This design comes from an exercise in tuning for small area and a short achievable clock period on the open sky130 flow, not from production work. At most, simulation tests tie the RTL to the original design; equivalence was not proved. Not every run is shown, and edits may drop behaviour that the tests do not exercise. No functional check of the RTL was part of run 10. The clock input has no modelled driver; a real chip could not lean on it and would need a root buffer or a full tree. No activity file was given, so power comes from the tool's default toggle rates.

==> run_1/power_grid.png <==
The bar under the picture is 50 um long. Pins as bars on the die edge. Tap cells in grey.
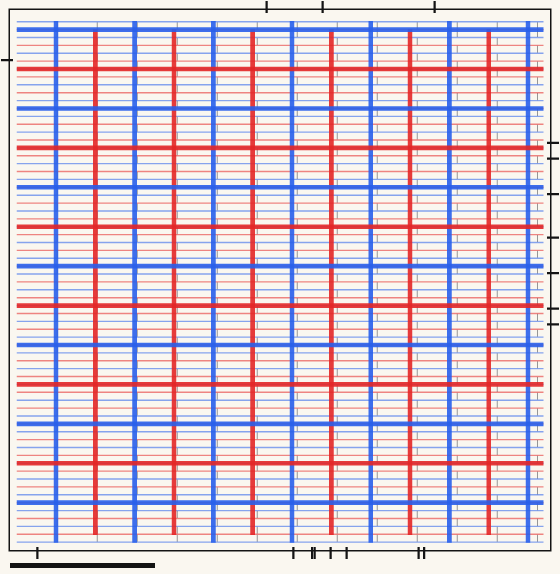
==> run_1/wires.png <==
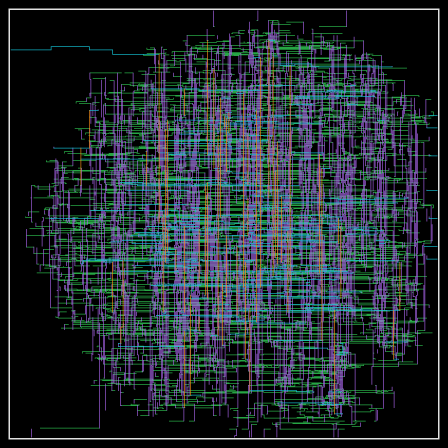
==> run_1/congestion.png <==
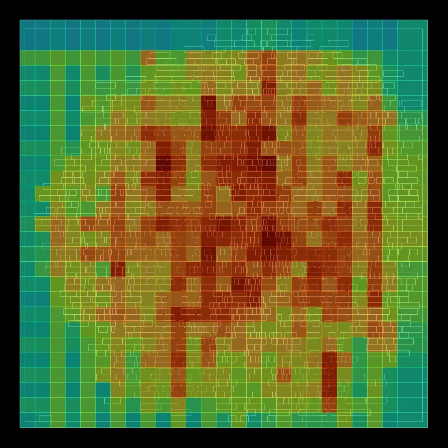
===== design.v =====
module nibble_mem (
    input  wire        clk,
    input  wire        rst_n,    
    input  wire [3:0]  din,
    input  wire        store,
    input  wire        next,
    input  wire        prev,
    output reg  [3:0]  dout,
    output reg  [5:0]  addr     
);
    reg [3:0] mem [0:63];
    reg store_ff1, store_ff2;
    reg next_ff1,  next_ff2;
    reg prev_ff1,  prev_ff2;
    always @(posedge clk or negedge rst_n) begin
        if (!rst_n) begin
            store_ff1 <= 1'b0; store_ff2 <= 1'b0;
            next_ff1  <= 1'b0; next_ff2  <= 1'b0;
            prev_ff1  <= 1'b0; prev_ff2  <= 1'b0;
        end else begin
            store_ff1 <= store; store_ff2 <= store_ff1;
            next_ff1  <= next;  next_ff2  <= next_ff1;
            prev_ff1  <= prev;  prev_ff2  <= prev_ff1;
        end
    end
    reg store_d, next_d, prev_d;
    wire store_pulse = store_ff2 & ~store_d;
    wire next_pulse  = next_ff2  & ~next_d;
    wire prev_pulse  = prev_ff2  & ~prev_d;
    always @(posedge clk or negedge rst_n) begin
        if (!rst_n) begin
            store_d <= 1'b0;
            next_d  <= 1'b0;
            prev_d  <= 1'b0;
        end else begin
            store_d <= store_ff2;
            next_d  <= next_ff2;
            prev_d  <= prev_ff2;
        end
    end
    integer i;
    wire [5:0] addr_inc = addr + 6'd1;
    wire [5:0] addr_dec = addr - 6'd1;
    wire [5:0] addr_after =
        store_pulse ? addr_inc :
        next_pulse  ? addr_inc :
        prev_pulse  ? addr_dec :
                      addr;
    always @(posedge clk or negedge rst_n) begin
        if (!rst_n) begin
            addr <= 6'd0;
            dout <= 4'd0;
            for (i = 0; i < 64; i = i + 1)
                mem[i] <= 4'd0;
        end else begin
            if (store_pulse) begin
                mem[addr] <= din;
            end
            addr <= addr_after;
            dout <= mem[addr_after];
        end
    end
endmodule

===== run.sh =====
#!/bin/bash
# synth_recipe.tcl (not shown) runs the flow's synth.tcl, then flattens the netlist and writes it again
# the make line also repeats each setting of config.mk as NAME=value (left out here)
make -C /OpenROAD-flow-scripts/flow DESIGN_CONFIG=/design/flow/config.mk WORK_HOME=/design/flow/orfs CLKGATE_MAP_FILE= SYNTH_SCRIPT=/design/flow/synth_recipe.tcl finish

===== config.mk =====
export PLATFORM = sky130hd
export DESIGN_NAME = nibble_mem
export DESIGN_NICKNAME = nibble_mem
export VERILOG_FILES = /design/flow/design.v
export SDC_FILE = /design/flow/constraint.sdc
export NUM_CORES = 4
export LEC_CHECK = 0
export CAP_MARGIN = 20
export CORE_MARGIN = 2
export CORE_UTILIZATION = 40
export SLEW_MARGIN = 20

===== constraint.sdc =====
create_clock -name core_clock -period 4.0 [get_ports {clk}]
set_input_delay 0.8000 -clock core_clock [delete_from_list [all_inputs] [get_ports {clk}]]
set_output_delay 0.8000 -clock core_clock [all_outputs]
set_load 0.01 [all_outputs]

==> impl_results.html, run 1 <==
<table>
<tr><th>Metric</th><th>Value</th></tr>
<tr><th colspan="2">STA</th></tr>
<tr><td>Clock tree skew after final layout</td><td>roughly 0.018 ns</td></tr>
<tr><td>F_max</td><td>around 0.27 GHz</td></tr>
<tr><td>RSZ-0062 raised after global routing</td><td>no</td></tr>
<tr><td>Worst slew margin</td><td>between 20% and 30%</td></tr>
<tr><td>Final worst-path cycle share</td><td>93.4%</td></tr>
<tr><td>Worst Setup Slack, final</td><td>~0.27 ns</td></tr>
<tr><td>Final max-slew violation count</td><td>0</td></tr>
<tr><th colspan="2">Global route</th></tr>
<tr><td>Pin count of the biggest net entering global routing</td><td>approximately 110</td></tr>
<tr><td>Wire length of the first global-routing pass</td><td>about 70000 um</td></tr>
<tr><th colspan="2">Worst setup path</th></tr>
<tr><td>Type of destination of the critical path</td><td>flip-flop</td></tr>
<tr><td>Dominant delay contributor by cell family on the critical path</td><td>simple AND/OR/NAND/NOR gates</td></tr>
<tr><td>Worst r2r path cells</td><td>11</td></tr>
<tr><td>Worst setup startpoint</td><td>next_d</td></tr>
<tr><td>Reg-to-reg startpoint</td><td>next_d</td></tr>
<tr><td>Endpoint of the worst-slack reg-to-reg timing path</td><td>dout[2]</td></tr>
<tr><td>Total buffers and inverters traversed by the critical path</td><td>1</td></tr>
<tr><td>Required time reported for the critical path endpoint</td><td>4.44 ns</td></tr>
<tr><td>Type of the setup path with the least slack</td><td>reg2reg</td></tr>
<tr><th colspan="2">Routing</th></tr>
<tr><td>Routed length per instance</td><td>roughly 28 um</td></tr>
<tr><td>Number of remaining DRC errors</td><td>0</td></tr>
<tr><td>Via density</td><td>between 6 and 7</td></tr>
<tr><td>Iteration count of the initial detailed-routing pass</td><td>5</td></tr>
<tr><th colspan="2">Layout</th></tr>
<tr><td>Synthesis-to-layout area growth</td><td>14.8%</td></tr>
<tr><td>Highest-count cells in the layout ignoring fill and taps</td><td>275 x sky130_fd_sc_hd__dfrtp_1, 260 x sky130_fd_sc_hd__mux2_2, 72 x sky130_fd_sc_hd__nor2_1</td></tr>
<tr><td>Final design area excluding fillers</td><td>15300 sq um</td></tr>
<tr><td>Number of antenna diodes</td><td>0</td></tr>
<tr><td>Commonest non-fill, non-tap cell in the layout</td><td>sky130_fd_sc_hd__dfrtp_1</td></tr>
<tr><th colspan="2">Pwr</th></tr>
<tr><td>Part of the total power dissipated in sequential elements</td><td>~37%</td></tr>
<tr><td>Logic gate share of total power</td><td>roughly two fifths</td></tr>
<tr><td>Switching component of the power</td><td>0.00455 W</td></tr>
<tr><td>Sequential logic power</td><td>about 0.0044 W</td></tr>
<tr><td>Biggest consumer</td><td>combinational cells</td></tr>
<tr><td>Leakage power summed over all cells</td><td>between 6 and 7 nW</td></tr>
<tr><td>Switching portion of total power</td><td>between 30% and 40%</td></tr>
<tr><td>Sum of internal, switching and leakage power</td><td>between 0.01 and 0.015 W</td></tr>
<tr><td>Power density of the placed cells</td><td>768 nW/um^2</td></tr>
<tr><th colspan="2">Synthesis</th></tr>
<tr><td>Count of cell types in the netlist</td><td>79</td></tr>
<tr><td>Share of the synthesized area in the top cell type</td><td>~52%</td></tr>
<tr><td>Netlist area before placement</td><td>13300 sq um</td></tr>
<tr><td>Top area cells in the synthesized netlist</td><td>sky130_fd_sc_hd__dfrtp_1 52%, sky130_fd_sc_hd__mux2_2 22%, sky130_fd_sc_hd__nand3_1 2.0%</td></tr>
<tr><td>Post-synthesis net count</td><td>about 1.1k</td></tr>
<tr><td>Synth Register Bits</td><td>~280</td></tr>
<tr><th colspan="2">Floorplan</th></tr>
<tr><td>Die Span X</td><td>about 190 um</td></tr>
<tr><td>Die height</td><td>between 150 and 200 um</td></tr>
<tr><td>Total number of placement rows</td><td>66</td></tr>
<tr><td>Overall die area</td><td>around 35000 sq um</td></tr>
<tr><td>Area of the core region</td><td>about 33000 sq um</td></tr>
<tr><th colspan="2">Hold path</th></tr>
<tr><td>Path category of the worst min-delay check</td><td>in2async</td></tr>
<tr><th colspan="2">CTS</th></tr>
<tr><td>Post-CTS resize count</td><td>0</td></tr>
<tr><td>CTS tree</td><td>built</td></tr>
<tr><td>Maximum clock insertion buffer count</td><td>3</td></tr>
<tr><th colspan="2">Place</th></tr>
<tr><td>Number of I/O port buffers</td><td>18</td></tr>
<tr><td>Post-placement cell area</td><td>~14000 sq um</td></tr>
<tr><th colspan="2">Status</th></tr>
<tr><td>Result of the run</td><td>timing/DRC/antenna clean</td></tr>
</table>
Back to the opening pictures, power_grid.png:
Blue stands for VSS. Red stands for VDD.
442 tap cells. 67 met1 rails follow the rows. The core has 66 rows.

Back to the opening pictures, wires.png:
Orange stands for metal 4, wire length 2000 um. Cyan stands for metal 3, wire length 3400 um. Purple stands for metal 2, wire length 19900 um. Green stands for metal 1, wire length 20.5 mm.

Back to the opening pictures, congestion.png:
final standard cell utilization of the core: 46.8%
highest-utilization routing layer at the global route stage: met2
total global-route track usage: 27.1%

## run 1: worst max path at each step
stage                         end  cells after the start
after floorplan           dout[2]                     13
after global placement    dout[2]                     12
after detailed placement  dout[2]                     11
after CTS                 dout[2]                     11
after global routing      dout[2]                     11
final                     dout[2]                     11
## run 1: cell families (layout without fill, tap and decap cells)
logic type,after synthesis,count (layout),share of synthesized area (%)
AO/OA/AOI/OAI,200,200,11.4
flip-flops,275,275,51.8
adder cells (fa/ha/maj),5,5,0.471
buffers and inverters,85,143,2.71
AND/OR/NAND/NOR,282,282,10.6
multiplexers,269,269,22.8
XOR/XNOR,3,3,0.311
## run 1: area by class of cell
class / instances / area [sq um]
clock buffers: 46 / 891
clock inverters: 10 / 120
fillers: 3019 / 17400
inverters: 7 / 26.3
multi-input cells: 759 / 6090
flip-flops and latches: 275 / 6880
well taps: 442 / 553
repair buffers: 80 / 696
## run 1: registers in the layout, summed over array words and instances, names as in the netlist
| signal | flops |
|---|---|
| addr | 6 |
| next_ff2 | 1 |
| mem | 256 |
| prev_ff2 | 1 |
| next_ff1 | 1 |
| prev_d | 1 |
| store_ff2 | 1 |
| store_ff1 | 1 |
| prev_ff1 | 1 |
| dout | 4 |
| next_d | 1 |
| store_d | 1 |
## run 1: cells in the mapped netlist (18+ instances only)
| master | count |
|---|---|
| sky130_fd_sc_hd__nor2_1 | 72 |
| sky130_fd_sc_hd__clkbuf_1 | 50 |
| sky130_fd_sc_hd__dfrtp_1 | 275 |
| sky130_fd_sc_hd__nor3_1 | 29 |
| sky130_fd_sc_hd__nand3_1 | 54 |
| sky130_fd_sc_hd__a21oi_1 | 27 |
| sky130_fd_sc_hd__mux2_2 | 260 |
| sky130_fd_sc_hd__nand2_1 | 60 |
| sky130_fd_sc_hd__o21ai_0 | 18 |
| sky130_fd_sc_hd__a22o_1 | 20 |
| sky130_fd_sc_hd__and3_1 | 18 |
| sky130_fd_sc_hd__a221oi_1 | 19 |
| sky130_fd_sc_hd__a22oi_1 | 32 |
## run 1: routing by layer
layer | wire (um) | share of wire [%] | track usage, % | vias to the layer above
li1 | - | - | - | 4254
met1 | 20500 | 45 | 39.4 | 5263
met2 | 19900 | 43 | 40.8 | 485
met3 | 3400 | 7.4 | 4.21 | 117
met4 | 2000 | 4.4 | 10.7 | 0
met5 | 0 | 0 | 0 | -
==> run_1/flops_by_reg.png <==
The bar under the picture is 50 um long. Other sequential cells in the stronger grey, the rest of the logic in the fainter grey.
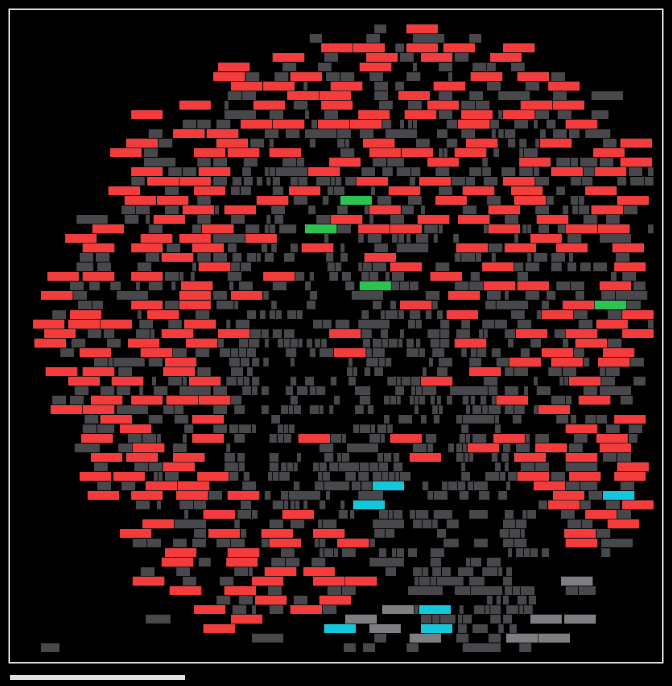

## Run 2: what changed since run 1
==> design.v (replaced) <==
module nibble_mem (
    input  wire        clk,
    input  wire        rst_n,    
    input  wire [3:0]  din,
    input  wire        store,
    input  wire        next,
    input  wire        prev,
    output wire [3:0]  dout,
    output reg  [5:0]  addr
);
    reg store_ff1, store_ff2;
    reg next_ff1,  next_ff2;
    reg prev_ff1,  prev_ff2;
    wire store_p = store_ff1 & ~store_ff2;
    wire next_p  = next_ff1  & ~next_ff2;
    wire prev_p  = prev_ff1  & ~prev_ff2;
    reg up;      
    reg dn;      
    reg wr;      
    reg hold;    
    reg step;    
    reg dir;     
    always @(posedge clk or negedge rst_n) begin
        if (!rst_n) begin
            store_ff1 <= 1'b0; store_ff2 <= 1'b0;
            next_ff1  <= 1'b0; next_ff2  <= 1'b0;
            prev_ff1  <= 1'b0; prev_ff2  <= 1'b0;
            up <= 1'b0;
            dn <= 1'b0;
            wr <= 1'b0;
            hold <= 1'b1;
            step <= 1'b0;
            dir  <= 1'b0;
        end else begin
            store_ff1 <= store; store_ff2 <= store_ff1;
            next_ff1  <= next;  next_ff2  <= next_ff1;
            prev_ff1  <= prev;  prev_ff2  <= prev_ff1;
            up <= store_p | next_p;
            dn <= prev_p & ~(store_p | next_p);
            wr <= store_p;
            hold <= ~(store_p | next_p | prev_p);
            step <= store_p | next_p | prev_p;
            if (store_p | next_p)
                dir <= 1'b1;
            else if (prev_p)
                dir <= 1'b0;
        end
    end
    always @(posedge clk or negedge rst_n) begin
        if (!rst_n)
            addr <= 6'd0;
        else if (step)
            addr <= dir ? addr + 6'd1 : addr - 6'd1;
    end
    reg       par;
    reg [3:0] pos [0:63];
    wire [3:0] pv  = {4{par}};
    wire [3:0] x0  = pos[0] ^ pv;             
    wire [3:0] d1  = pos[1] ^ pv;             
    wire [3:0] d63 = pos[63] ^ pv;            
    wire [3:0] w63 = (wr ? din : pos[0]) ^ pv;
    wire [3:0] src_up [0:63];    
    wire [3:0] src_dn [0:63];    
    genvar j;
    generate
        for (j = 1; j < 63; j = j + 1) begin : g_src
            assign src_up[j] = pos[j+1];
        end
        for (j = 2; j < 64; j = j + 1) begin : g_srd
            assign src_dn[j] = pos[j-1];
        end
    endgenerate
    assign src_up[63] = w63;
    assign src_dn[1]  = x0;
    assign src_up[0]  = 4'd0;    
    assign src_dn[0]  = 4'd0;    
    integer i;
    always @(posedge clk or negedge rst_n) begin
        if (!rst_n) begin
            par <= 1'b0;
            for (i = 0; i < 64; i = i + 1)
                pos[i] <= 4'd0;
        end else begin
            par <= ~par;
            pos[0] <= up ? d1 : dn ? d63 : pos[0];
            for (i = 1; i < 64; i = i + 1)
                pos[i] <= ~((pos[i] & {4{hold}}) | (src_up[i] & {4{up}}) | (src_dn[i] & {4{dn}}));
        end
    end
    assign dout = pos[0];
endmodule
==> flow/run.sh (new file) <==
#!/bin/bash
# Layout flow: the standard ORFS flow (standard synthesis unchanged), with
#  - plain buffers (buf_2) on the ports instead of the default port buffer choice,
#  - resizing not restricted to the same cell footprint,
#  - CTS without dummy loads and with larger sink clusters,
#  - repair aimed at a tighter period than the design's (setup margin).
# Each make run writes its full output to a log file in this folder.
set -euo pipefail
export BUFFER_PORTS_ARGS="-buffer_cell sky130_fd_sc_hd__buf_2"
export CTS_ARGS="-sink_clustering_enable -repair_clock_nets -dont_use_dummy_load -sink_clustering_size 30 -sink_clustering_max_diameter 100"
bash standard.sh MATCH_CELL_FOOTPRINT=0 finish > make_finish.log 2>&1
==> standard.sh (new file) <==
#!/bin/bash
# synth_recipe.tcl (not shown) runs the flow's synth.tcl, then flattens the netlist and writes it again
# the make line also repeats each setting of config.mk as NAME=value (left out here)
make -C /OpenROAD-flow-scripts/flow DESIGN_CONFIG=/design/flow/config.mk WORK_HOME=/design/flow/orfs CLKGATE_MAP_FILE= SYNTH_SCRIPT=/design/flow/synth_recipe.tcl "${@:-finish}"
--- a/config.mk
+++ b/config.mk
@@ -8,4 +8,7 @@
 export CAP_MARGIN = 20
 export CORE_MARGIN = 2
-export CORE_UTILIZATION = 40
-export SLEW_MARGIN = 20
+export CORE_UTILIZATION = 35
+export CTS_CLUSTER_DIAMETER = 100
+export CTS_CLUSTER_SIZE = 30
+export SETUP_SLACK_MARGIN = 2.4
+export SLEW_MARGIN = 60
removed: run.sh
==> run_2/flops_by_reg.png <==
The bar under the picture is 50 um long. Other sequential cells in the stronger grey, the rest of the logic in the fainter grey.
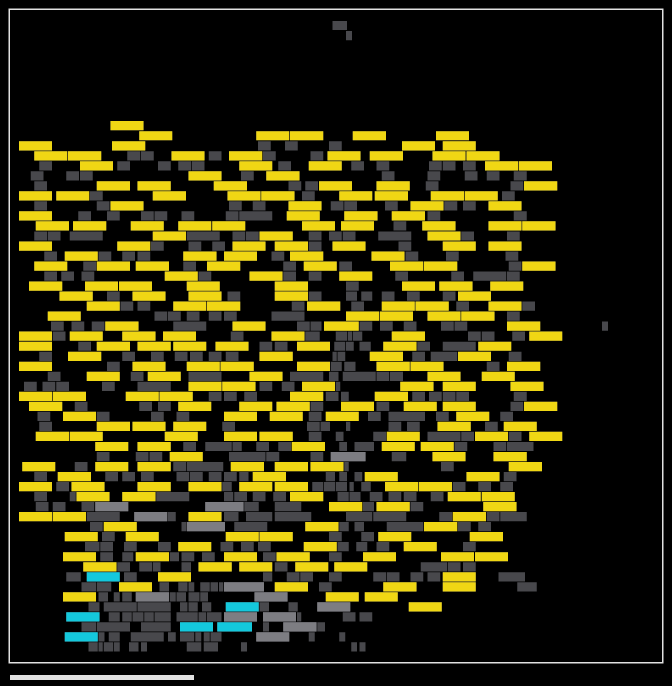
Yellow stands for `pos`, flops 256. Cyan stands for `addr`, flops 6, where south-west.
Another 13 sequential cells are not coloured.

==> run_2/congestion.png <==
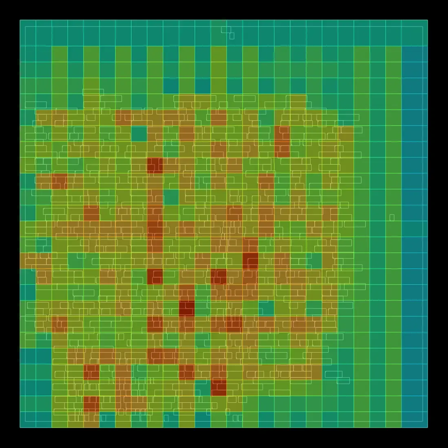
M1 GR Usage: 20.1%
final standard cell utilization of the core: 39.5%
met2 capacity usage during global routing: 20.2%
total global-route track usage: 13.1%
met3 capacity usage during global routing: 1.80%

==> impl_results.html, run 2 <==
<table>
<tr><th>Metric</th><th>Value</th></tr>
<tr><th colspan="2">Global route</th></tr>
<tr><td>Highest-utilization routing layer at the global route stage</td><td>met2</td></tr>
<tr><th colspan="2">Layout</th></tr>
<tr><td>Filler cell count</td><td>about 2.7k</td></tr>
<tr><td>Synthesis-to-layout area growth</td><td>11.5%</td></tr>
<tr><td>Highest-count cells in the layout ignoring fill and taps</td><td>269 x sky130_fd_sc_hd__dfrtp_1, 252 x sky130_fd_sc_hd__a222oi_1, 21 x sky130_fd_sc_hd__buf_4</td></tr>
<tr><td>Commonest non-fill, non-tap cell in the layout</td><td>sky130_fd_sc_hd__dfrtp_1</td></tr>
<tr><td>Biggest registers after layout</td><td>pos (256), addr (6)</td></tr>
<tr><td>Final design area excluding fillers</td><td>between 10000 and 15000 sq um</td></tr>
<tr><td>Number of flip-flops under the largest register name</td><td>~260</td></tr>
<tr><td>Area of the multi-input gates</td><td>between 3000 and 4000 sq um</td></tr>
<tr><th colspan="2">Worst setup path</th></tr>
<tr><td>Total buffers and inverters traversed by the critical path</td><td>1</td></tr>
<tr><td>Endpoint of the worst-slack reg-to-reg timing path</td><td>addr[4]</td></tr>
<tr><td>Worst r2r path cells</td><td>7</td></tr>
<tr><td>Dominant delay contributor by cell family on the critical path</td><td>flip-flops</td></tr>
<tr><td>Required time reported for the critical path endpoint</td><td>roughly 3.2 ns</td></tr>
<tr><td>Reg-to-reg startpoint</td><td>addr[0]</td></tr>
<tr><th colspan="2">CTS</th></tr>
<tr><td>Maximum clock insertion buffer count</td><td>3</td></tr>
<tr><th colspan="2">Synthesis</th></tr>
<tr><td>Top area cells in the synthesized netlist</td><td>sky130_fd_sc_hd__dfrtp_1 66%, sky130_fd_sc_hd__a222oi_1 24%, sky130_fd_sc_hd__buf_2 2.1%</td></tr>
<tr><td>Share of the synthesized area in the top cell type</td><td>65.5%</td></tr>
<tr><td>Top cell types by occurrence after synthesis</td><td>274 x sky130_fd_sc_hd__dfrtp_1, 252 x sky130_fd_sc_hd__a222oi_1, 43 x sky130_fd_sc_hd__buf_2, 28 x sky130_fd_sc_hd__clkbuf_1, 15 x sky130_fd_sc_hd__buf_6</td></tr>
<tr><th colspan="2">Floorplan</th></tr>
<tr><td>Total number of placement rows</td><td>63</td></tr>
<tr><td>Area of the core region</td><td>around 30000 sq um</td></tr>
<tr><th colspan="2">Pwr</th></tr>
<tr><td>Part of the total power dissipated in sequential elements</td><td>59.3%</td></tr>
<tr><td>Switching portion of total power</td><td>29.0%</td></tr>
<tr><th colspan="2">Routing</th></tr>
<tr><td>Number of remaining DRC errors</td><td>0</td></tr>
<tr><td>Via density</td><td>6.63</td></tr>
<tr><td>Iteration count of the initial detailed-routing pass</td><td>14</td></tr>
<tr><th colspan="2">Status</th></tr>
<tr><td>Result of the run</td><td>timing/DRC/antenna clean</td></tr>
<tr><th colspan="2">STA</th></tr>
<tr><td>Worst slew margin</td><td>roughly 70%</td></tr>
<tr><td>Final worst-path cycle share</td><td>46.7%</td></tr>
<tr><th colspan="2">Place</th></tr>
<tr><td>Post-placement cell area</td><td>10900 sq um</td></tr>
</table>
run 2: cell count changes in the layout (fill, tap and decap cells not counted), sizes merged, moves of 22 or more:
cell    change
mux2      -259
nand2      -61
clkbuf     -28
nand3      -54
nor2       -69
a22oi      -33
a21oi      -22
a222oi    +250
nor3       -30
run 2: stage by stage:
| step | setup WS [ns] | total power [W] | util (%) | std cells | hold slack, ns |
|---|---|---|---|---|---|
| 4_1_cts | 2.09 | 0.00685 | 39.1 | 1062 | 0.151 |
| 5_1_grt | 2.08 | 0.00724 | 39.5 | 1069 | 0.153 |
| 6_report | 2.13 | 0.00685 | 39.5 | 1069 | 0.155 |
| 2_1_floorplan | 2.37 | 0.00484 | - | 688 | 0.347 |
| 3_3_place_gp | 1.98 | 0.00517 | 36.2 | 1017 | 0.353 |
| 3_5_place_dp | 2.13 | 0.00525 | 36.8 | 1025 | 0.362 |
run 2: worst max-delay path by stage:
stage                   start        end  slack, ns  depth (start not counted)
floorplan             addr[0]    addr[4]       2.37                          5
global placement           up  pos[0][0]       1.98                          3
detailed placement       hold  pos[4][3]       2.13                          4
CTS                 pos[0][2]    dout[2]       2.09                          1
global route        pos[0][2]    dout[2]       2.08                          1
finish              pos[0][2]    dout[2]       2.13                          1
run 2: final cells by class:
class	instances	share of cell area (%)
Clock buffer	13	2.79
Inverter	5	0.182
Multi-Input combinational cell	320	26.8
Sequential cell	275	59.1
Tap cell	390	4.18
Timing Repair Buffer	66	6.87
run 2: cells by family (layout without fill, tap and decap cells):
logic type	Yosys count	count (layout)	synth area share (%)
flops	275	275	65.8
buf+inv	93	84	4.97
mux	7	7	0.705
compound gates	278	278	25.9
simple gates	18	18	0.944
xor+xnor	12	12	1.00
fa+ha+maj	5	5	0.669
run 2: timing repair:
item | in CTS | in global routing
setup endpoints to repair | 186 | 29
hold buffers | 0 | 0
resized for setup | 21 | 7
pin swaps | 7 | 16
gates cloned | 3 | 1
buffers inserted | 21 | 6
run 2: per-layer routing:
layer,wire length (um),part of all wire [%]
met4,212,1.0
met3,1080,5.1
met2,10100,47
met1,9870,46
met5,0,0
run 2: power by group through the flow:
stage,registers (W),logic [W],clock network [W]
after floorplan,0.00395,0.000882,0
after global placement,0.00415,0.00102,0
after detailed placement,0.00413,0.00112,0
after CTS,0.00404,0.00135,0.00145
after global routing,0.00415,0.00155,0.00154
final,0.00406,0.00140,0.00139
==> run_2/wires.png <==
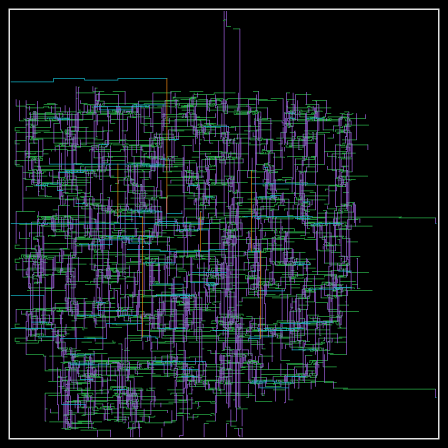

## Run 3: what changed since run 2
==> flow/run.sh (replaced) <==
#!/bin/bash
# Layout flow: the standard ORFS flow (standard synthesis unchanged), with
#  - plain buffers (buf_2) on the ports instead of the default port buffer choice,
#  - resizing not restricted to the same cell footprint,
#  - CTS without dummy loads and with larger sink clusters,
set -euo pipefail
export BUFFER_PORTS_ARGS="-buffer_cell sky130_fd_sc_hd__buf_2"
export CTS_ARGS="-sink_clustering_enable -repair_clock_nets -dont_use_dummy_load -sink_clustering_size 30 -sink_clustering_max_diameter 100"
R=orfs/results/sky130hd/nibble_mem/base
bash standard.sh MATCH_CELL_FOOTPRINT=0 cts > make_cts.log 2>&1
ODB_IN=$R/4_cts.odb ODB_OUT=$R/4_cts.odb openroad -no_init -exit flow/rmroot.tcl > rmroot.log 2>&1
bash standard.sh MATCH_CELL_FOOTPRINT=0 finish > make_finish.log 2>&1
==> flow/rmroot.tcl (new file) <==
read_db $::env(ODB_IN)
set block [ord::get_db_block]
set clk_net [[$block findBTerm clk] getNet]
set its [$clk_net getITerms]
if {[llength $its] == 1} {
  set root [[lindex $its 0] getInst]
  set out_net [[$root findITerm X] getNet]
  set loads {}
  foreach it [$out_net getITerms] { if {[$it getInst] ne $root} { lappend loads $it } }
  if {[llength $loads] <= 4 && [llength [$out_net getBTerms]] == 0} {
    foreach it $loads { $it disconnect; $it connect $clk_net }
    [$root findITerm A] disconnect
    [$root findITerm X] disconnect
    puts "rmroot: removed [$root getName], clk now feeds [llength $loads] pins"
    odb::dbInst_destroy $root
    odb::dbNet_destroy $out_net
  }
}
write_db $::env(ODB_OUT)
==> run_3/wires.png <==
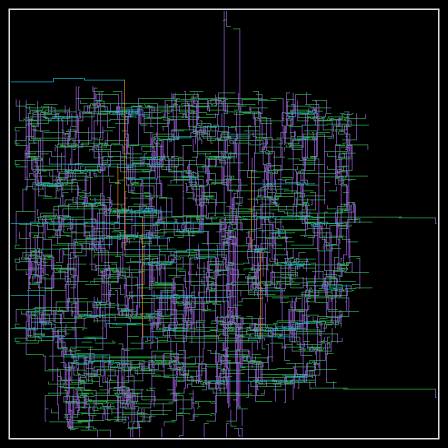
Cyan stands for metal 3, wire length 1040 um. Green stands for metal 1, wire length 9860 um. Orange stands for metal 4, wire length 211 um. Purple stands for metal 2, wire length 9850 um.

==> impl_results.html, run 3 <==
<table>
<tr><th>Metric</th><th>Value</th></tr>
<tr><th colspan="2">Hold path</th></tr>
<tr><td>Path category of the worst min-delay check</td><td>in2async</td></tr>
<tr><th colspan="2">Synthesis</th></tr>
<tr><td>Synth Register Bits</td><td>275</td></tr>
<tr><td>Cell with the most instances after synthesis</td><td>sky130_fd_sc_hd__dfrtp_1</td></tr>
<tr><td>Netlist area before placement</td><td>around 10000 sq um</td></tr>
<tr><td>Count of cell types in the netlist</td><td>34</td></tr>
<tr><td>Top cell types by occurrence after synthesis</td><td>274 x sky130_fd_sc_hd__dfrtp_1, 252 x sky130_fd_sc_hd__a222oi_1, 43 x sky130_fd_sc_hd__buf_2, 28 x sky130_fd_sc_hd__clkbuf_1, 15 x sky130_fd_sc_hd__buf_6</td></tr>
<tr><td>Top area cells in the synthesized netlist</td><td>sky130_fd_sc_hd__dfrtp_1 66%, sky130_fd_sc_hd__a222oi_1 24%, sky130_fd_sc_hd__buf_2 2.1%</td></tr>
<tr><th colspan="2">Layout</th></tr>
<tr><td>Biggest registers after layout</td><td>pos (256), addr (6)</td></tr>
<tr><td>Number of antenna diodes</td><td>0</td></tr>
<tr><td>Register with the highest flop count</td><td>pos</td></tr>
<tr><td>Number of flip-flops under the largest register name</td><td>256</td></tr>
<tr><td>Synthesis-to-layout area growth</td><td>11.1%</td></tr>
<tr><th colspan="2">Worst setup path</th></tr>
<tr><td>Endpoint of the worst-slack reg-to-reg timing path</td><td>addr[5]</td></tr>
<tr><td>Required time reported for the critical path endpoint</td><td>roughly 3.2 ns</td></tr>
<tr><td>Worst r2r path cells</td><td>6</td></tr>
<tr><td>Total buffers and inverters traversed by the critical path</td><td>1</td></tr>
<tr><td>Worst setup startpoint</td><td>pos[0][2]</td></tr>
<tr><td>Dominant delay contributor by cell family on the critical path</td><td>flip-flops</td></tr>
<tr><td>Type of destination of the critical path</td><td>output port</td></tr>
<tr><td>Number of cells on the critical path</td><td>1</td></tr>
<tr><td>Reg-to-reg startpoint</td><td>addr[2]</td></tr>
<tr><td>Type of the setup path with the least slack</td><td>reg2out</td></tr>
<tr><th colspan="2">Floorplan</th></tr>
<tr><td>Total number of placement rows</td><td>63</td></tr>
<tr><td>Die height</td><td>roughly 180 um</td></tr>
<tr><td>Overall die area</td><td>31300 sq um</td></tr>
<tr><td>Die Span X</td><td>about 180 um</td></tr>
<tr><th colspan="2">STA</th></tr>
<tr><td>Final worst-path cycle share</td><td>a little over two fifths</td></tr>
<tr><td>Worst slew margin</td><td>between 70% and 80%</td></tr>
<tr><td>RSZ-0062 raised after global routing</td><td>yes</td></tr>
<tr><td>Clock tree skew after final layout</td><td>between 0.06 and 0.07 ns</td></tr>
<tr><td>F_max</td><td>about 0.57 GHz</td></tr>
<tr><td>Worst Setup Slack, final</td><td>roughly 2.3 ns</td></tr>
<tr><td>Final max-slew violation count</td><td>0</td></tr>
<tr><th colspan="2">Global route</th></tr>
<tr><td>Wire length of the first global-routing pass</td><td>between 30000 and 40000 um</td></tr>
<tr><td>Pin count of the biggest net entering global routing</td><td>around 130</td></tr>
<tr><th colspan="2">Routing</th></tr>
<tr><td>Via density</td><td>6.64</td></tr>
<tr><td>Routed length per instance</td><td>19.7 um</td></tr>
<tr><td>Iteration count of the initial detailed-routing pass</td><td>12</td></tr>
<tr><td>Number of remaining DRC errors</td><td>0</td></tr>
<tr><th colspan="2">CTS</th></tr>
<tr><td>Number of hold buffers added after CTS</td><td>0</td></tr>
<tr><th colspan="2">Status</th></tr>
<tr><td>Result of the run</td><td>timing/DRC/antenna clean</td></tr>
<tr><th colspan="2">Place</th></tr>
<tr><td>Number of I/O port buffers</td><td>18</td></tr>
<tr><td>Post-Place Setup Slack</td><td>approximately 2.1 ns</td></tr>
<tr><th colspan="2">Pwr</th></tr>
<tr><td>Leakage power summed over all cells</td><td>between 4 and 5 nW</td></tr>
<tr><td>Power density of the placed cells</td><td>just under 600 nW/um^2</td></tr>
<tr><td>Sum of internal, switching and leakage power</td><td>~0.0068 W</td></tr>
</table>
==> run_3/congestion.png <==
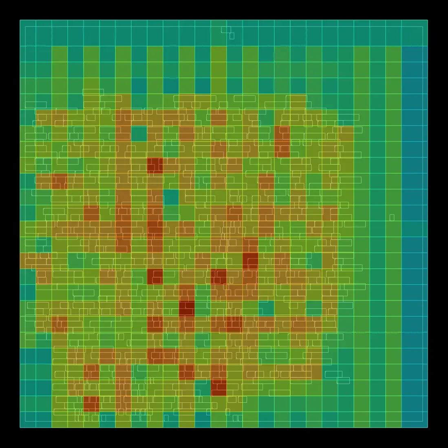
final standard cell utilization of the core: 39.3%
total global-route track usage: 13.1%

## run 3: timing repair
item,CTS,global route
endpoints found under the hold margin,0,0
cloned,3,1
gates resized for setup,21,7
setup endpoints to repair,186,29
setup buffers,21,4
pin swaps,7,16
## run 3: layer usage
| layer | global-route usage (%) | wire length, um | vias up | share of wire (%) |
|---|---|---|---|---|
| li1 | - | - | 3064 | - |
| met1 | 20.1 | 9860 | 3789 | 47 |
| met2 | 20.2 | 9850 | 209 | 47 |
| met3 | 1.61 | 1040 | 14 | 4.9 |
| met4 | 2.07 | 210 | 0 | 1.0 |
| met5 | 0 | 0 | - | 0 |
## run 3: how the worst min path moves through the flow
stage                         start         end  slack [ns]  cells past startpoint
final                         rst_n  pos[56][3]        0.29                      1
after global routing          rst_n  pos[56][3]        0.29                      1
after CTS                     rst_n  pos[56][3]        0.15                      1
after detailed placement  store_ff1   store_ff2        0.36                      0
after global placement    store_ff1   store_ff2        0.35                      0
after floorplan           store_ff1   store_ff2        0.35                      0
## run 3: where the power goes
| part | switching [W] | total (W) | internal, W |
|---|---|---|---|
| Sequential | 0.000587 | 0.00406 | 0.00347 |
| Clock | 0.000781 | 0.00133 | 0.000545 |
| Combinational | 0.000589 | 0.00138 | 0.000787 |
## run 3: kinds of logic (layout without fill, tap and decap cells)
logic type	Yosys count	after routing	share of synthesized area (%)
flip-flops	275	275	65.8
AND/OR/NAND/NOR	18	18	0.944
AO/OA/AOI/OAI	278	278	25.9
multiplexers	7	7	0.705
XOR/XNOR	12	12	1.00
buffers and inverters	93	81	4.97
adder cells (fa/ha/maj)	5	5	0.669
## run 3: area by class of cell
type	instances	area, sq um	area share (%)
flip-flops and latches	275	6900	59.3
multi-input cells	320	3130	26.9
well taps	390	488	4.20
repair buffers	64	787	6.77
clock buffers	12	300	2.58
inverters	5	21.3	0.183
## run 3: per-stage QoR
step	instances	instance area (sq um)	hold WS [ns]	utilization [%]
after global routing	1066	11600	0.289	39.3
after floorplan	688	10500	0.347	-
after detailed placement	1025	10900	0.362	36.8
final	1066	11600	0.289	39.3
after global placement	1017	10700	0.353	36.2
after CTS	1062	11600	0.151	39.1
==> run_3/flops_by_reg.png <==
The bar under the picture is 50 um long. Other sequential cells in the stronger grey, the rest of the logic in the fainter grey.
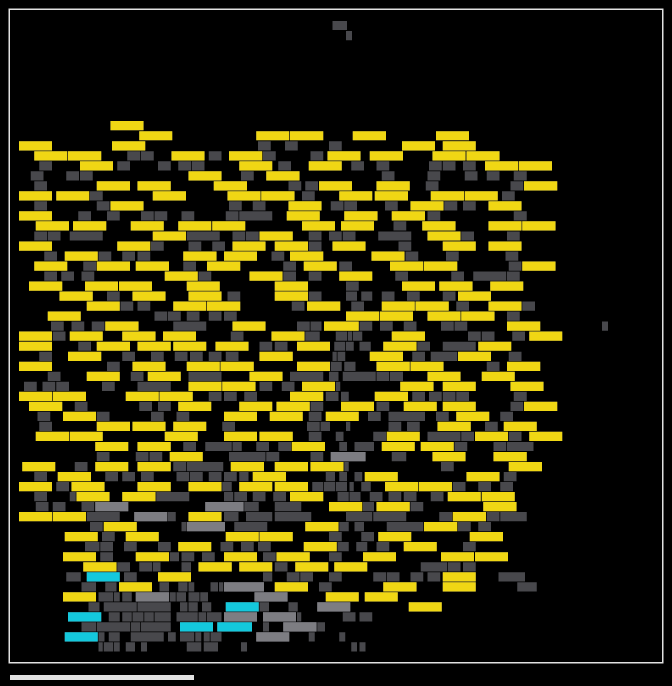

## Run 4: what changed since run 3
--- a/config.mk
+++ b/config.mk
@@ -12,3 +12,3 @@
 export CTS_CLUSTER_SIZE = 30
 export SETUP_SLACK_MARGIN = 2.4
-export SLEW_MARGIN = 60
+export SLEW_MARGIN = 20
==> run_4/flops_by_reg.png <==
The bar under the picture is 50 um long. Other sequential cells in the stronger grey, the rest of the logic in the fainter grey.
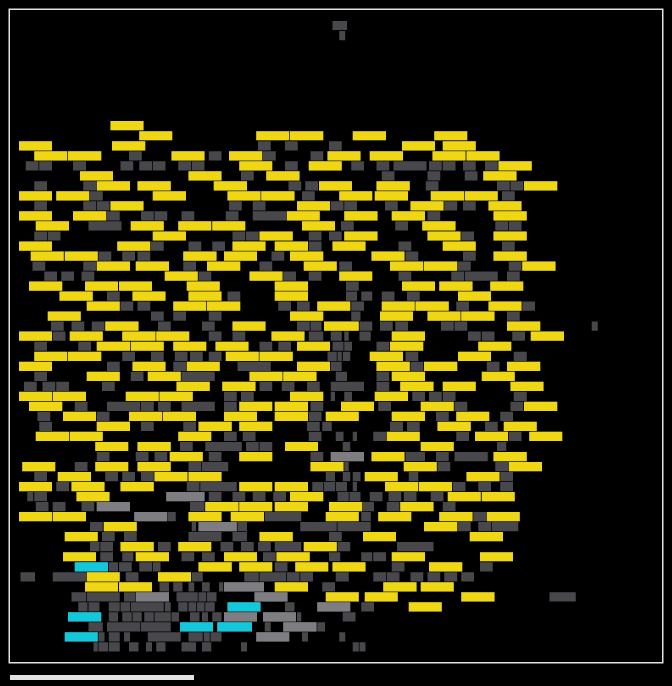
Yellow stands for `pos`, flops 256. Cyan stands for `addr`, flops 6, where south-west.
Another 13 sequential cells are not coloured.

==> run_4/wires.png <==
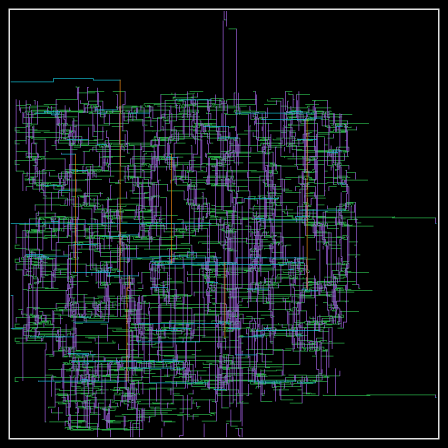
Cyan stands for metal 3, wire length 1060 um. Orange stands for metal 4, wire length 319 um. Purple stands for metal 2, wire length 9770 um. Green stands for metal 1, wire length 10100 um.

==> impl_results.html, run 4 <==
<table>
<tr><th>Metric</th><th>Value</th></tr>
<tr><th colspan="2">Synthesis</th></tr>
<tr><td>Most common flop cell mapped by yosys</td><td>sky130_fd_sc_hd__dfrtp_1</td></tr>
<tr><td>Top area cells in the synthesized netlist</td><td>sky130_fd_sc_hd__dfrtp_1 66%, sky130_fd_sc_hd__a222oi_1 24%, sky130_fd_sc_hd__buf_2 2.1%</td></tr>
<tr><td>Cell type with the largest total area after synthesis</td><td>sky130_fd_sc_hd__dfrtp_1</td></tr>
<tr><td>Post-synthesis net count</td><td>702</td></tr>
<tr><td>Cell with the most instances after synthesis</td><td>sky130_fd_sc_hd__dfrtp_1</td></tr>
<tr><td>Top cell types by occurrence after synthesis</td><td>274 x sky130_fd_sc_hd__dfrtp_1, 252 x sky130_fd_sc_hd__a222oi_1, 43 x sky130_fd_sc_hd__buf_2, 28 x sky130_fd_sc_hd__clkbuf_1, 15 x sky130_fd_sc_hd__buf_6</td></tr>
<tr><td>Synth Register Bits</td><td>~280</td></tr>
<tr><td>Netlist area before placement</td><td>10500 sq um</td></tr>
<tr><td>Share of the synthesized area in the top cell type</td><td>between 60% and 70%</td></tr>
<tr><td>Count of cell types in the netlist</td><td>34</td></tr>
<tr><th colspan="2">Floorplan</th></tr>
<tr><td>Area of the core region</td><td>between 20000 and 30000 sq um</td></tr>
<tr><td>Die Span X</td><td>177 um</td></tr>
<tr><td>Die height</td><td>about 180 um</td></tr>
<tr><td>Overall die area</td><td>31300 sq um</td></tr>
<tr><td>Total number of placement rows</td><td>between 60 and 70</td></tr>
<tr><th colspan="2">Layout</th></tr>
<tr><td>Commonest non-fill, non-tap cell in the layout</td><td>sky130_fd_sc_hd__dfrtp_1</td></tr>
<tr><td>Filler cell count</td><td>2754</td></tr>
<tr><td>Biggest registers after layout</td><td>pos (256), addr (6)</td></tr>
<tr><td>Synthesis-to-layout area growth</td><td>9.12%</td></tr>
<tr><td>Number of nets at the end of the flow</td><td>approximately 700</td></tr>
<tr><td>Number of flip-flops under the largest register name</td><td>between 200 and 300</td></tr>
<tr><td>Register with the highest flop count</td><td>pos</td></tr>
<tr><td>Highest-count cells in the layout ignoring fill and taps</td><td>270 x sky130_fd_sc_hd__dfrtp_1, 252 x sky130_fd_sc_hd__a222oi_1, 20 x sky130_fd_sc_hd__buf_4</td></tr>
<tr><td>Number of antenna diodes</td><td>0</td></tr>
<tr><th colspan="2">Status</th></tr>
<tr><td>Result of the run</td><td>timing/DRC/antenna clean</td></tr>
<tr><th colspan="2">Global route</th></tr>
<tr><td>Pin count of the biggest net entering global routing</td><td>about 130</td></tr>
<tr><td>Overflow after GRT</td><td>0</td></tr>
<tr><td>Wire length of the first global-routing pass</td><td>34900 um</td></tr>
<tr><td>Total global-route track usage</td><td>around an eighth</td></tr>
<tr><th colspan="2">Pwr</th></tr>
<tr><td>Power density of the placed cells</td><td>approximately 600 nW/um^2</td></tr>
<tr><td>Worst vdd ir</td><td>332 uV</td></tr>
<tr><td>Leakage power summed over all cells</td><td>about 4.4 nW</td></tr>
<tr><td>Sum of internal, switching and leakage power</td><td>approximately 0.0068 W</td></tr>
<tr><th colspan="2">Worst setup path</th></tr>
<tr><td>Worst setup startpoint</td><td>pos[0][2]</td></tr>
<tr><td>Cell chain of the critical path</td><td>buf_6</td></tr>
<tr><td>Type of destination of the critical path</td><td>output port</td></tr>
<tr><td>Worst r2r path cells</td><td>6</td></tr>
<tr><td>Endpoint of the worst-slack reg-to-reg timing path</td><td>addr[4]</td></tr>
<tr><td>Required time reported for the critical path endpoint</td><td>between 3 and 4 ns</td></tr>
<tr><td>Type of the setup path with the least slack</td><td>reg2out</td></tr>
<tr><td>Total buffers and inverters traversed by the critical path</td><td>1</td></tr>
<tr><td>Number of cells on the critical path</td><td>1</td></tr>
<tr><td>CP Capture Point</td><td>dout[2]</td></tr>
<tr><td>Dominant delay contributor by cell family on the critical path</td><td>flip-flops</td></tr>
<tr><td>Reg-to-reg startpoint</td><td>addr[1]</td></tr>
<tr><th colspan="2">Routing</th></tr>
<tr><td>Iteration count of the initial detailed-routing pass</td><td>14</td></tr>
<tr><td>Routed length per instance</td><td>~20 um</td></tr>
<tr><td>Via density</td><td>approximately 6.6</td></tr>
<tr><td>Number of remaining DRC errors</td><td>0</td></tr>
<tr><th colspan="2">STA</th></tr>
<tr><td>F_max</td><td>0.571 GHz</td></tr>
<tr><td>Worst slew margin</td><td>between 50% and 60%</td></tr>
<tr><td>RSZ-0062 raised after global routing</td><td>yes</td></tr>
<tr><td>Final worst-path cycle share</td><td>43.8%</td></tr>
<tr><td>Clock tree skew after final layout</td><td>between 0.06 and 0.07 ns</td></tr>
<tr><td>Final max-slew violation count</td><td>0</td></tr>
<tr><th colspan="2">CTS</th></tr>
<tr><td>CTS Sinks</td><td>between 200 and 300</td></tr>
<tr><td>Number of hold buffers added after CTS</td><td>0</td></tr>
<tr><th colspan="2">Hold path</th></tr>
<tr><td>Path category of the worst min-delay check</td><td>in2async</td></tr>
<tr><th colspan="2">Place</th></tr>
<tr><td>Number of I/O port buffers</td><td>18</td></tr>
</table>
==> run 4: cell counts after synthesis <==
Identical to the previous run, type by type.
==> run 4: layer usage <==
layer | global-route usage, % | part of all wire (%) | wire (um)
met3 | 1.76 | 5.0 | 1060
met5 | 0 | 0 | 0
met1 | 19.6 | 47 | 10100
met4 | 2.65 | 1.5 | 318
met2 | 20.8 | 46 | 9770
==> run 4: where the power goes <==
part           total (W)  switching [W]  leakage, nW  internal, W
combinational    0.00133       0.000573         1.15     0.000758
sequential       0.00408       0.000603         3.14      0.00347
clock            0.00135       0.000806        0.148     0.000546
==> run 4: repair_timing <==
action	CTS	global route
gates cloned	1	0
endpoints found under the setup margin	269	277
resized for setup	21	4
buffers inserted	21	4
pin swaps	10	2
==> run 4: worst min-delay path by stage <==
stage | to | cells after the start | startpoint | slack, ns
CTS | pos[56][3] | 1 | rst_n | 0.32
global route | pos[56][3] | 1 | rst_n | 0.39
detailed placement | store_ff2 | 0 | store_ff1 | 0.36
finish | pos[56][3] | 1 | rst_n | 0.36
floorplan | store_ff2 | 0 | store_ff1 | 0.35
global placement | store_ff2 | 0 | store_ff1 | 0.35
==> run 4: kinds of logic (layout without fill, tap and decap cells) <==
kind of cell | after synthesis | in the layout | share of synthesized area [%]
xor+xnor | 12 | 12 | 1.00
mux | 7 | 7 | 0.705
simple gates | 18 | 18 | 0.944
fa+ha+maj | 5 | 5 | 0.669
flops | 275 | 275 | 65.8
buf+inv | 93 | 70 | 4.97
compound gates | 278 | 278 | 25.9
==> run 4: area by class of cell <==
cell class	instances	area (sq um)	share of cell area (%)
flip-flops and latches	275	6900	60.4
repair buffers	53	579	5.07
multi-input cells	320	3140	27.5
well taps	390	488	4.27
inverters	5	21.3	0.186
clock buffers	12	300	2.63
==> run 4: metrics by stage <==
stage	area [sq um]	utilization [%]	setup slack (ns)	hold WS [ns]	std cells
final	11400	38.6	2.25	0.356	1055
after global routing	11400	38.6	2.22	0.386	1055
after CTS	11400	38.5	2.10	0.320	1052
after detailed placement	10700	36.2	1.99	0.362	1017
after global placement	10700	36.2	1.98	0.353	1017
after floorplan	10500	-	2.37	0.347	688
==> run_4/congestion.png <==
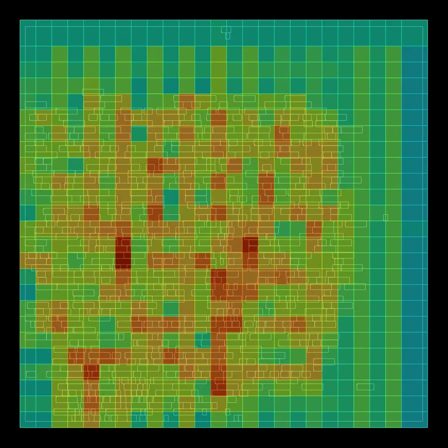

## Run 5: what changed since run 4
--- a/config.mk
+++ b/config.mk
@@ -8,5 +8,5 @@
 export CAP_MARGIN = 20
 export CORE_MARGIN = 2
-export CORE_UTILIZATION = 35
+export CORE_UTILIZATION = 45
 export CTS_CLUSTER_DIAMETER = 100
 export CTS_CLUSTER_SIZE = 30
==> run_5/congestion.png <==
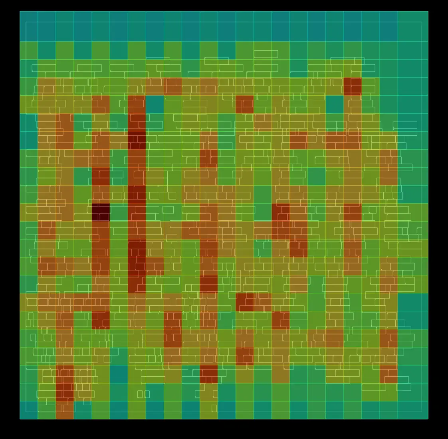
met3 capacity usage during global routing: 2.05%
met2 capacity usage during global routing: 28.6%
final standard cell utilization of the core: 49.7%

==> run_5/power_grid.png <==
The bar under the picture is 50 um long. Pins as bars on the die edge. Tap cells in grey.
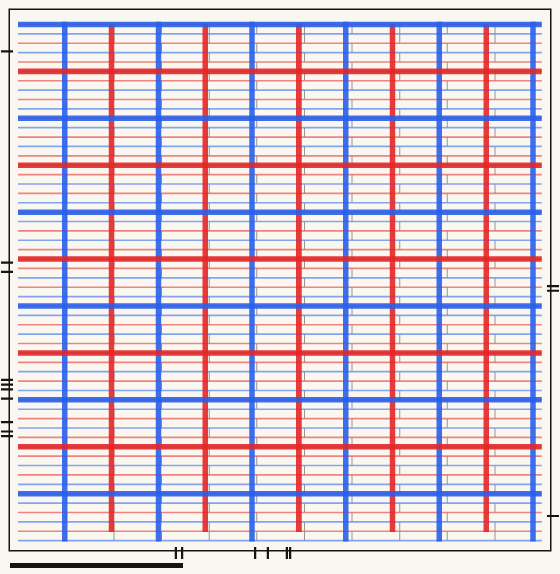
Blue stands for VSS. Red stands for VDD.
11 straps on met5. 285 tap cells. 11 straps on met4. 56 met1 rails follow the rows. 19 signal pins sit on the boundary.

==> impl_results.html, run 5 <==
<table>
<tr><th>Metric</th><th>Value</th></tr>
<tr><th colspan="2">Floorplan</th></tr>
<tr><td>Overall die area</td><td>roughly 24000 sq um</td></tr>
<tr><td>Die Span X</td><td>~160 um</td></tr>
<tr><td>Area of the core region</td><td>22700 sq um</td></tr>
<tr><th colspan="2">Routing</th></tr>
<tr><td>Number of remaining DRC errors</td><td>0</td></tr>
<tr><td>Iteration count of the initial detailed-routing pass</td><td>15</td></tr>
<tr><th colspan="2">Worst setup path</th></tr>
<tr><td>Worst r2r path cells</td><td>6</td></tr>
<tr><td>Total buffers and inverters traversed by the critical path</td><td>1</td></tr>
<tr><td>Dominant delay contributor by cell family on the critical path</td><td>compound AO/OA/AOI/OAI gates</td></tr>
<tr><td>Number of cells on the critical path</td><td>6</td></tr>
<tr><td>Worst setup startpoint</td><td>addr[3]</td></tr>
<tr><td>Cell chain of the critical path</td><td>buf_4 &gt; ha_4 &gt; o211ai_1 &gt; or2_1 &gt; a41oi_2 &gt; o2111ai_1</td></tr>
<tr><td>Reg-to-reg startpoint</td><td>addr[3]</td></tr>
<tr><th colspan="2">Pwr</th></tr>
<tr><td>Worst vdd ir</td><td>slightly above 400 uV</td></tr>
<tr><td>Power density of the placed cells</td><td>600 nW/um^2</td></tr>
<tr><td>Sum of internal, switching and leakage power</td><td>between 0.006 and 0.007 W</td></tr>
<tr><td>Leakage power summed over all cells</td><td>around 4.4 nW</td></tr>
<tr><th colspan="2">Hold path</th></tr>
<tr><td>Source of the worst hold timing path</td><td>store_ff1</td></tr>
<tr><td>Path category of the worst min-delay check</td><td>reg2reg</td></tr>
<tr><th colspan="2">Synthesis</th></tr>
<tr><td>Top area cells in the synthesized netlist</td><td>sky130_fd_sc_hd__dfrtp_1 66%, sky130_fd_sc_hd__a222oi_1 24%, sky130_fd_sc_hd__buf_2 2.1%</td></tr>
<tr><td>Share of the synthesized area in the top cell type</td><td>around two thirds</td></tr>
<tr><td>Synth Register Bits</td><td>275</td></tr>
<tr><td>Cell with the most instances after synthesis</td><td>sky130_fd_sc_hd__dfrtp_1</td></tr>
<tr><td>Most common flop cell mapped by yosys</td><td>sky130_fd_sc_hd__dfrtp_1</td></tr>
<tr><th colspan="2">Layout</th></tr>
<tr><td>Filler cell count</td><td>1886</td></tr>
<tr><td>Register with the highest flop count</td><td>pos</td></tr>
<tr><td>Area of the multi-input gates</td><td>between 3000 and 4000 sq um</td></tr>
<tr><td>Register Area</td><td>between 6000 and 7000 sq um</td></tr>
<tr><td>Commonest non-fill, non-tap cell in the layout</td><td>sky130_fd_sc_hd__dfrtp_1</td></tr>
<tr><td>Final design area excluding fillers</td><td>approximately 11000 sq um</td></tr>
<tr><td>Highest-count cells in the layout ignoring fill and taps</td><td>270 x sky130_fd_sc_hd__dfrtp_1, 252 x sky130_fd_sc_hd__a222oi_1, 17 x sky130_fd_sc_hd__buf_4</td></tr>
<tr><td>Number of nets at the end of the flow</td><td>between 600 and 700</td></tr>
<tr><th colspan="2">STA</th></tr>
<tr><td>Clock tree skew after final layout</td><td>0.0624 ns</td></tr>
<tr><td>RSZ-0062 raised after global routing</td><td>yes</td></tr>
<tr><td>F_max</td><td>about 0.57 GHz</td></tr>
<tr><td>Worst slew margin</td><td>between 50% and 60%</td></tr>
<tr><td>Final max-slew violation count</td><td>0</td></tr>
<tr><th colspan="2">Global route</th></tr>
<tr><td>Pin count of the biggest net entering global routing</td><td>103</td></tr>
<tr><th colspan="2">Status</th></tr>
<tr><td>Result of the run</td><td>timing/DRC/antenna clean</td></tr>
<tr><th colspan="2">CTS</th></tr>
<tr><td>Number of hold buffers added after CTS</td><td>0</td></tr>
</table>
==> run 5: changes by cell type in the layout (fill, tap and decap cells not counted), sizes merged <==
cell	delta
clkbuf	-1
buf	+1
==> run 5: layer usage <==
metal / routed length [um] / share of wire, % / GRT usage [%]
met2: 10800 / 49 / 28.6
met5: 0 / 0 / 0
met3: 1340 / 6.1 / 2.05
met4: 470 / 2.1 / 4.28
met1: 9440 / 43 / 24.7
==> run 5: worst min-delay path by stage <==
stage	end	depth (start not counted)
2_1_floorplan	store_ff2	0
3_3_place_gp	store_ff2	0
3_5_place_dp	store_ff2	0
4_1_cts	pos[61][3]	1
5_1_grt	next_ff2	0
6_report	store_ff2	0
==> run 5: repair_timing <==
action / 4_1_cts / 5_1_grt
endpoints found under the setup margin: 269 / 84
gates resized for setup: 16 / 10
pin swaps: 3 / 6
gates cloned: 0 / 1
hold endpoints to repair: 0 / 0
buffers inserted: 18 / 5
==> run 5: cells by family (layout without fill, tap and decap cells) <==
kind of cell | count (synthesis) | count (layout) | share of synthesized area (%)
AO/OA/AOI/OAI | 278 | 278 | 25.9
AND/OR/NAND/NOR | 18 | 18 | 0.944
flip-flops | 275 | 275 | 65.8
multiplexers | 7 | 7 | 0.705
XOR/XNOR | 12 | 12 | 1.00
buffers and inverters | 93 | 70 | 4.97
adder cells (fa/ha/maj) | 5 | 5 | 0.669
==> run 5: per-stage QoR <==
step / utilization [%] / instances / hold slack, ns
floorplan: - / 688 / 0.347
global placement: 46.5 / 914 / 0.356
detailed placement: 46.5 / 914 / 0.365
CTS: 49.2 / 945 / 0.308
global route: 49.7 / 950 / 0.412
finish: 49.7 / 950 / 0.383
==> run 5: area by class of cell <==
class / count / area share (%)
Tap cell: 285 / 3.16
Clock buffer: 12 / 2.66
Timing Repair Buffer: 53 / 5.10
Sequential cell: 275 / 61.1
Multi-Input combinational cell: 320 / 27.8
Inverter: 5 / 0.189
==> run 5: where the power goes <==
group	internal (W)	switching, W
clock network	0.000545	0.000776
registers	0.00347	0.000624
logic	0.000757	0.000589
total	0.00477	0.00199
==> run_5/flops_by_reg.png <==
The bar under the picture is 50 um long. Other sequential cells in the stronger grey, the rest of the logic in the fainter grey.
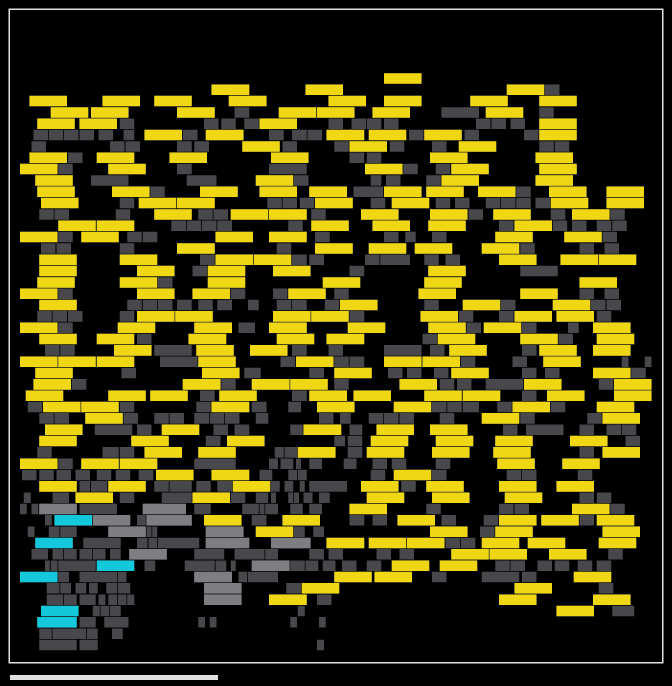

## Run 6: what changed since run 5
--- a/design.v
+++ b/design.v
@@ -47,9 +47,22 @@
         end
     end
+    wire [5:0] addr_inc, addr_dec;
+    genvar b;
+    generate
+        for (b = 0; b < 6; b = b + 1) begin : g_step
+            if (b == 0) begin : g_lsb
+                assign addr_inc[b] = ~addr[b];
+                assign addr_dec[b] = ~addr[b];
+            end else begin : g_bit
+                assign addr_inc[b] = addr[b] ^ (&addr[b-1:0]);
+                assign addr_dec[b] = addr[b] ^ ~(|addr[b-1:0]);
+            end
+        end
+    endgenerate
     always @(posedge clk or negedge rst_n) begin
         if (!rst_n)
             addr <= 6'd0;
         else if (step)
-            addr <= dir ? addr + 6'd1 : addr - 6'd1;
+            addr <= dir ? addr_inc : addr_dec;
     end
     reg       par;
--- a/flow/run.sh
+++ b/flow/run.sh
@@ -4,4 +4,9 @@
 #  - resizing not restricted to the same cell footprint,
 #  - CTS without dummy loads and with larger sink clusters,
+#  - after CTS, a shorter clock tree, the same for every register: the clock
+#    root buffer is removed and each first-level clock buffer is split in two,
+#    so the clock port drives 4 first-level clock buffers directly
+#    (rmroot.tcl, splitmid.tcl).
+# Each tool run writes its full output to a log file in this folder.
 set -euo pipefail
 export BUFFER_PORTS_ARGS="-buffer_cell sky130_fd_sc_hd__buf_2"
@@ -10,3 +15,4 @@
 bash standard.sh MATCH_CELL_FOOTPRINT=0 cts > make_cts.log 2>&1
 ODB_IN=$R/4_cts.odb ODB_OUT=$R/4_cts.odb openroad -no_init -exit flow/rmroot.tcl > rmroot.log 2>&1
+ODB_IN=$R/4_cts.odb ODB_OUT=$R/4_cts.odb openroad -no_init -exit flow/splitmid.tcl > splitmid.log 2>&1
 bash standard.sh MATCH_CELL_FOOTPRINT=0 finish > make_finish.log 2>&1
==> flow/splitmid.tcl (new file) <==
# Split each first-level clock buffer (driven by the clock port) into two, each
# driving the half of its loads on one side, so that the port drives up to
# 4 first-level buffers with fewer loads each.
read_db $::env(ODB_IN)
set block [ord::get_db_block]
set clk_net [[$block findBTerm clk] getNet]
set mids {}
foreach it [$clk_net getITerms] { lappend mids [$it getInst] }
if {[llength $mids] <= 2} {
  set k 0
  foreach mid $mids {
    set master [$mid getMaster]
    set out_net [[$mid findITerm X] getNet]
    set loads {}
    foreach it [$out_net getITerms] {
      if {[$it getInst] eq $mid} { continue }
      set bb [[$it getInst] getBBox]
      lappend loads [list $it [expr {([$bb xMin]+[$bb xMax])/2}] [expr {([$bb yMin]+[$bb yMax])/2}]]
    }
    if {[llength $loads] < 4} { continue }
    # split along the wider spread
    set xs [lmap l $loads {lindex $l 1}]; set ys [lmap l $loads {lindex $l 2}]
    set dx [expr {[tcl::mathfunc::max {*}$xs] - [tcl::mathfunc::min {*}$xs]}]
    set dy [expr {[tcl::mathfunc::max {*}$ys] - [tcl::mathfunc::min {*}$ys]}]
    set idx [expr {$dx >= $dy ? 1 : 2}]
    set loads [lsort -integer -index $idx $loads]
    set half [expr {[llength $loads] / 2}]
    set move [lrange $loads $half end]
    set keep [lrange $loads 0 [expr {$half-1}]]
    incr k
    set nn [odb::dbNet_create $block "clknet_split_$k"]
    $nn setSigType CLOCK
    set ni [odb::dbInst_create $block $master "clkbuf_split_$k"]
    [$ni findITerm A] connect $clk_net
    [$ni findITerm X] connect $nn
    set sx 0; set sy 0
    foreach l $move { [lindex $l 0] disconnect; [lindex $l 0] connect $nn; incr sx [lindex $l 1]; incr sy [lindex $l 2] }
    set n [llength $move]
    $ni setLocation [expr {$sx/$n}] [expr {$sy/$n}]
    $ni setPlacementStatus PLACED
    # move the kept buffer to the centroid of its own loads
    set sx 0; set sy 0
    foreach l $keep { incr sx [lindex $l 1]; incr sy [lindex $l 2] }
    set n [llength $keep]
    $mid setLocation [expr {$sx/$n}] [expr {$sy/$n}]
    puts "splitmid: [$mid getName] split, [llength $keep] + [llength $move] loads"
  }
  detailed_placement
  check_placement
}
write_db $::env(ODB_OUT)
--- a/config.mk
+++ b/config.mk
@@ -8,5 +8,5 @@
 export CAP_MARGIN = 20
 export CORE_MARGIN = 2
-export CORE_UTILIZATION = 45
+export CORE_UTILIZATION = 35
 export CTS_CLUSTER_DIAMETER = 100
 export CTS_CLUSTER_SIZE = 30
==> run_6/flops_by_reg.png <==
The bar under the picture is 50 um long. Other sequential cells in the stronger grey, the rest of the logic in the fainter grey.
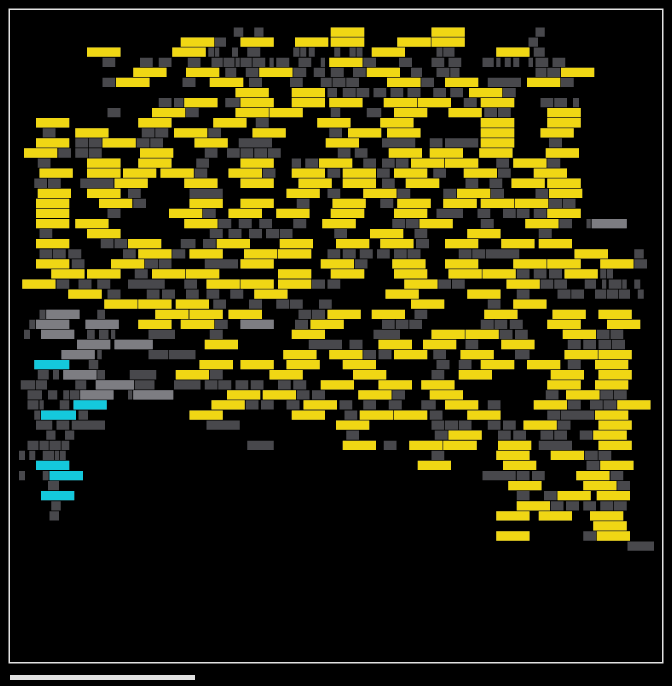
Cyan stands for `addr`, flops 6. Yellow stands for `pos`, flops 256.
Another 13 sequential cells are not coloured.
sequential logic power: 0.00408 W
Register Area: 6900 sq um
final standard cell utilization of the core: 38.7%

==> impl_results.html, run 6 <==
<table>
<tr><th>Metric</th><th>Value</th></tr>
<tr><th colspan="2">Status</th></tr>
<tr><td>Result of the run</td><td>timing/DRC/antenna clean</td></tr>
<tr><th colspan="2">Worst setup path</th></tr>
<tr><td>Total buffers and inverters traversed by the critical path</td><td>1</td></tr>
<tr><td>Reg-to-reg startpoint</td><td>up</td></tr>
<tr><td>Dominant delay contributor by cell family on the critical path</td><td>flip-flops</td></tr>
<tr><td>Cell chain of the critical path</td><td>buf_2</td></tr>
<tr><td>Required time reported for the critical path endpoint</td><td>about 3.2 ns</td></tr>
<tr><td>Worst setup startpoint</td><td>pos[0][2]</td></tr>
<tr><th colspan="2">Floorplan</th></tr>
<tr><td>Die Span X</td><td>roughly 180 um</td></tr>
<tr><td>Die height</td><td>176 um</td></tr>
<tr><td>Area of the core region</td><td>between 20000 and 30000 sq um</td></tr>
<tr><td>Overall die area</td><td>a little over 30000 sq um</td></tr>
<tr><td>Total number of placement rows</td><td>62</td></tr>
<tr><th colspan="2">STA</th></tr>
<tr><td>Clock tree skew after final layout</td><td>between 0.04 and 0.05 ns</td></tr>
<tr><td>Worst slew margin</td><td>55.7%</td></tr>
<tr><td>Final worst-path cycle share</td><td>a little over two fifths</td></tr>
<tr><td>Final max-slew violation count</td><td>0</td></tr>
<tr><th colspan="2">Global route</th></tr>
<tr><td>Pin count of the biggest net entering global routing</td><td>roughly 130</td></tr>
<tr><td>Overflow after GRT</td><td>0</td></tr>
<tr><th colspan="2">Routing</th></tr>
<tr><td>Via density</td><td>~6.7</td></tr>
<tr><td>Routed length per instance</td><td>19.6 um</td></tr>
<tr><td>Number of remaining DRC errors</td><td>0</td></tr>
<tr><th colspan="2">Layout</th></tr>
<tr><td>Commonest non-fill, non-tap cell in the layout</td><td>sky130_fd_sc_hd__dfrtp_1</td></tr>
<tr><td>Number of nets at the end of the flow</td><td>666</td></tr>
<tr><td>Register with the highest flop count</td><td>pos</td></tr>
<tr><td>Synthesis-to-layout area growth</td><td>8.14%</td></tr>
<tr><td>Final cell count without fillers</td><td>1039</td></tr>
<tr><td>Highest-count cells in the layout ignoring fill and taps</td><td>269 x sky130_fd_sc_hd__dfrtp_1, 252 x sky130_fd_sc_hd__a222oi_1, 17 x sky130_fd_sc_hd__buf_4</td></tr>
<tr><th colspan="2">Pwr</th></tr>
<tr><td>Worst vdd ir</td><td>~370 uV</td></tr>
<tr><td>Switching component of the power</td><td>between 0.0015 and 0.002 W</td></tr>
<tr><td>Leakage power summed over all cells</td><td>about 4.3 nW</td></tr>
<tr><td>Switching portion of total power</td><td>between 20% and 30%</td></tr>
<tr><td>Part of the total power dissipated in sequential elements</td><td>roughly three fifths</td></tr>
<tr><td>Cell internal power dissipation</td><td>approximately 0.0047 W</td></tr>
<tr><th colspan="2">Place</th></tr>
<tr><td>Number of I/O port buffers</td><td>18</td></tr>
<tr><th colspan="2">Hold path</th></tr>
<tr><td>Source of the worst hold timing path</td><td>store_ff1</td></tr>
<tr><th colspan="2">Synthesis</th></tr>
<tr><td>Count of cell types in the netlist</td><td>27</td></tr>
<tr><td>Post-synthesis net count</td><td>689</td></tr>
<tr><td>Most common flop cell mapped by yosys</td><td>sky130_fd_sc_hd__dfrtp_1</td></tr>
<tr><td>Cell with the most instances after synthesis</td><td>sky130_fd_sc_hd__dfrtp_1</td></tr>
<tr><td>Synth Register Bits</td><td>275</td></tr>
<tr><td>Netlist area before placement</td><td>10300 sq um</td></tr>
<tr><td>Top area cells in the synthesized netlist</td><td>sky130_fd_sc_hd__dfrtp_1 66%, sky130_fd_sc_hd__a222oi_1 24%, sky130_fd_sc_hd__buf_2 1.8%</td></tr>
<tr><td>Share of the synthesized area in the top cell type</td><td>around 66%</td></tr>
<tr><th colspan="2">CTS</th></tr>
<tr><td>Number of hold buffers added after CTS</td><td>0</td></tr>
<tr><td>CTS Sinks</td><td>approximately 280</td></tr>
</table>
==> run_6/wires.png <==
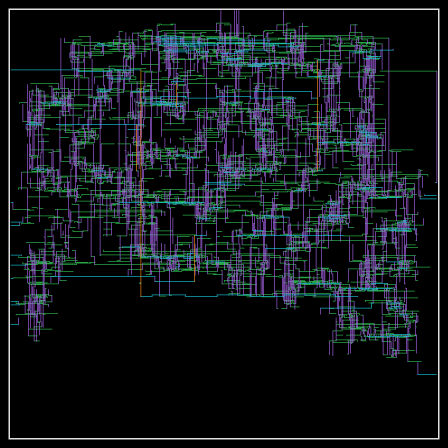
Green stands for metal 1, wire length 9000 um. Orange stands for metal 4, wire length 187 um. Cyan stands for metal 3, wire length 1340 um. Purple stands for metal 2, wire length 9880 um.

[run 6: path summary, 6_finish.rpt]
path | endpoint | cells past startpoint
setup / recovery | dout[2] | 1
hold / removal | store_ff2 | 0
setup reg to reg | pos[54][1] | 2
hold reg to reg | store_ff2 | 0
max in group asynchronous | pos[58][3] | 2
min in group asynchronous | pos[39][0] | 1
[run 6: routing by layer]
metal / global-route usage (%) / vias up / wire [um] / share of wire (%)
li1: - / 2970 / - / -
met1: 18.9 / 3635 / 9000 / 44
met2: 20.9 / 304 / 9880 / 48
met3: 2.67 / 14 / 1340 / 6.5
met4: 2.27 / 0 / 187 / 0.92
met5: 0 / - / 0 / 0
[run 6: area by class of cell]
| class | count | area (sq um) |
|---|---|---|
| clock buffer | 12 | 300 |
| multi-input combinational | 313 | 2950 |
| inverter | 3 | 11.3 |
| fill | 2662 | 17700 |
| tap | 384 | 480 |
| buffer | 2 | 50.0 |
| timing repair buffer | 50 | 499 |
| sequential | 275 | 6900 |
[run 6: stage by stage]
step                worst slack, ns  area (sq um)  total power, W
floorplan                      2.66         10300         0.00474
global placement               1.97         10600         0.00499
detailed placement             1.88         10600         0.00511
CTS                            2.13         11100         0.00661
global route                   2.28         11200         0.00696
finish                         2.32         11200         0.00658
[run 6: cell families (layout without fill, tap and decap cells)]
family / Yosys count / count (layout) / synth area share [%]
AOI/OAI and AO/OA: 265 / 265 / 25.1
xor gates and xnor gates: 23 / 23 / 1.95
buffers and inverters: 92 / 67 / 4.97
DFF: 275 / 275 / 66.5
muxes: 4 / 4 / 0.387
and+or+nand+nor: 21 / 21 / 1.10
[run 6: power groups by stage]
stage	sequential [W]	clock (W)	combinational, W
final	0.00408	0.00138	0.00112
after global routing	0.00417	0.00155	0.00125
after CTS	0.00406	0.00145	0.00111
after detailed placement	0.00416	0	0.000942
after global placement	0.00411	0	0.000877
after floorplan	0.00396	0	0.000784
[run 6: repair_timing]
| action | CTS | global route |
|---|---|---|
| buffers inserted | 15 | 5 |
| resized for setup | 8 | 4 |
| setup endpoints to repair | 266 | 216 |
==> run_6/congestion.png <==
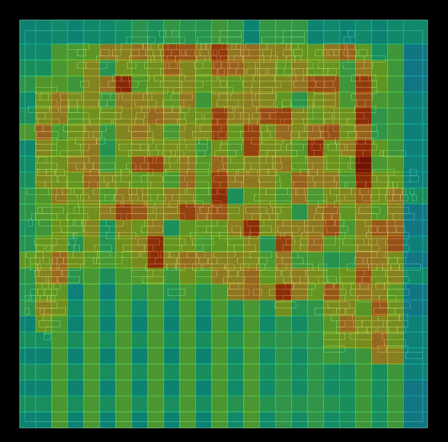

## Run 7: what changed since run 6
--- a/config.mk
+++ b/config.mk
@@ -11,4 +11,4 @@
 export CTS_CLUSTER_DIAMETER = 100
 export CTS_CLUSTER_SIZE = 30
-export SETUP_SLACK_MARGIN = 2.4
+export SETUP_SLACK_MARGIN = 2.3
 export SLEW_MARGIN = 20
==> run_7/congestion.png <==
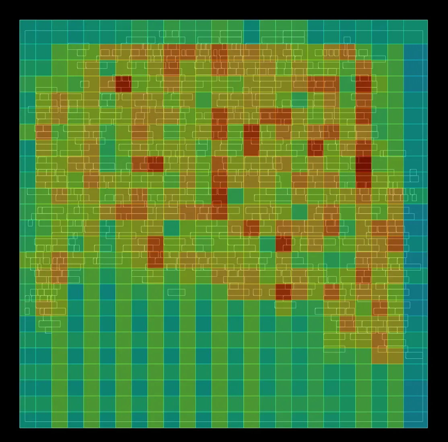
routed length per instance: 19.4 um
met2 capacity usage during global routing: 20.7%
met3 capacity usage during global routing: 2.52%

==> impl_results.html, run 7 <==
<table>
<tr><th>Metric</th><th>Value</th></tr>
<tr><th colspan="2">Synthesis</th></tr>
<tr><td>Most common flop cell mapped by yosys</td><td>sky130_fd_sc_hd__dfrtp_1</td></tr>
<tr><td>Cell with the most instances after synthesis</td><td>sky130_fd_sc_hd__dfrtp_1</td></tr>
<tr><td>Synth Register Bits</td><td>275</td></tr>
<tr><td>Top area cells in the synthesized netlist</td><td>sky130_fd_sc_hd__dfrtp_1 66%, sky130_fd_sc_hd__a222oi_1 24%, sky130_fd_sc_hd__buf_2 1.8%</td></tr>
<tr><td>Share of the synthesized area in the top cell type</td><td>66.3%</td></tr>
<tr><th colspan="2">Global route</th></tr>
<tr><td>Pin count of the biggest net entering global routing</td><td>approximately 130</td></tr>
<tr><td>Total global-route track usage</td><td>12.9%</td></tr>
<tr><th colspan="2">Place</th></tr>
<tr><td>Number of I/O port buffers</td><td>18</td></tr>
<tr><td>Post-placement cell area</td><td>~11000 sq um</td></tr>
<tr><th colspan="2">STA</th></tr>
<tr><td>F_max</td><td>0.595 GHz</td></tr>
<tr><td>Clock tree skew after final layout</td><td>between 0.04 and 0.05 ns</td></tr>
<tr><th colspan="2">Layout</th></tr>
<tr><td>Highest-count cells in the layout ignoring fill and taps</td><td>269 x sky130_fd_sc_hd__dfrtp_1, 252 x sky130_fd_sc_hd__a222oi_1, 18 x sky130_fd_sc_hd__buf_4</td></tr>
<tr><td>Final design area excluding fillers</td><td>between 10000 and 15000 sq um</td></tr>
<tr><td>Number of antenna diodes</td><td>0</td></tr>
<tr><td>Register with the highest flop count</td><td>pos</td></tr>
<tr><th colspan="2">Status</th></tr>
<tr><td>Result of the run</td><td>timing/DRC/antenna clean</td></tr>
<tr><th colspan="2">Worst setup path</th></tr>
<tr><td>Worst r2r path cells</td><td>2</td></tr>
<tr><td>Type of the setup path with the least slack</td><td>reg2out</td></tr>
<tr><td>Type of destination of the critical path</td><td>output port</td></tr>
<tr><td>Dominant delay contributor by cell family on the critical path</td><td>flip-flops</td></tr>
<tr><td>Total buffers and inverters traversed by the critical path</td><td>1</td></tr>
<tr><th colspan="2">Pwr</th></tr>
<tr><td>Leakage power summed over all cells</td><td>4.28 nW</td></tr>
<tr><th colspan="2">Floorplan</th></tr>
<tr><td>Die Span X</td><td>about 180 um</td></tr>
<tr><td>Overall die area</td><td>slightly above 30000 sq um</td></tr>
<tr><th colspan="2">Routing</th></tr>
<tr><td>Via density</td><td>around 6.6</td></tr>
<tr><th colspan="2">CTS</th></tr>
<tr><td>Number of hold buffers added after CTS</td><td>0</td></tr>
</table>
==> run_7/flops_by_reg.png <==
The bar under the picture is 50 um long. Other sequential cells in the stronger grey, the rest of the logic in the fainter grey.
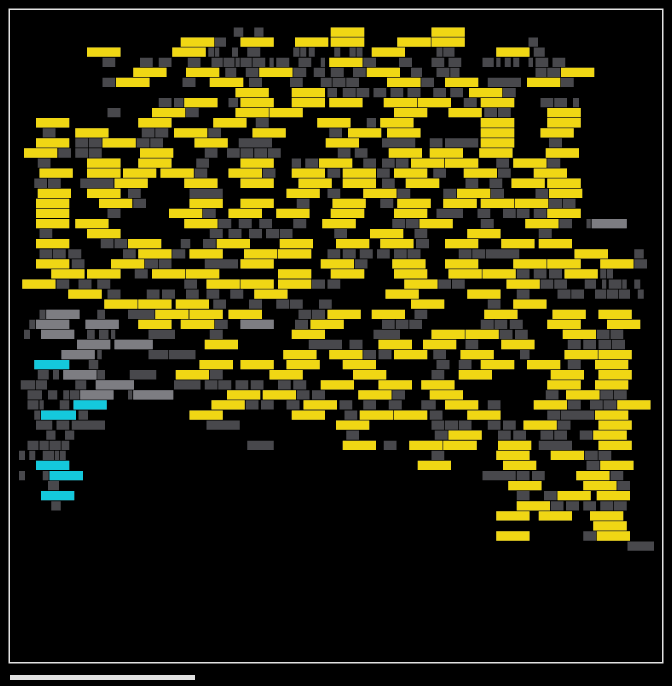
Yellow stands for `pos`, flops 256. Cyan stands for `addr`, flops 6.
Another 13 sequential cells are not coloured.
sequential logic power: 0.00407 W
final standard cell utilization of the core: 38.5%
flip-flop and latch share of the layout cell area: 62.0%

==> run 7: layer usage <==
metal | vias up | track usage, % | part of all wire, %
met5 | - | 0 | 0
met4 | 0 | 2.24 | 0.87
met1 | 3608 | 18.6 | 44
met2 | 289 | 20.7 | 48
met3 | 12 | 2.52 | 6.6
li1 | 2958 | - | -
==> run 7: what timing repair did <==
item                       4_1_cts  5_1_grt
setup endpoints to repair      258       73
buffers inserted                14        2
gates resized for setup          4        3
==> run 7: power by group <==
group	internal [W]	switching, W	total (W)
registers	0.00347	0.000602	0.00407
clock network	0.000633	0.000749	0.00138
logic	0.000611	0.000484	0.00110
total	0.00472	0.00184	0.00655
==> run 7: cells by family (layout without fill, tap and decap cells) <==
kind of cell,count (synthesis),in the layout,share of synthesized area [%]
flops,275,275,66.5
compound gates,265,265,25.1
buf+inv,92,63,4.97
xor+xnor,23,23,1.95
simple gates,21,21,1.10
mux,4,4,0.387
==> run 7: path summary, 6_finish.rpt <==
check                      startpoint          to  slack (ns)
min reg2reg                 store_ff1   store_ff2        0.38
max                         pos[0][2]     dout[2]        2.32
min in group asynchronous       rst_n  pos[39][0]        0.45
max reg2reg                      hold  pos[47][3]        2.39
max in group asynchronous       rst_n   pos[6][2]        2.67
min                         store_ff1   store_ff2        0.38
==> run 7: layout make-up <==
type | instances | area [sq um]
Multi-Input combinational cell | 313 | 2950
Timing Repair Buffer | 46 | 439
Inverter | 3 | 11.3
Clock buffer | 12 | 300
Tap cell | 384 | 480
Buffer | 2 | 50.0
Fill cell | 2667 | 17800
Sequential cell | 275 | 6900
==> run 7: per-stage QoR <==
stage | instances | setup slack, ns | utilization, % | hold slack [ns] | power, W
floorplan | 680 | 2.66 | - | 0.347 | 0.00474
CTS | 1032 | 2.13 | 38.3 | 0.383 | 0.00660
detailed placement | 1005 | 1.88 | 36.6 | 0.365 | 0.00511
global route | 1035 | 2.28 | 38.5 | 0.393 | 0.00694
finish | 1035 | 2.32 | 38.5 | 0.376 | 0.00655
global placement | 1005 | 1.97 | 36.6 | 0.356 | 0.00499
==> run_7/wires.png <==
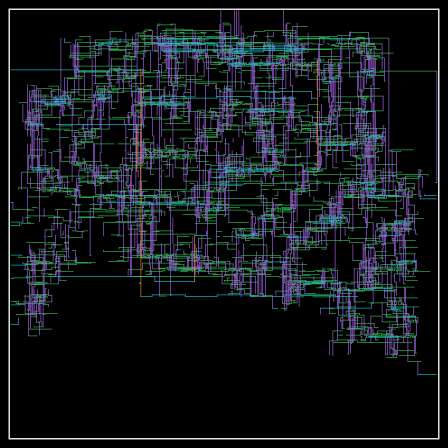

## Run 8: what changed since run 7
--- a/design.v
+++ b/design.v
@@ -70,6 +70,5 @@
     wire [3:0] pv  = {4{par}};
     wire [3:0] x0  = pos[0] ^ pv;             
-    wire [3:0] d1  = pos[1] ^ pv;             
-    wire [3:0] d63 = pos[63] ^ pv;            
+    wire [3:0] s0  = ~((x0 & {4{hold}}) | (pos[1] & {4{up}}) | (pos[63] & {4{dn}}));
     wire [3:0] w63 = (wr ? din : pos[0]) ^ pv;
     wire [3:0] src_up [0:63];    
@@ -96,5 +95,5 @@
         end else begin
             par <= ~par;
-            pos[0] <= up ? d1 : dn ? d63 : pos[0];
+            pos[0] <= ~(s0 ^ pv);
             for (i = 1; i < 64; i = i + 1)
                 pos[i] <= ~((pos[i] & {4{hold}}) | (src_up[i] & {4{up}}) | (src_dn[i] & {4{dn}}));
==> run_8/wires.png <==
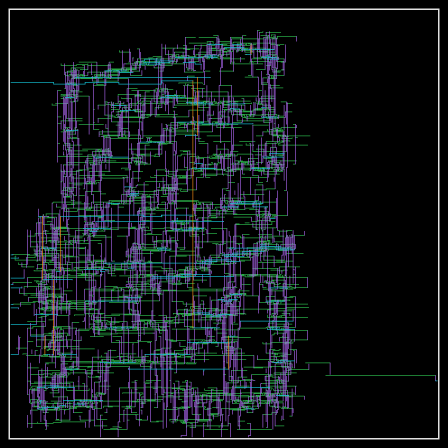
Purple stands for metal 2, wire length 9330 um. Cyan stands for metal 3, wire length 1220 um. Orange stands for metal 4, wire length 229 um. Green stands for metal 1, wire length 8490 um.

==> run_8/power_grid.png <==
The bar under the picture is 50 um long. Pins as bars on the die edge. Tap cells in grey.
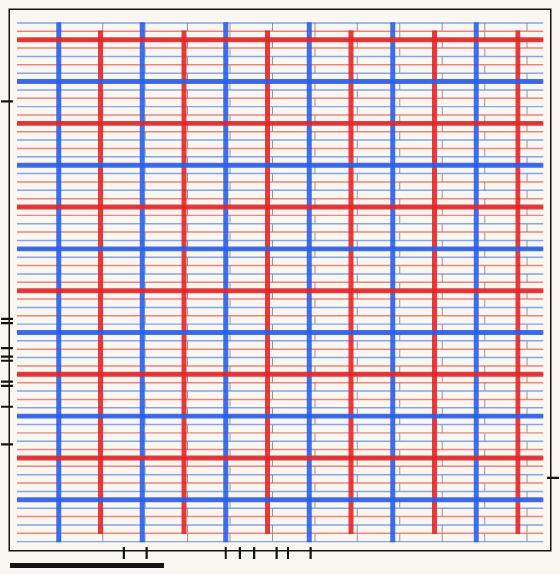
Blue stands for VSS. Red stands for VDD.
12 straps on met5. 19 signal pins sit on the boundary. The core has 62 rows.
Die Span X: 176 um
die height: 176 um
worst vdd ir: 371 uV
area of the core region: 28900 sq um

==> impl_results.html, run 8 <==
<table>
<tr><th>Metric</th><th>Value</th></tr>
<tr><th colspan="2">Place</th></tr>
<tr><td>Number of I/O port buffers</td><td>18</td></tr>
<tr><th colspan="2">Synthesis</th></tr>
<tr><td>Count of cell types in the netlist</td><td>29</td></tr>
<tr><td>Top area cells in the synthesized netlist</td><td>sky130_fd_sc_hd__dfrtp_1 67%, sky130_fd_sc_hd__a222oi_1 24%, sky130_fd_sc_hd__buf_6 2.2%</td></tr>
<tr><td>Netlist area before placement</td><td>between 10000 and 15000 sq um</td></tr>
<tr><td>Post-synthesis net count</td><td>between 600 and 700</td></tr>
<tr><td>Top cell types by occurrence after synthesis</td><td>274 x sky130_fd_sc_hd__dfrtp_1, 252 x sky130_fd_sc_hd__a222oi_1, 34 x sky130_fd_sc_hd__clkbuf_1, 20 x sky130_fd_sc_hd__buf_6, 16 x sky130_fd_sc_hd__buf_2</td></tr>
<tr><td>Share of the synthesized area in the top cell type</td><td>about two thirds</td></tr>
<tr><th colspan="2">Layout</th></tr>
<tr><td>Biggest registers after layout</td><td>pos (256), addr (6)</td></tr>
<tr><td>Filler cell count</td><td>2666</td></tr>
<tr><td>Number of flip-flops under the largest register name</td><td>256</td></tr>
<tr><td>Register with the highest flop count</td><td>pos</td></tr>
<tr><td>Number of antenna diodes</td><td>0</td></tr>
<tr><td>Final standard cell utilization of the core</td><td>a little under two fifths</td></tr>
<tr><td>Final design area excluding fillers</td><td>~11000 sq um</td></tr>
<tr><td>Highest-count cells in the layout ignoring fill and taps</td><td>271 x sky130_fd_sc_hd__dfrtp_1, 252 x sky130_fd_sc_hd__a222oi_1, 16 x sky130_fd_sc_hd__buf_2</td></tr>
<tr><th colspan="2">Routing</th></tr>
<tr><td>Number of remaining DRC errors</td><td>0</td></tr>
<tr><th colspan="2">Worst setup path</th></tr>
<tr><td>Cell chain of the critical path</td><td>buf_2</td></tr>
<tr><th colspan="2">Status</th></tr>
<tr><td>Result of the run</td><td>timing/DRC/antenna clean</td></tr>
<tr><th colspan="2">Pwr</th></tr>
<tr><td>Switching portion of total power</td><td>between 20% and 30%</td></tr>
<tr><td>Logic gate share of total power</td><td>16.5%</td></tr>
<tr><td>Power density of the placed cells</td><td>between 500 and 600 nW/um^2</td></tr>
<tr><td>Clock network power share</td><td>a little over a fifth</td></tr>
<tr><td>Switching component of the power</td><td>approximately 0.0018 W</td></tr>
<tr><th colspan="2">STA</th></tr>
<tr><td>F_max</td><td>~0.60 GHz</td></tr>
<tr><td>Final max-slew violation count</td><td>0</td></tr>
<tr><td>Final worst-path cycle share</td><td>about two fifths</td></tr>
<tr><td>Clock tree skew after final layout</td><td>between 0.06 and 0.07 ns</td></tr>
<tr><th colspan="2">Hold path</th></tr>
<tr><td>Min-Delay Path Depth</td><td>0</td></tr>
<tr><th colspan="2">Global route</th></tr>
<tr><td>Pin count of the biggest net entering global routing</td><td>approximately 120</td></tr>
</table>
## run 8: changes by cell type after synthesis, sizes merged, moves of 4 or more
cell   before  now
a22oi       0    4
a21oi       0    8
nand2      10    2
xor2       11    7
o21ai      11    3
buf        57   52
xnor2      12    8
nor2        1    6
## run 8: area by class of cell
| cell class | instances | area, sq um | area share, % |
|---|---|---|---|
| flip-flops and latches | 275 | 6900 | 62.3 |
| multi-input cells | 306 | 2900 | 26.2 |
| well taps | 384 | 480 | 4.34 |
| repair buffers | 42 | 435 | 3.93 |
| clock buffers | 12 | 300 | 2.71 |
| plain buffers | 2 | 50.0 | 0.452 |
| inverters | 3 | 11.3 | 0.102 |
## run 8: what timing repair did
item / 4_1_cts / 5_1_grt
gates cloned: 0 / 0
pin swaps: 0 / 0
gates resized for setup: 4 / 6
setup endpoints to repair: 240 / 100
buffers inserted: 13 / 2
## run 8: layer usage
metal	GRT usage, %	part of all wire, %
met5	0	0
met1	16.9	44
met4	3.00	1.2
met3	1.99	6.3
met2	19.7	48
## run 8: kinds of logic (layout without fill, tap and decap cells)
group	after synthesis	after routing	share of synthesized area (%)
xor+xnor	15	15	1.28
flops	275	275	66.8
mux	4	4	0.389
simple gates	18	18	0.996
compound gates	269	269	25.5
buf+inv	90	59	5.05
## run 8: metrics by stage
| step | hold WS (ns) | total power [W] |
|---|---|---|
| floorplan | 0.347 | 0.00474 |
| global placement | 0.357 | 0.00498 |
| finish | 0.382 | 0.00654 |
| CTS | 0.257 | 0.00658 |
| detailed placement | 0.362 | 0.00508 |
| global route | 0.417 | 0.00691 |
## run 8: power groups by stage
stage          combinational [W]  clock [W]  sequential [W]
6_report                 0.00108    0.00141         0.00406
5_1_grt                  0.00120    0.00157         0.00415
4_1_cts                  0.00108    0.00147         0.00404
3_5_place_dp            0.000941          0         0.00414
3_3_place_gp            0.000877          0         0.00410
2_1_floorplan           0.000784          0         0.00395
## run 8: final timing paths
check,startpoint,endpoint,slack [ns]
max,pos[0][0],dout[0],2.34
min,store_ff1,store_ff2,0.38
max reg2reg,hold,pos[50][2],2.37
min reg2reg,store_ff1,store_ff2,0.38
max in group asynchronous,rst_n,pos[0][2],2.53
min in group asynchronous,rst_n,pos[32][1],0.40
==> run_8/congestion.png <==
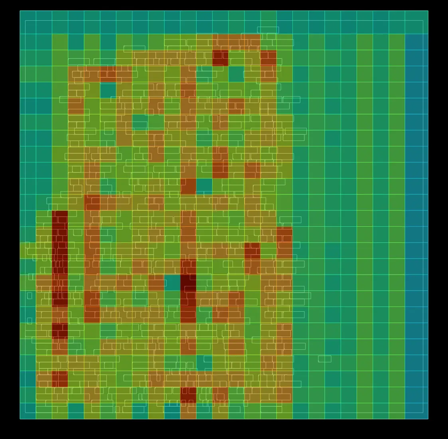

## Run 9: what changed since run 8
--- a/flow/run.sh
+++ b/flow/run.sh
@@ -11,5 +11,5 @@
 set -euo pipefail
 export BUFFER_PORTS_ARGS="-buffer_cell sky130_fd_sc_hd__buf_2"
-export CTS_ARGS="-sink_clustering_enable -repair_clock_nets -dont_use_dummy_load -sink_clustering_size 30 -sink_clustering_max_diameter 100"
+export CTS_ARGS="-sink_clustering_enable -repair_clock_nets -dont_use_dummy_load -sink_clustering_size 22 -sink_clustering_max_diameter 80"
 R=orfs/results/sky130hd/nibble_mem/base
 bash standard.sh MATCH_CELL_FOOTPRINT=0 cts > make_cts.log 2>&1
--- a/config.mk
+++ b/config.mk
@@ -9,6 +9,6 @@
 export CORE_MARGIN = 2
 export CORE_UTILIZATION = 35
-export CTS_CLUSTER_DIAMETER = 100
-export CTS_CLUSTER_SIZE = 30
+export CTS_CLUSTER_DIAMETER = 80
+export CTS_CLUSTER_SIZE = 22
 export SETUP_SLACK_MARGIN = 2.3
 export SLEW_MARGIN = 20
==> run_9/congestion.png <==
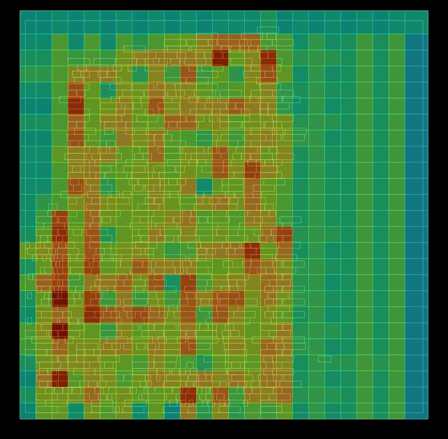
M1 GR Usage: 17.1%
total global-route track usage: 12.2%
routed length per instance: 18.8 um

==> run_9/flops_by_reg.png <==
The bar under the picture is 50 um long. Other sequential cells in the stronger grey, the rest of the logic in the fainter grey.
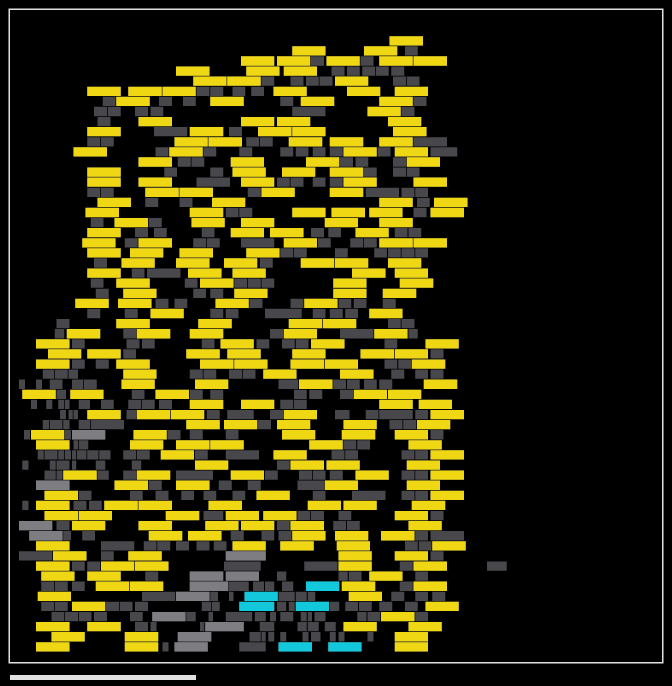
Cyan stands for `addr`, flops 6, where south. Yellow stands for `pos`, flops 256.
Register Area: 6900 sq um
sequential logic power: 0.00406 W

==> impl_results.html, run 9 <==
<table>
<tr><th>Metric</th><th>Value</th></tr>
<tr><th colspan="2">Synthesis</th></tr>
<tr><td>Cell type with the largest total area after synthesis</td><td>sky130_fd_sc_hd__dfrtp_1</td></tr>
<tr><td>Most common flop cell mapped by yosys</td><td>sky130_fd_sc_hd__dfrtp_1</td></tr>
<tr><td>Count of cell types in the netlist</td><td>29</td></tr>
<tr><td>Cell with the most instances after synthesis</td><td>sky130_fd_sc_hd__dfrtp_1</td></tr>
<tr><td>Top area cells in the synthesized netlist</td><td>sky130_fd_sc_hd__dfrtp_1 67%, sky130_fd_sc_hd__a222oi_1 24%, sky130_fd_sc_hd__buf_6 2.2%</td></tr>
<tr><td>Netlist area before placement</td><td>10300 sq um</td></tr>
<tr><td>Post-synthesis net count</td><td>between 600 and 700</td></tr>
<tr><td>Share of the synthesized area in the top cell type</td><td>between 60% and 70%</td></tr>
<tr><td>Top cell types by occurrence after synthesis</td><td>274 x sky130_fd_sc_hd__dfrtp_1, 252 x sky130_fd_sc_hd__a222oi_1, 34 x sky130_fd_sc_hd__clkbuf_1, 20 x sky130_fd_sc_hd__buf_6, 16 x sky130_fd_sc_hd__buf_2</td></tr>
<tr><th colspan="2">Worst setup path</th></tr>
<tr><td>Reg-to-reg startpoint</td><td>hold</td></tr>
<tr><td>Worst r2r path cells</td><td>2</td></tr>
<tr><td>Endpoint of the worst-slack reg-to-reg timing path</td><td>pos[33][2]</td></tr>
<tr><td>Type of destination of the critical path</td><td>flip-flop</td></tr>
<tr><td>Worst-case register-to-register setup slack</td><td>about 2.4 ns</td></tr>
<tr><td>Worst setup startpoint</td><td>hold</td></tr>
<tr><td>CP Capture Point</td><td>pos[33][2]</td></tr>
<tr><td>Required time reported for the critical path endpoint</td><td>a little over 4 ns</td></tr>
<tr><th colspan="2">STA</th></tr>
<tr><td>Clock tree skew after final layout</td><td>slightly below 0.05 ns</td></tr>
<tr><td>Worst slew margin</td><td>just over 60%</td></tr>
<tr><td>F_max</td><td>0.607 GHz</td></tr>
<tr><td>Final Hold Fails</td><td>0</td></tr>
<tr><td>RSZ-0062 raised after global routing</td><td>yes</td></tr>
<tr><td>Final worst-path cycle share</td><td>roughly two fifths</td></tr>
<tr><td>Final max-slew violation count</td><td>0</td></tr>
<tr><th colspan="2">Layout</th></tr>
<tr><td>Number of flip-flops under the largest register name</td><td>approximately 260</td></tr>
<tr><td>Commonest non-fill, non-tap cell in the layout</td><td>sky130_fd_sc_hd__dfrtp_1</td></tr>
<tr><td>Number of nets at the end of the flow</td><td>approximately 650</td></tr>
<tr><td>Biggest registers after layout</td><td>pos (256), addr (6)</td></tr>
<tr><td>Synthesis-to-layout area growth</td><td>8.12%</td></tr>
<tr><td>Final cell count without fillers</td><td>1026</td></tr>
<tr><td>Area of the multi-input gates</td><td>2900 sq um</td></tr>
<tr><td>Final standard cell utilization of the core</td><td>between 30% and 40%</td></tr>
<tr><td>Final design area excluding fillers</td><td>~11000 sq um</td></tr>
<tr><td>Register with the highest flop count</td><td>pos</td></tr>
<tr><td>Highest-count cells in the layout ignoring fill and taps</td><td>271 x sky130_fd_sc_hd__dfrtp_1, 252 x sky130_fd_sc_hd__a222oi_1, 17 x sky130_fd_sc_hd__clkbuf_16</td></tr>
<tr><td>Number of antenna diodes</td><td>0</td></tr>
<tr><th colspan="2">Routing</th></tr>
<tr><td>Number of remaining DRC errors</td><td>0</td></tr>
<tr><td>Iteration count of the initial detailed-routing pass</td><td>19</td></tr>
<tr><td>Via density</td><td>between 6 and 7</td></tr>
<tr><th colspan="2">Floorplan</th></tr>
<tr><td>Overall die area</td><td>between 30000 and 40000 sq um</td></tr>
<tr><td>Area of the core region</td><td>28900 sq um</td></tr>
<tr><td>Die Span X</td><td>176 um</td></tr>
<tr><td>Total number of placement rows</td><td>62</td></tr>
<tr><td>Die height</td><td>176 um</td></tr>
<tr><th colspan="2">Status</th></tr>
<tr><td>Result of the run</td><td>timing/DRC/antenna clean</td></tr>
<tr><th colspan="2">Place</th></tr>
<tr><td>Total placed cells including tap cells</td><td>995</td></tr>
<tr><td>Number of I/O port buffers</td><td>18</td></tr>
<tr><td>Post-placement cell area</td><td>10500 sq um</td></tr>
<tr><th colspan="2">Global route</th></tr>
<tr><td>Wire length of the first global-routing pass</td><td>between 30000 and 40000 um</td></tr>
<tr><td>Number of antenna violations at the first check in global routing</td><td>0</td></tr>
<tr><td>Overflow after GRT</td><td>0</td></tr>
<tr><td>Pin count of the biggest net entering global routing</td><td>about 120</td></tr>
<tr><th colspan="2">CTS</th></tr>
<tr><td>Number of hold buffers added after CTS</td><td>0</td></tr>
<tr><td>CTS Sinks</td><td>approximately 280</td></tr>
<tr><th colspan="2">Pwr</th></tr>
<tr><td>Leakage power summed over all cells</td><td>roughly 4.3 nW</td></tr>
<tr><td>Worst vdd ir</td><td>approximately 420 uV</td></tr>
<tr><td>Power density of the placed cells</td><td>601 nW/um^2</td></tr>
<tr><th colspan="2">Hold path</th></tr>
<tr><td>Path category of the worst min-delay check</td><td>reg2reg</td></tr>
</table>
run 9: cell counts after synthesis:
No cell type changed its count.
run 9: repair_timing:
action | in CTS | in global routing
resized for setup | 4 | 7
setup buffers | 13 | 1
endpoints found under the setup margin | 237 | 88
run 9: logic make-up (layout without fill, tap and decap cells):
kind of cell | after synthesis | after routing | synth area share [%]
flip-flops | 275 | 275 | 66.8
buffers and inverters | 90 | 61 | 5.05
multiplexers | 4 | 4 | 0.389
AND/OR/NAND/NOR | 18 | 18 | 0.996
XOR/XNOR | 15 | 15 | 1.28
AO/OA/AOI/OAI | 269 | 269 | 25.5
run 9: layout make-up:
| cell class | count | area share (%) |
|---|---|---|
| Timing Repair Buffer | 41 | 3.84 |
| Clock buffer | 15 | 3.37 |
| Tap cell | 384 | 4.31 |
| Buffer | 2 | 0.449 |
| Inverter | 3 | 0.101 |
| Sequential cell | 275 | 61.9 |
| Multi-Input combinational cell | 306 | 26.0 |
run 9: worst min path at each step:
stage | startpoint | endpoint | slack (ns) | cells past startpoint
6_report | store_ff1 | store_ff2 | 0.37 | 0
3_3_place_gp | store_ff1 | store_ff2 | 0.36 | 0
5_1_grt | store_ff1 | store_ff2 | 0.41 | 0
2_1_floorplan | store_ff1 | store_ff2 | 0.35 | 0
4_1_cts | rst_n | pos[32][1] | 0.27 | 1
3_5_place_dp | store_ff1 | store_ff2 | 0.36 | 0
run 9: report_power, final:
group / switching (W) / leakage, nW / total, W / internal, W
combinational: 0.000476 / 0.946 / 0.00107 / 0.000598
clock: 0.000799 / 0.209 / 0.00156 / 0.000763
sequential: 0.000589 / 3.14 / 0.00406 / 0.00347
run 9: worst max-delay path: stages, from the launching register on:
cell,delay (ns)
sky130_fd_sc_hd__dfstp_4,0.86
sky130_fd_sc_hd__buf_16,0.36
sky130_fd_sc_hd__a222oi_1,0.16
run 9: per-stage QoR:
step / power (W) / hold WS [ns] / worst slack (ns)
after floorplan: 0.00474 / 0.347 / 2.66
after global placement: 0.00498 / 0.357 / 1.96
after detailed placement: 0.00508 / 0.362 / 1.89
after CTS: 0.00673 / 0.270 / 2.14
after global routing: 0.00707 / 0.408 / 2.29
final: 0.00670 / 0.368 / 2.35
run 9: per-layer routing:
layer  vias to the layer above  share of wire [%]  global-route usage [%]
li1                       2948                  -                       -
met1                      3566                 44                    17.1
met2                       276                 48                    19.6
met3                        19                6.6                    2.21
met4                         0                1.3                    3.03
met5                         -                  0                       0
==> run_9/wires.png <==
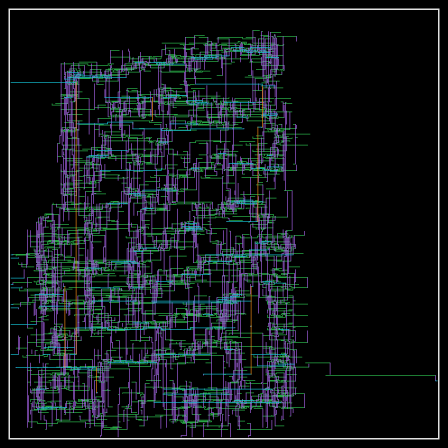

## Run 10: what changed since run 9
--- a/design.v
+++ b/design.v
@@ -18,7 +18,6 @@
     reg dn;      
     reg wr;      
-    reg hold;    
-    reg step;    
-    reg dir;     
+    reg mv;      
+    wire hold = ~mv;
     always @(posedge clk or negedge rst_n) begin
         if (!rst_n) begin
@@ -29,7 +28,5 @@
             dn <= 1'b0;
             wr <= 1'b0;
-            hold <= 1'b1;
-            step <= 1'b0;
-            dir  <= 1'b0;
+            mv <= 1'b0;
         end else begin
             store_ff1 <= store; store_ff2 <= store_ff1;
@@ -39,10 +36,5 @@
             dn <= prev_p & ~(store_p | next_p);
             wr <= store_p;
-            hold <= ~(store_p | next_p | prev_p);
-            step <= store_p | next_p | prev_p;
-            if (store_p | next_p)
-                dir <= 1'b1;
-            else if (prev_p)
-                dir <= 1'b0;
+            mv <= store_p | next_p | prev_p;
         end
     end
@@ -63,6 +55,6 @@
         if (!rst_n)
             addr <= 6'd0;
-        else if (step)
-            addr <= dir ? addr_inc : addr_dec;
+        else if (mv)
+            addr <= up ? addr_inc : addr_dec;
     end
     reg       par;
@@ -70,5 +62,6 @@
     wire [3:0] pv  = {4{par}};
     wire [3:0] x0  = pos[0] ^ pv;             
-    wire [3:0] s0  = ~((x0 & {4{hold}}) | (pos[1] & {4{up}}) | (pos[63] & {4{dn}}));
+    wire [3:0] d1  = pos[1] ^ pv;             
+    wire [3:0] d63 = pos[63] ^ pv;            
     wire [3:0] w63 = (wr ? din : pos[0]) ^ pv;
     wire [3:0] src_up [0:63];    
@@ -95,5 +88,5 @@
         end else begin
             par <= ~par;
-            pos[0] <= ~(s0 ^ pv);
+            pos[0] <= up ? d1 : dn ? d63 : pos[0];
             for (i = 1; i < 64; i = i + 1)
                 pos[i] <= ~((pos[i] & {4{hold}}) | (src_up[i] & {4{up}}) | (src_dn[i] & {4{dn}}));
--- a/flow/run.sh
+++ b/flow/run.sh
@@ -11,5 +11,5 @@
 set -euo pipefail
 export BUFFER_PORTS_ARGS="-buffer_cell sky130_fd_sc_hd__buf_2"
-export CTS_ARGS="-sink_clustering_enable -repair_clock_nets -dont_use_dummy_load -sink_clustering_size 22 -sink_clustering_max_diameter 80"
+export CTS_ARGS="-sink_clustering_enable -repair_clock_nets -dont_use_dummy_load -sink_clustering_size 30 -sink_clustering_max_diameter 100"
 R=orfs/results/sky130hd/nibble_mem/base
 bash standard.sh MATCH_CELL_FOOTPRINT=0 cts > make_cts.log 2>&1
--- a/config.mk
+++ b/config.mk
@@ -9,6 +9,6 @@
 export CORE_MARGIN = 2
 export CORE_UTILIZATION = 35
-export CTS_CLUSTER_DIAMETER = 80
-export CTS_CLUSTER_SIZE = 22
+export CTS_CLUSTER_DIAMETER = 100
+export CTS_CLUSTER_SIZE = 30
 export SETUP_SLACK_MARGIN = 2.3
 export SLEW_MARGIN = 20
==> run_10/wires.png <==
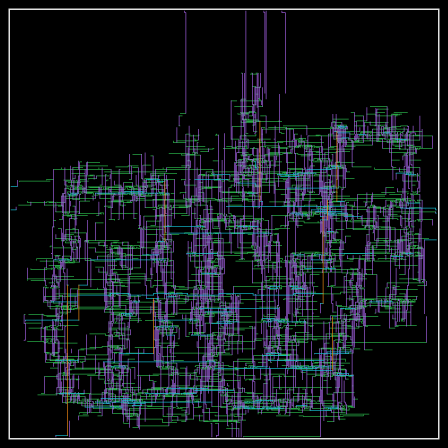
Cyan stands for metal 3, wire length 1270 um. Green stands for metal 1, wire length 8830 um. Purple stands for metal 2, wire length 10500 um. Orange stands for metal 4, wire length 249 um.

==> impl_results.html, run 10 <==
<table>
<tr><th>Metric</th><th>Value</th></tr>
<tr><th colspan="2">Global route</th></tr>
<tr><td>Number of antenna violations at the first check in global routing</td><td>0</td></tr>
<tr><td>Wire length of the first global-routing pass</td><td>~35000 um</td></tr>
<tr><td>Overflow after GRT</td><td>0</td></tr>
<tr><th colspan="2">Pwr</th></tr>
<tr><td>Clock network power share</td><td>21.0%</td></tr>
<tr><td>Switching portion of total power</td><td>28.6%</td></tr>
<tr><td>Cell internal power dissipation</td><td>0.00473 W</td></tr>
<tr><td>Power density of the placed cells</td><td>slightly below 600 nW/um^2</td></tr>
<tr><td>Part of the total power dissipated in sequential elements</td><td>61.0%</td></tr>
<tr><td>Switching component of the power</td><td>0.00189 W</td></tr>
<tr><th colspan="2">Synthesis</th></tr>
<tr><td>Top cell types by occurrence after synthesis</td><td>273 x sky130_fd_sc_hd__dfrtp_1, 252 x sky130_fd_sc_hd__a222oi_1, 74 x sky130_fd_sc_hd__clkbuf_1, 16 x sky130_fd_sc_hd__xor2_1, 9 x sky130_fd_sc_hd__buf_1</td></tr>
<tr><td>Post-synthesis net count</td><td>just under 700</td></tr>
<tr><td>Cell type with the largest total area after synthesis</td><td>sky130_fd_sc_hd__dfrtp_1</td></tr>
<tr><td>Most common flop cell mapped by yosys</td><td>sky130_fd_sc_hd__dfrtp_1</td></tr>
<tr><td>Synth Register Bits</td><td>roughly 270</td></tr>
<tr><td>Count of cell types in the netlist</td><td>24</td></tr>
<tr><th colspan="2">Routing</th></tr>
<tr><td>M1 WL</td><td>8830 um</td></tr>
<tr><td>Uppermost metal layer occupied by signal nets</td><td>met4</td></tr>
<tr><td>Via density</td><td>~6.7</td></tr>
<tr><td>Met2 routed wirelength</td><td>between 10000 and 15000 um</td></tr>
<tr><td>Amount of wire on met3 after detailed routing</td><td>~1300 um</td></tr>
<tr><td>Number of remaining DRC errors</td><td>0</td></tr>
<tr><th colspan="2">STA</th></tr>
<tr><td>Clock tree skew after final layout</td><td>a little under 0.09 ns</td></tr>
<tr><td>Final max-slew violation count</td><td>0</td></tr>
<tr><td>RSZ-0062 raised after global routing</td><td>yes</td></tr>
<tr><td>Final Hold Fails</td><td>0</td></tr>
<tr><td>Final worst-path cycle share</td><td>42.1%</td></tr>
<tr><td>Hold Worst Slack</td><td>around 0.38 ns</td></tr>
<tr><th colspan="2">Layout</th></tr>
<tr><td>Register with the highest flop count</td><td>pos</td></tr>
<tr><td>Number of antenna diodes</td><td>0</td></tr>
<tr><td>Final design area excluding fillers</td><td>between 10000 and 15000 sq um</td></tr>
<tr><td>Biggest registers after layout</td><td>pos (256), addr (6)</td></tr>
<tr><th colspan="2">Place</th></tr>
<tr><td>Number of I/O port buffers</td><td>18</td></tr>
<tr><td>Post-placement cell area</td><td>approximately 11000 sq um</td></tr>
<tr><th colspan="2">Floorplan</th></tr>
<tr><td>Overall die area</td><td>around 30000 sq um</td></tr>
<tr><td>Die Span X</td><td>roughly 170 um</td></tr>
<tr><td>Die height</td><td>about 170 um</td></tr>
<tr><td>Total number of placement rows</td><td>62</td></tr>
<tr><th colspan="2">Status</th></tr>
<tr><td>Result of the run</td><td>timing/DRC/antenna clean</td></tr>
<tr><th colspan="2">Worst setup path</th></tr>
<tr><td>Type of destination of the critical path</td><td>output port</td></tr>
<tr><td>Dominant delay contributor by cell family on the critical path</td><td>flip-flops</td></tr>
<tr><td>Type of the setup path with the least slack</td><td>reg2out</td></tr>
<tr><td>Slowest cell delay on critical path</td><td>~0.43 ns</td></tr>
<tr><td>Worst path slowest cell</td><td>sky130_fd_sc_hd__dfrtp_2</td></tr>
<tr><td>Cell chain of the critical path</td><td>buf_6</td></tr>
<tr><th colspan="2">Hold path</th></tr>
<tr><td>Source of the worst hold timing path</td><td>pos[14][0]</td></tr>
</table>
==> run_10/congestion.png <==
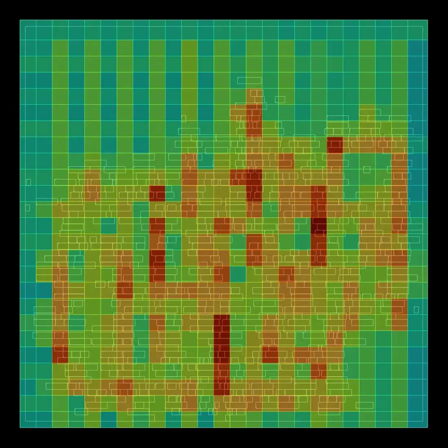
M1 GR Usage: 18.8%
total global-route track usage: 13.4%
met3 capacity usage during global routing: 1.68%
met2 capacity usage during global routing: 22.4%

[run 10: cells by family (layout without fill, tap and decap cells)]
logic type,after synthesis,in the layout,share of synthesized area [%]
AND/OR/NAND/NOR,16,16,0.840
AO/OA/AOI/OAI,261,261,25.5
buffers and inverters,91,68,3.43
flip-flops,273,273,67.4
XOR/XNOR,23,23,1.99
multiplexers,8,8,0.791
[run 10: per-stage QoR]
step / util, % / instances / setup slack [ns] / power, W
6_report: 39.0 / 1033 / 2.32 / 0.00663
5_1_grt: 39.0 / 1033 / 2.28 / 0.00699
4_1_cts: 38.8 / 1029 / 2.12 / 0.00665
3_5_place_dp: 36.8 / 999 / 1.98 / 0.00512
3_3_place_gp: 36.8 / 999 / 2.09 / 0.00500
2_1_floorplan: - / 672 / 2.50 / 0.00470
[run 10: cell type report]
type	count	area, sq um	area share, %
Sequential cell	273	6840	61.2
Timing Repair inverter	1	8.76	0.0784
Inverter	3	37.5	0.336
Clock buffer	12	300	2.69
Multi-Input combinational cell	308	2960	26.5
Buffer	2	50.0	0.448
Timing Repair Buffer	50	492	4.40
Tap cell	384	480	4.30
[run 10: power by group through the flow]
stage                     clock [W]  combinational (W)  sequential (W)
after global routing        0.00154            0.00131         0.00413
after global placement            0           0.000933         0.00407
final                       0.00139            0.00119         0.00404
after detailed placement          0            0.00101         0.00411
after CTS                   0.00143            0.00119         0.00403
after floorplan                   0           0.000767         0.00393
[run 10: worst paths after layout]
kind                                    to  slack, ns  depth (start not counted)
worst max-delay path               addr[0]       2.32                          1
worst max register to register     addr[5]       2.34                          3
max in group asynchronous       pos[37][0]       2.51                          2
worst min-delay path            pos[15][0]       0.38                          1
worst min register to register  pos[15][0]       0.38                          1
min in group asynchronous        pos[4][0]       0.53                          1
[run 10: per-layer routing]
metal	global-route usage, %	up-vias
li1	-	2946
met4	3.22	0
met5	0	-
met3	1.68	22
met2	22.4	270
met1	18.8	3666
[run 10: timing repair]
action                                  CTS  global route
pin swaps                                 0             2
buffers inserted                         16             3
gates cloned                              1             0
endpoints found under the setup margin  263            16
resized for setup                        21             2
hold buffers                              0             0

re-timing with driven ports:
How much do the figures lean on ideal ports? The routed layouts below were timed once more, with nothing changed but the port constraints.
Step 1: set_driving_cell puts a clkbuf_16 on clk and a buf_2 on each other input, an assumption about the parent block.
Step 2 times the ports against the registers' clock, not the clock port: input delays grow and output delays shrink by t, the midpoint of the rising clock arrivals with the driver on.
Slacks: ideal ports / drivers / drivers and shift; pairs: ideal ports / drivers.
run	t (ns)	slack for setup (ns)	slew at the worst register clock pin (ns)	worst data-port slew with drivers (ns)
run 1	0.619	0.266 / 0.266 / 0.266	0.07 / 0.07	0.05
run 2	0.498	2.131 / 2.090 / 2.215	0.11 / 0.11	0.07
run 3	0.383	2.258 / 2.202 / 2.343	0.11 / 0.11	0.07
run 4	0.385	2.247 / 2.188 / 2.264	0.11 / 0.11	0.07
run 5	0.394	2.243 / 2.197 / 2.238	0.11 / 0.11	0.05
run 6	0.391	2.318 / 2.220 / 2.306	0.11 / 0.11	0.06
run 7	0.391	2.320 / 2.221 / 2.313	0.11 / 0.11	0.06
run 8	0.375	2.338 / 2.246 / 2.176	0.11 / 0.11	0.07
run 9	0.382	2.353 / 2.264 / 2.183	0.09 / 0.09	0.07
run 10	0.362	2.316 / 2.229 / 2.184	0.11 / 0.11	0.05
After both steps setup and hold are still met in every run listed. The setup slack of run 9, which loses most, moves by -0.089 ns with the drivers and by -0.170 ns with both steps. The worst setup slack also covers recovery checks on asynchronous resets.
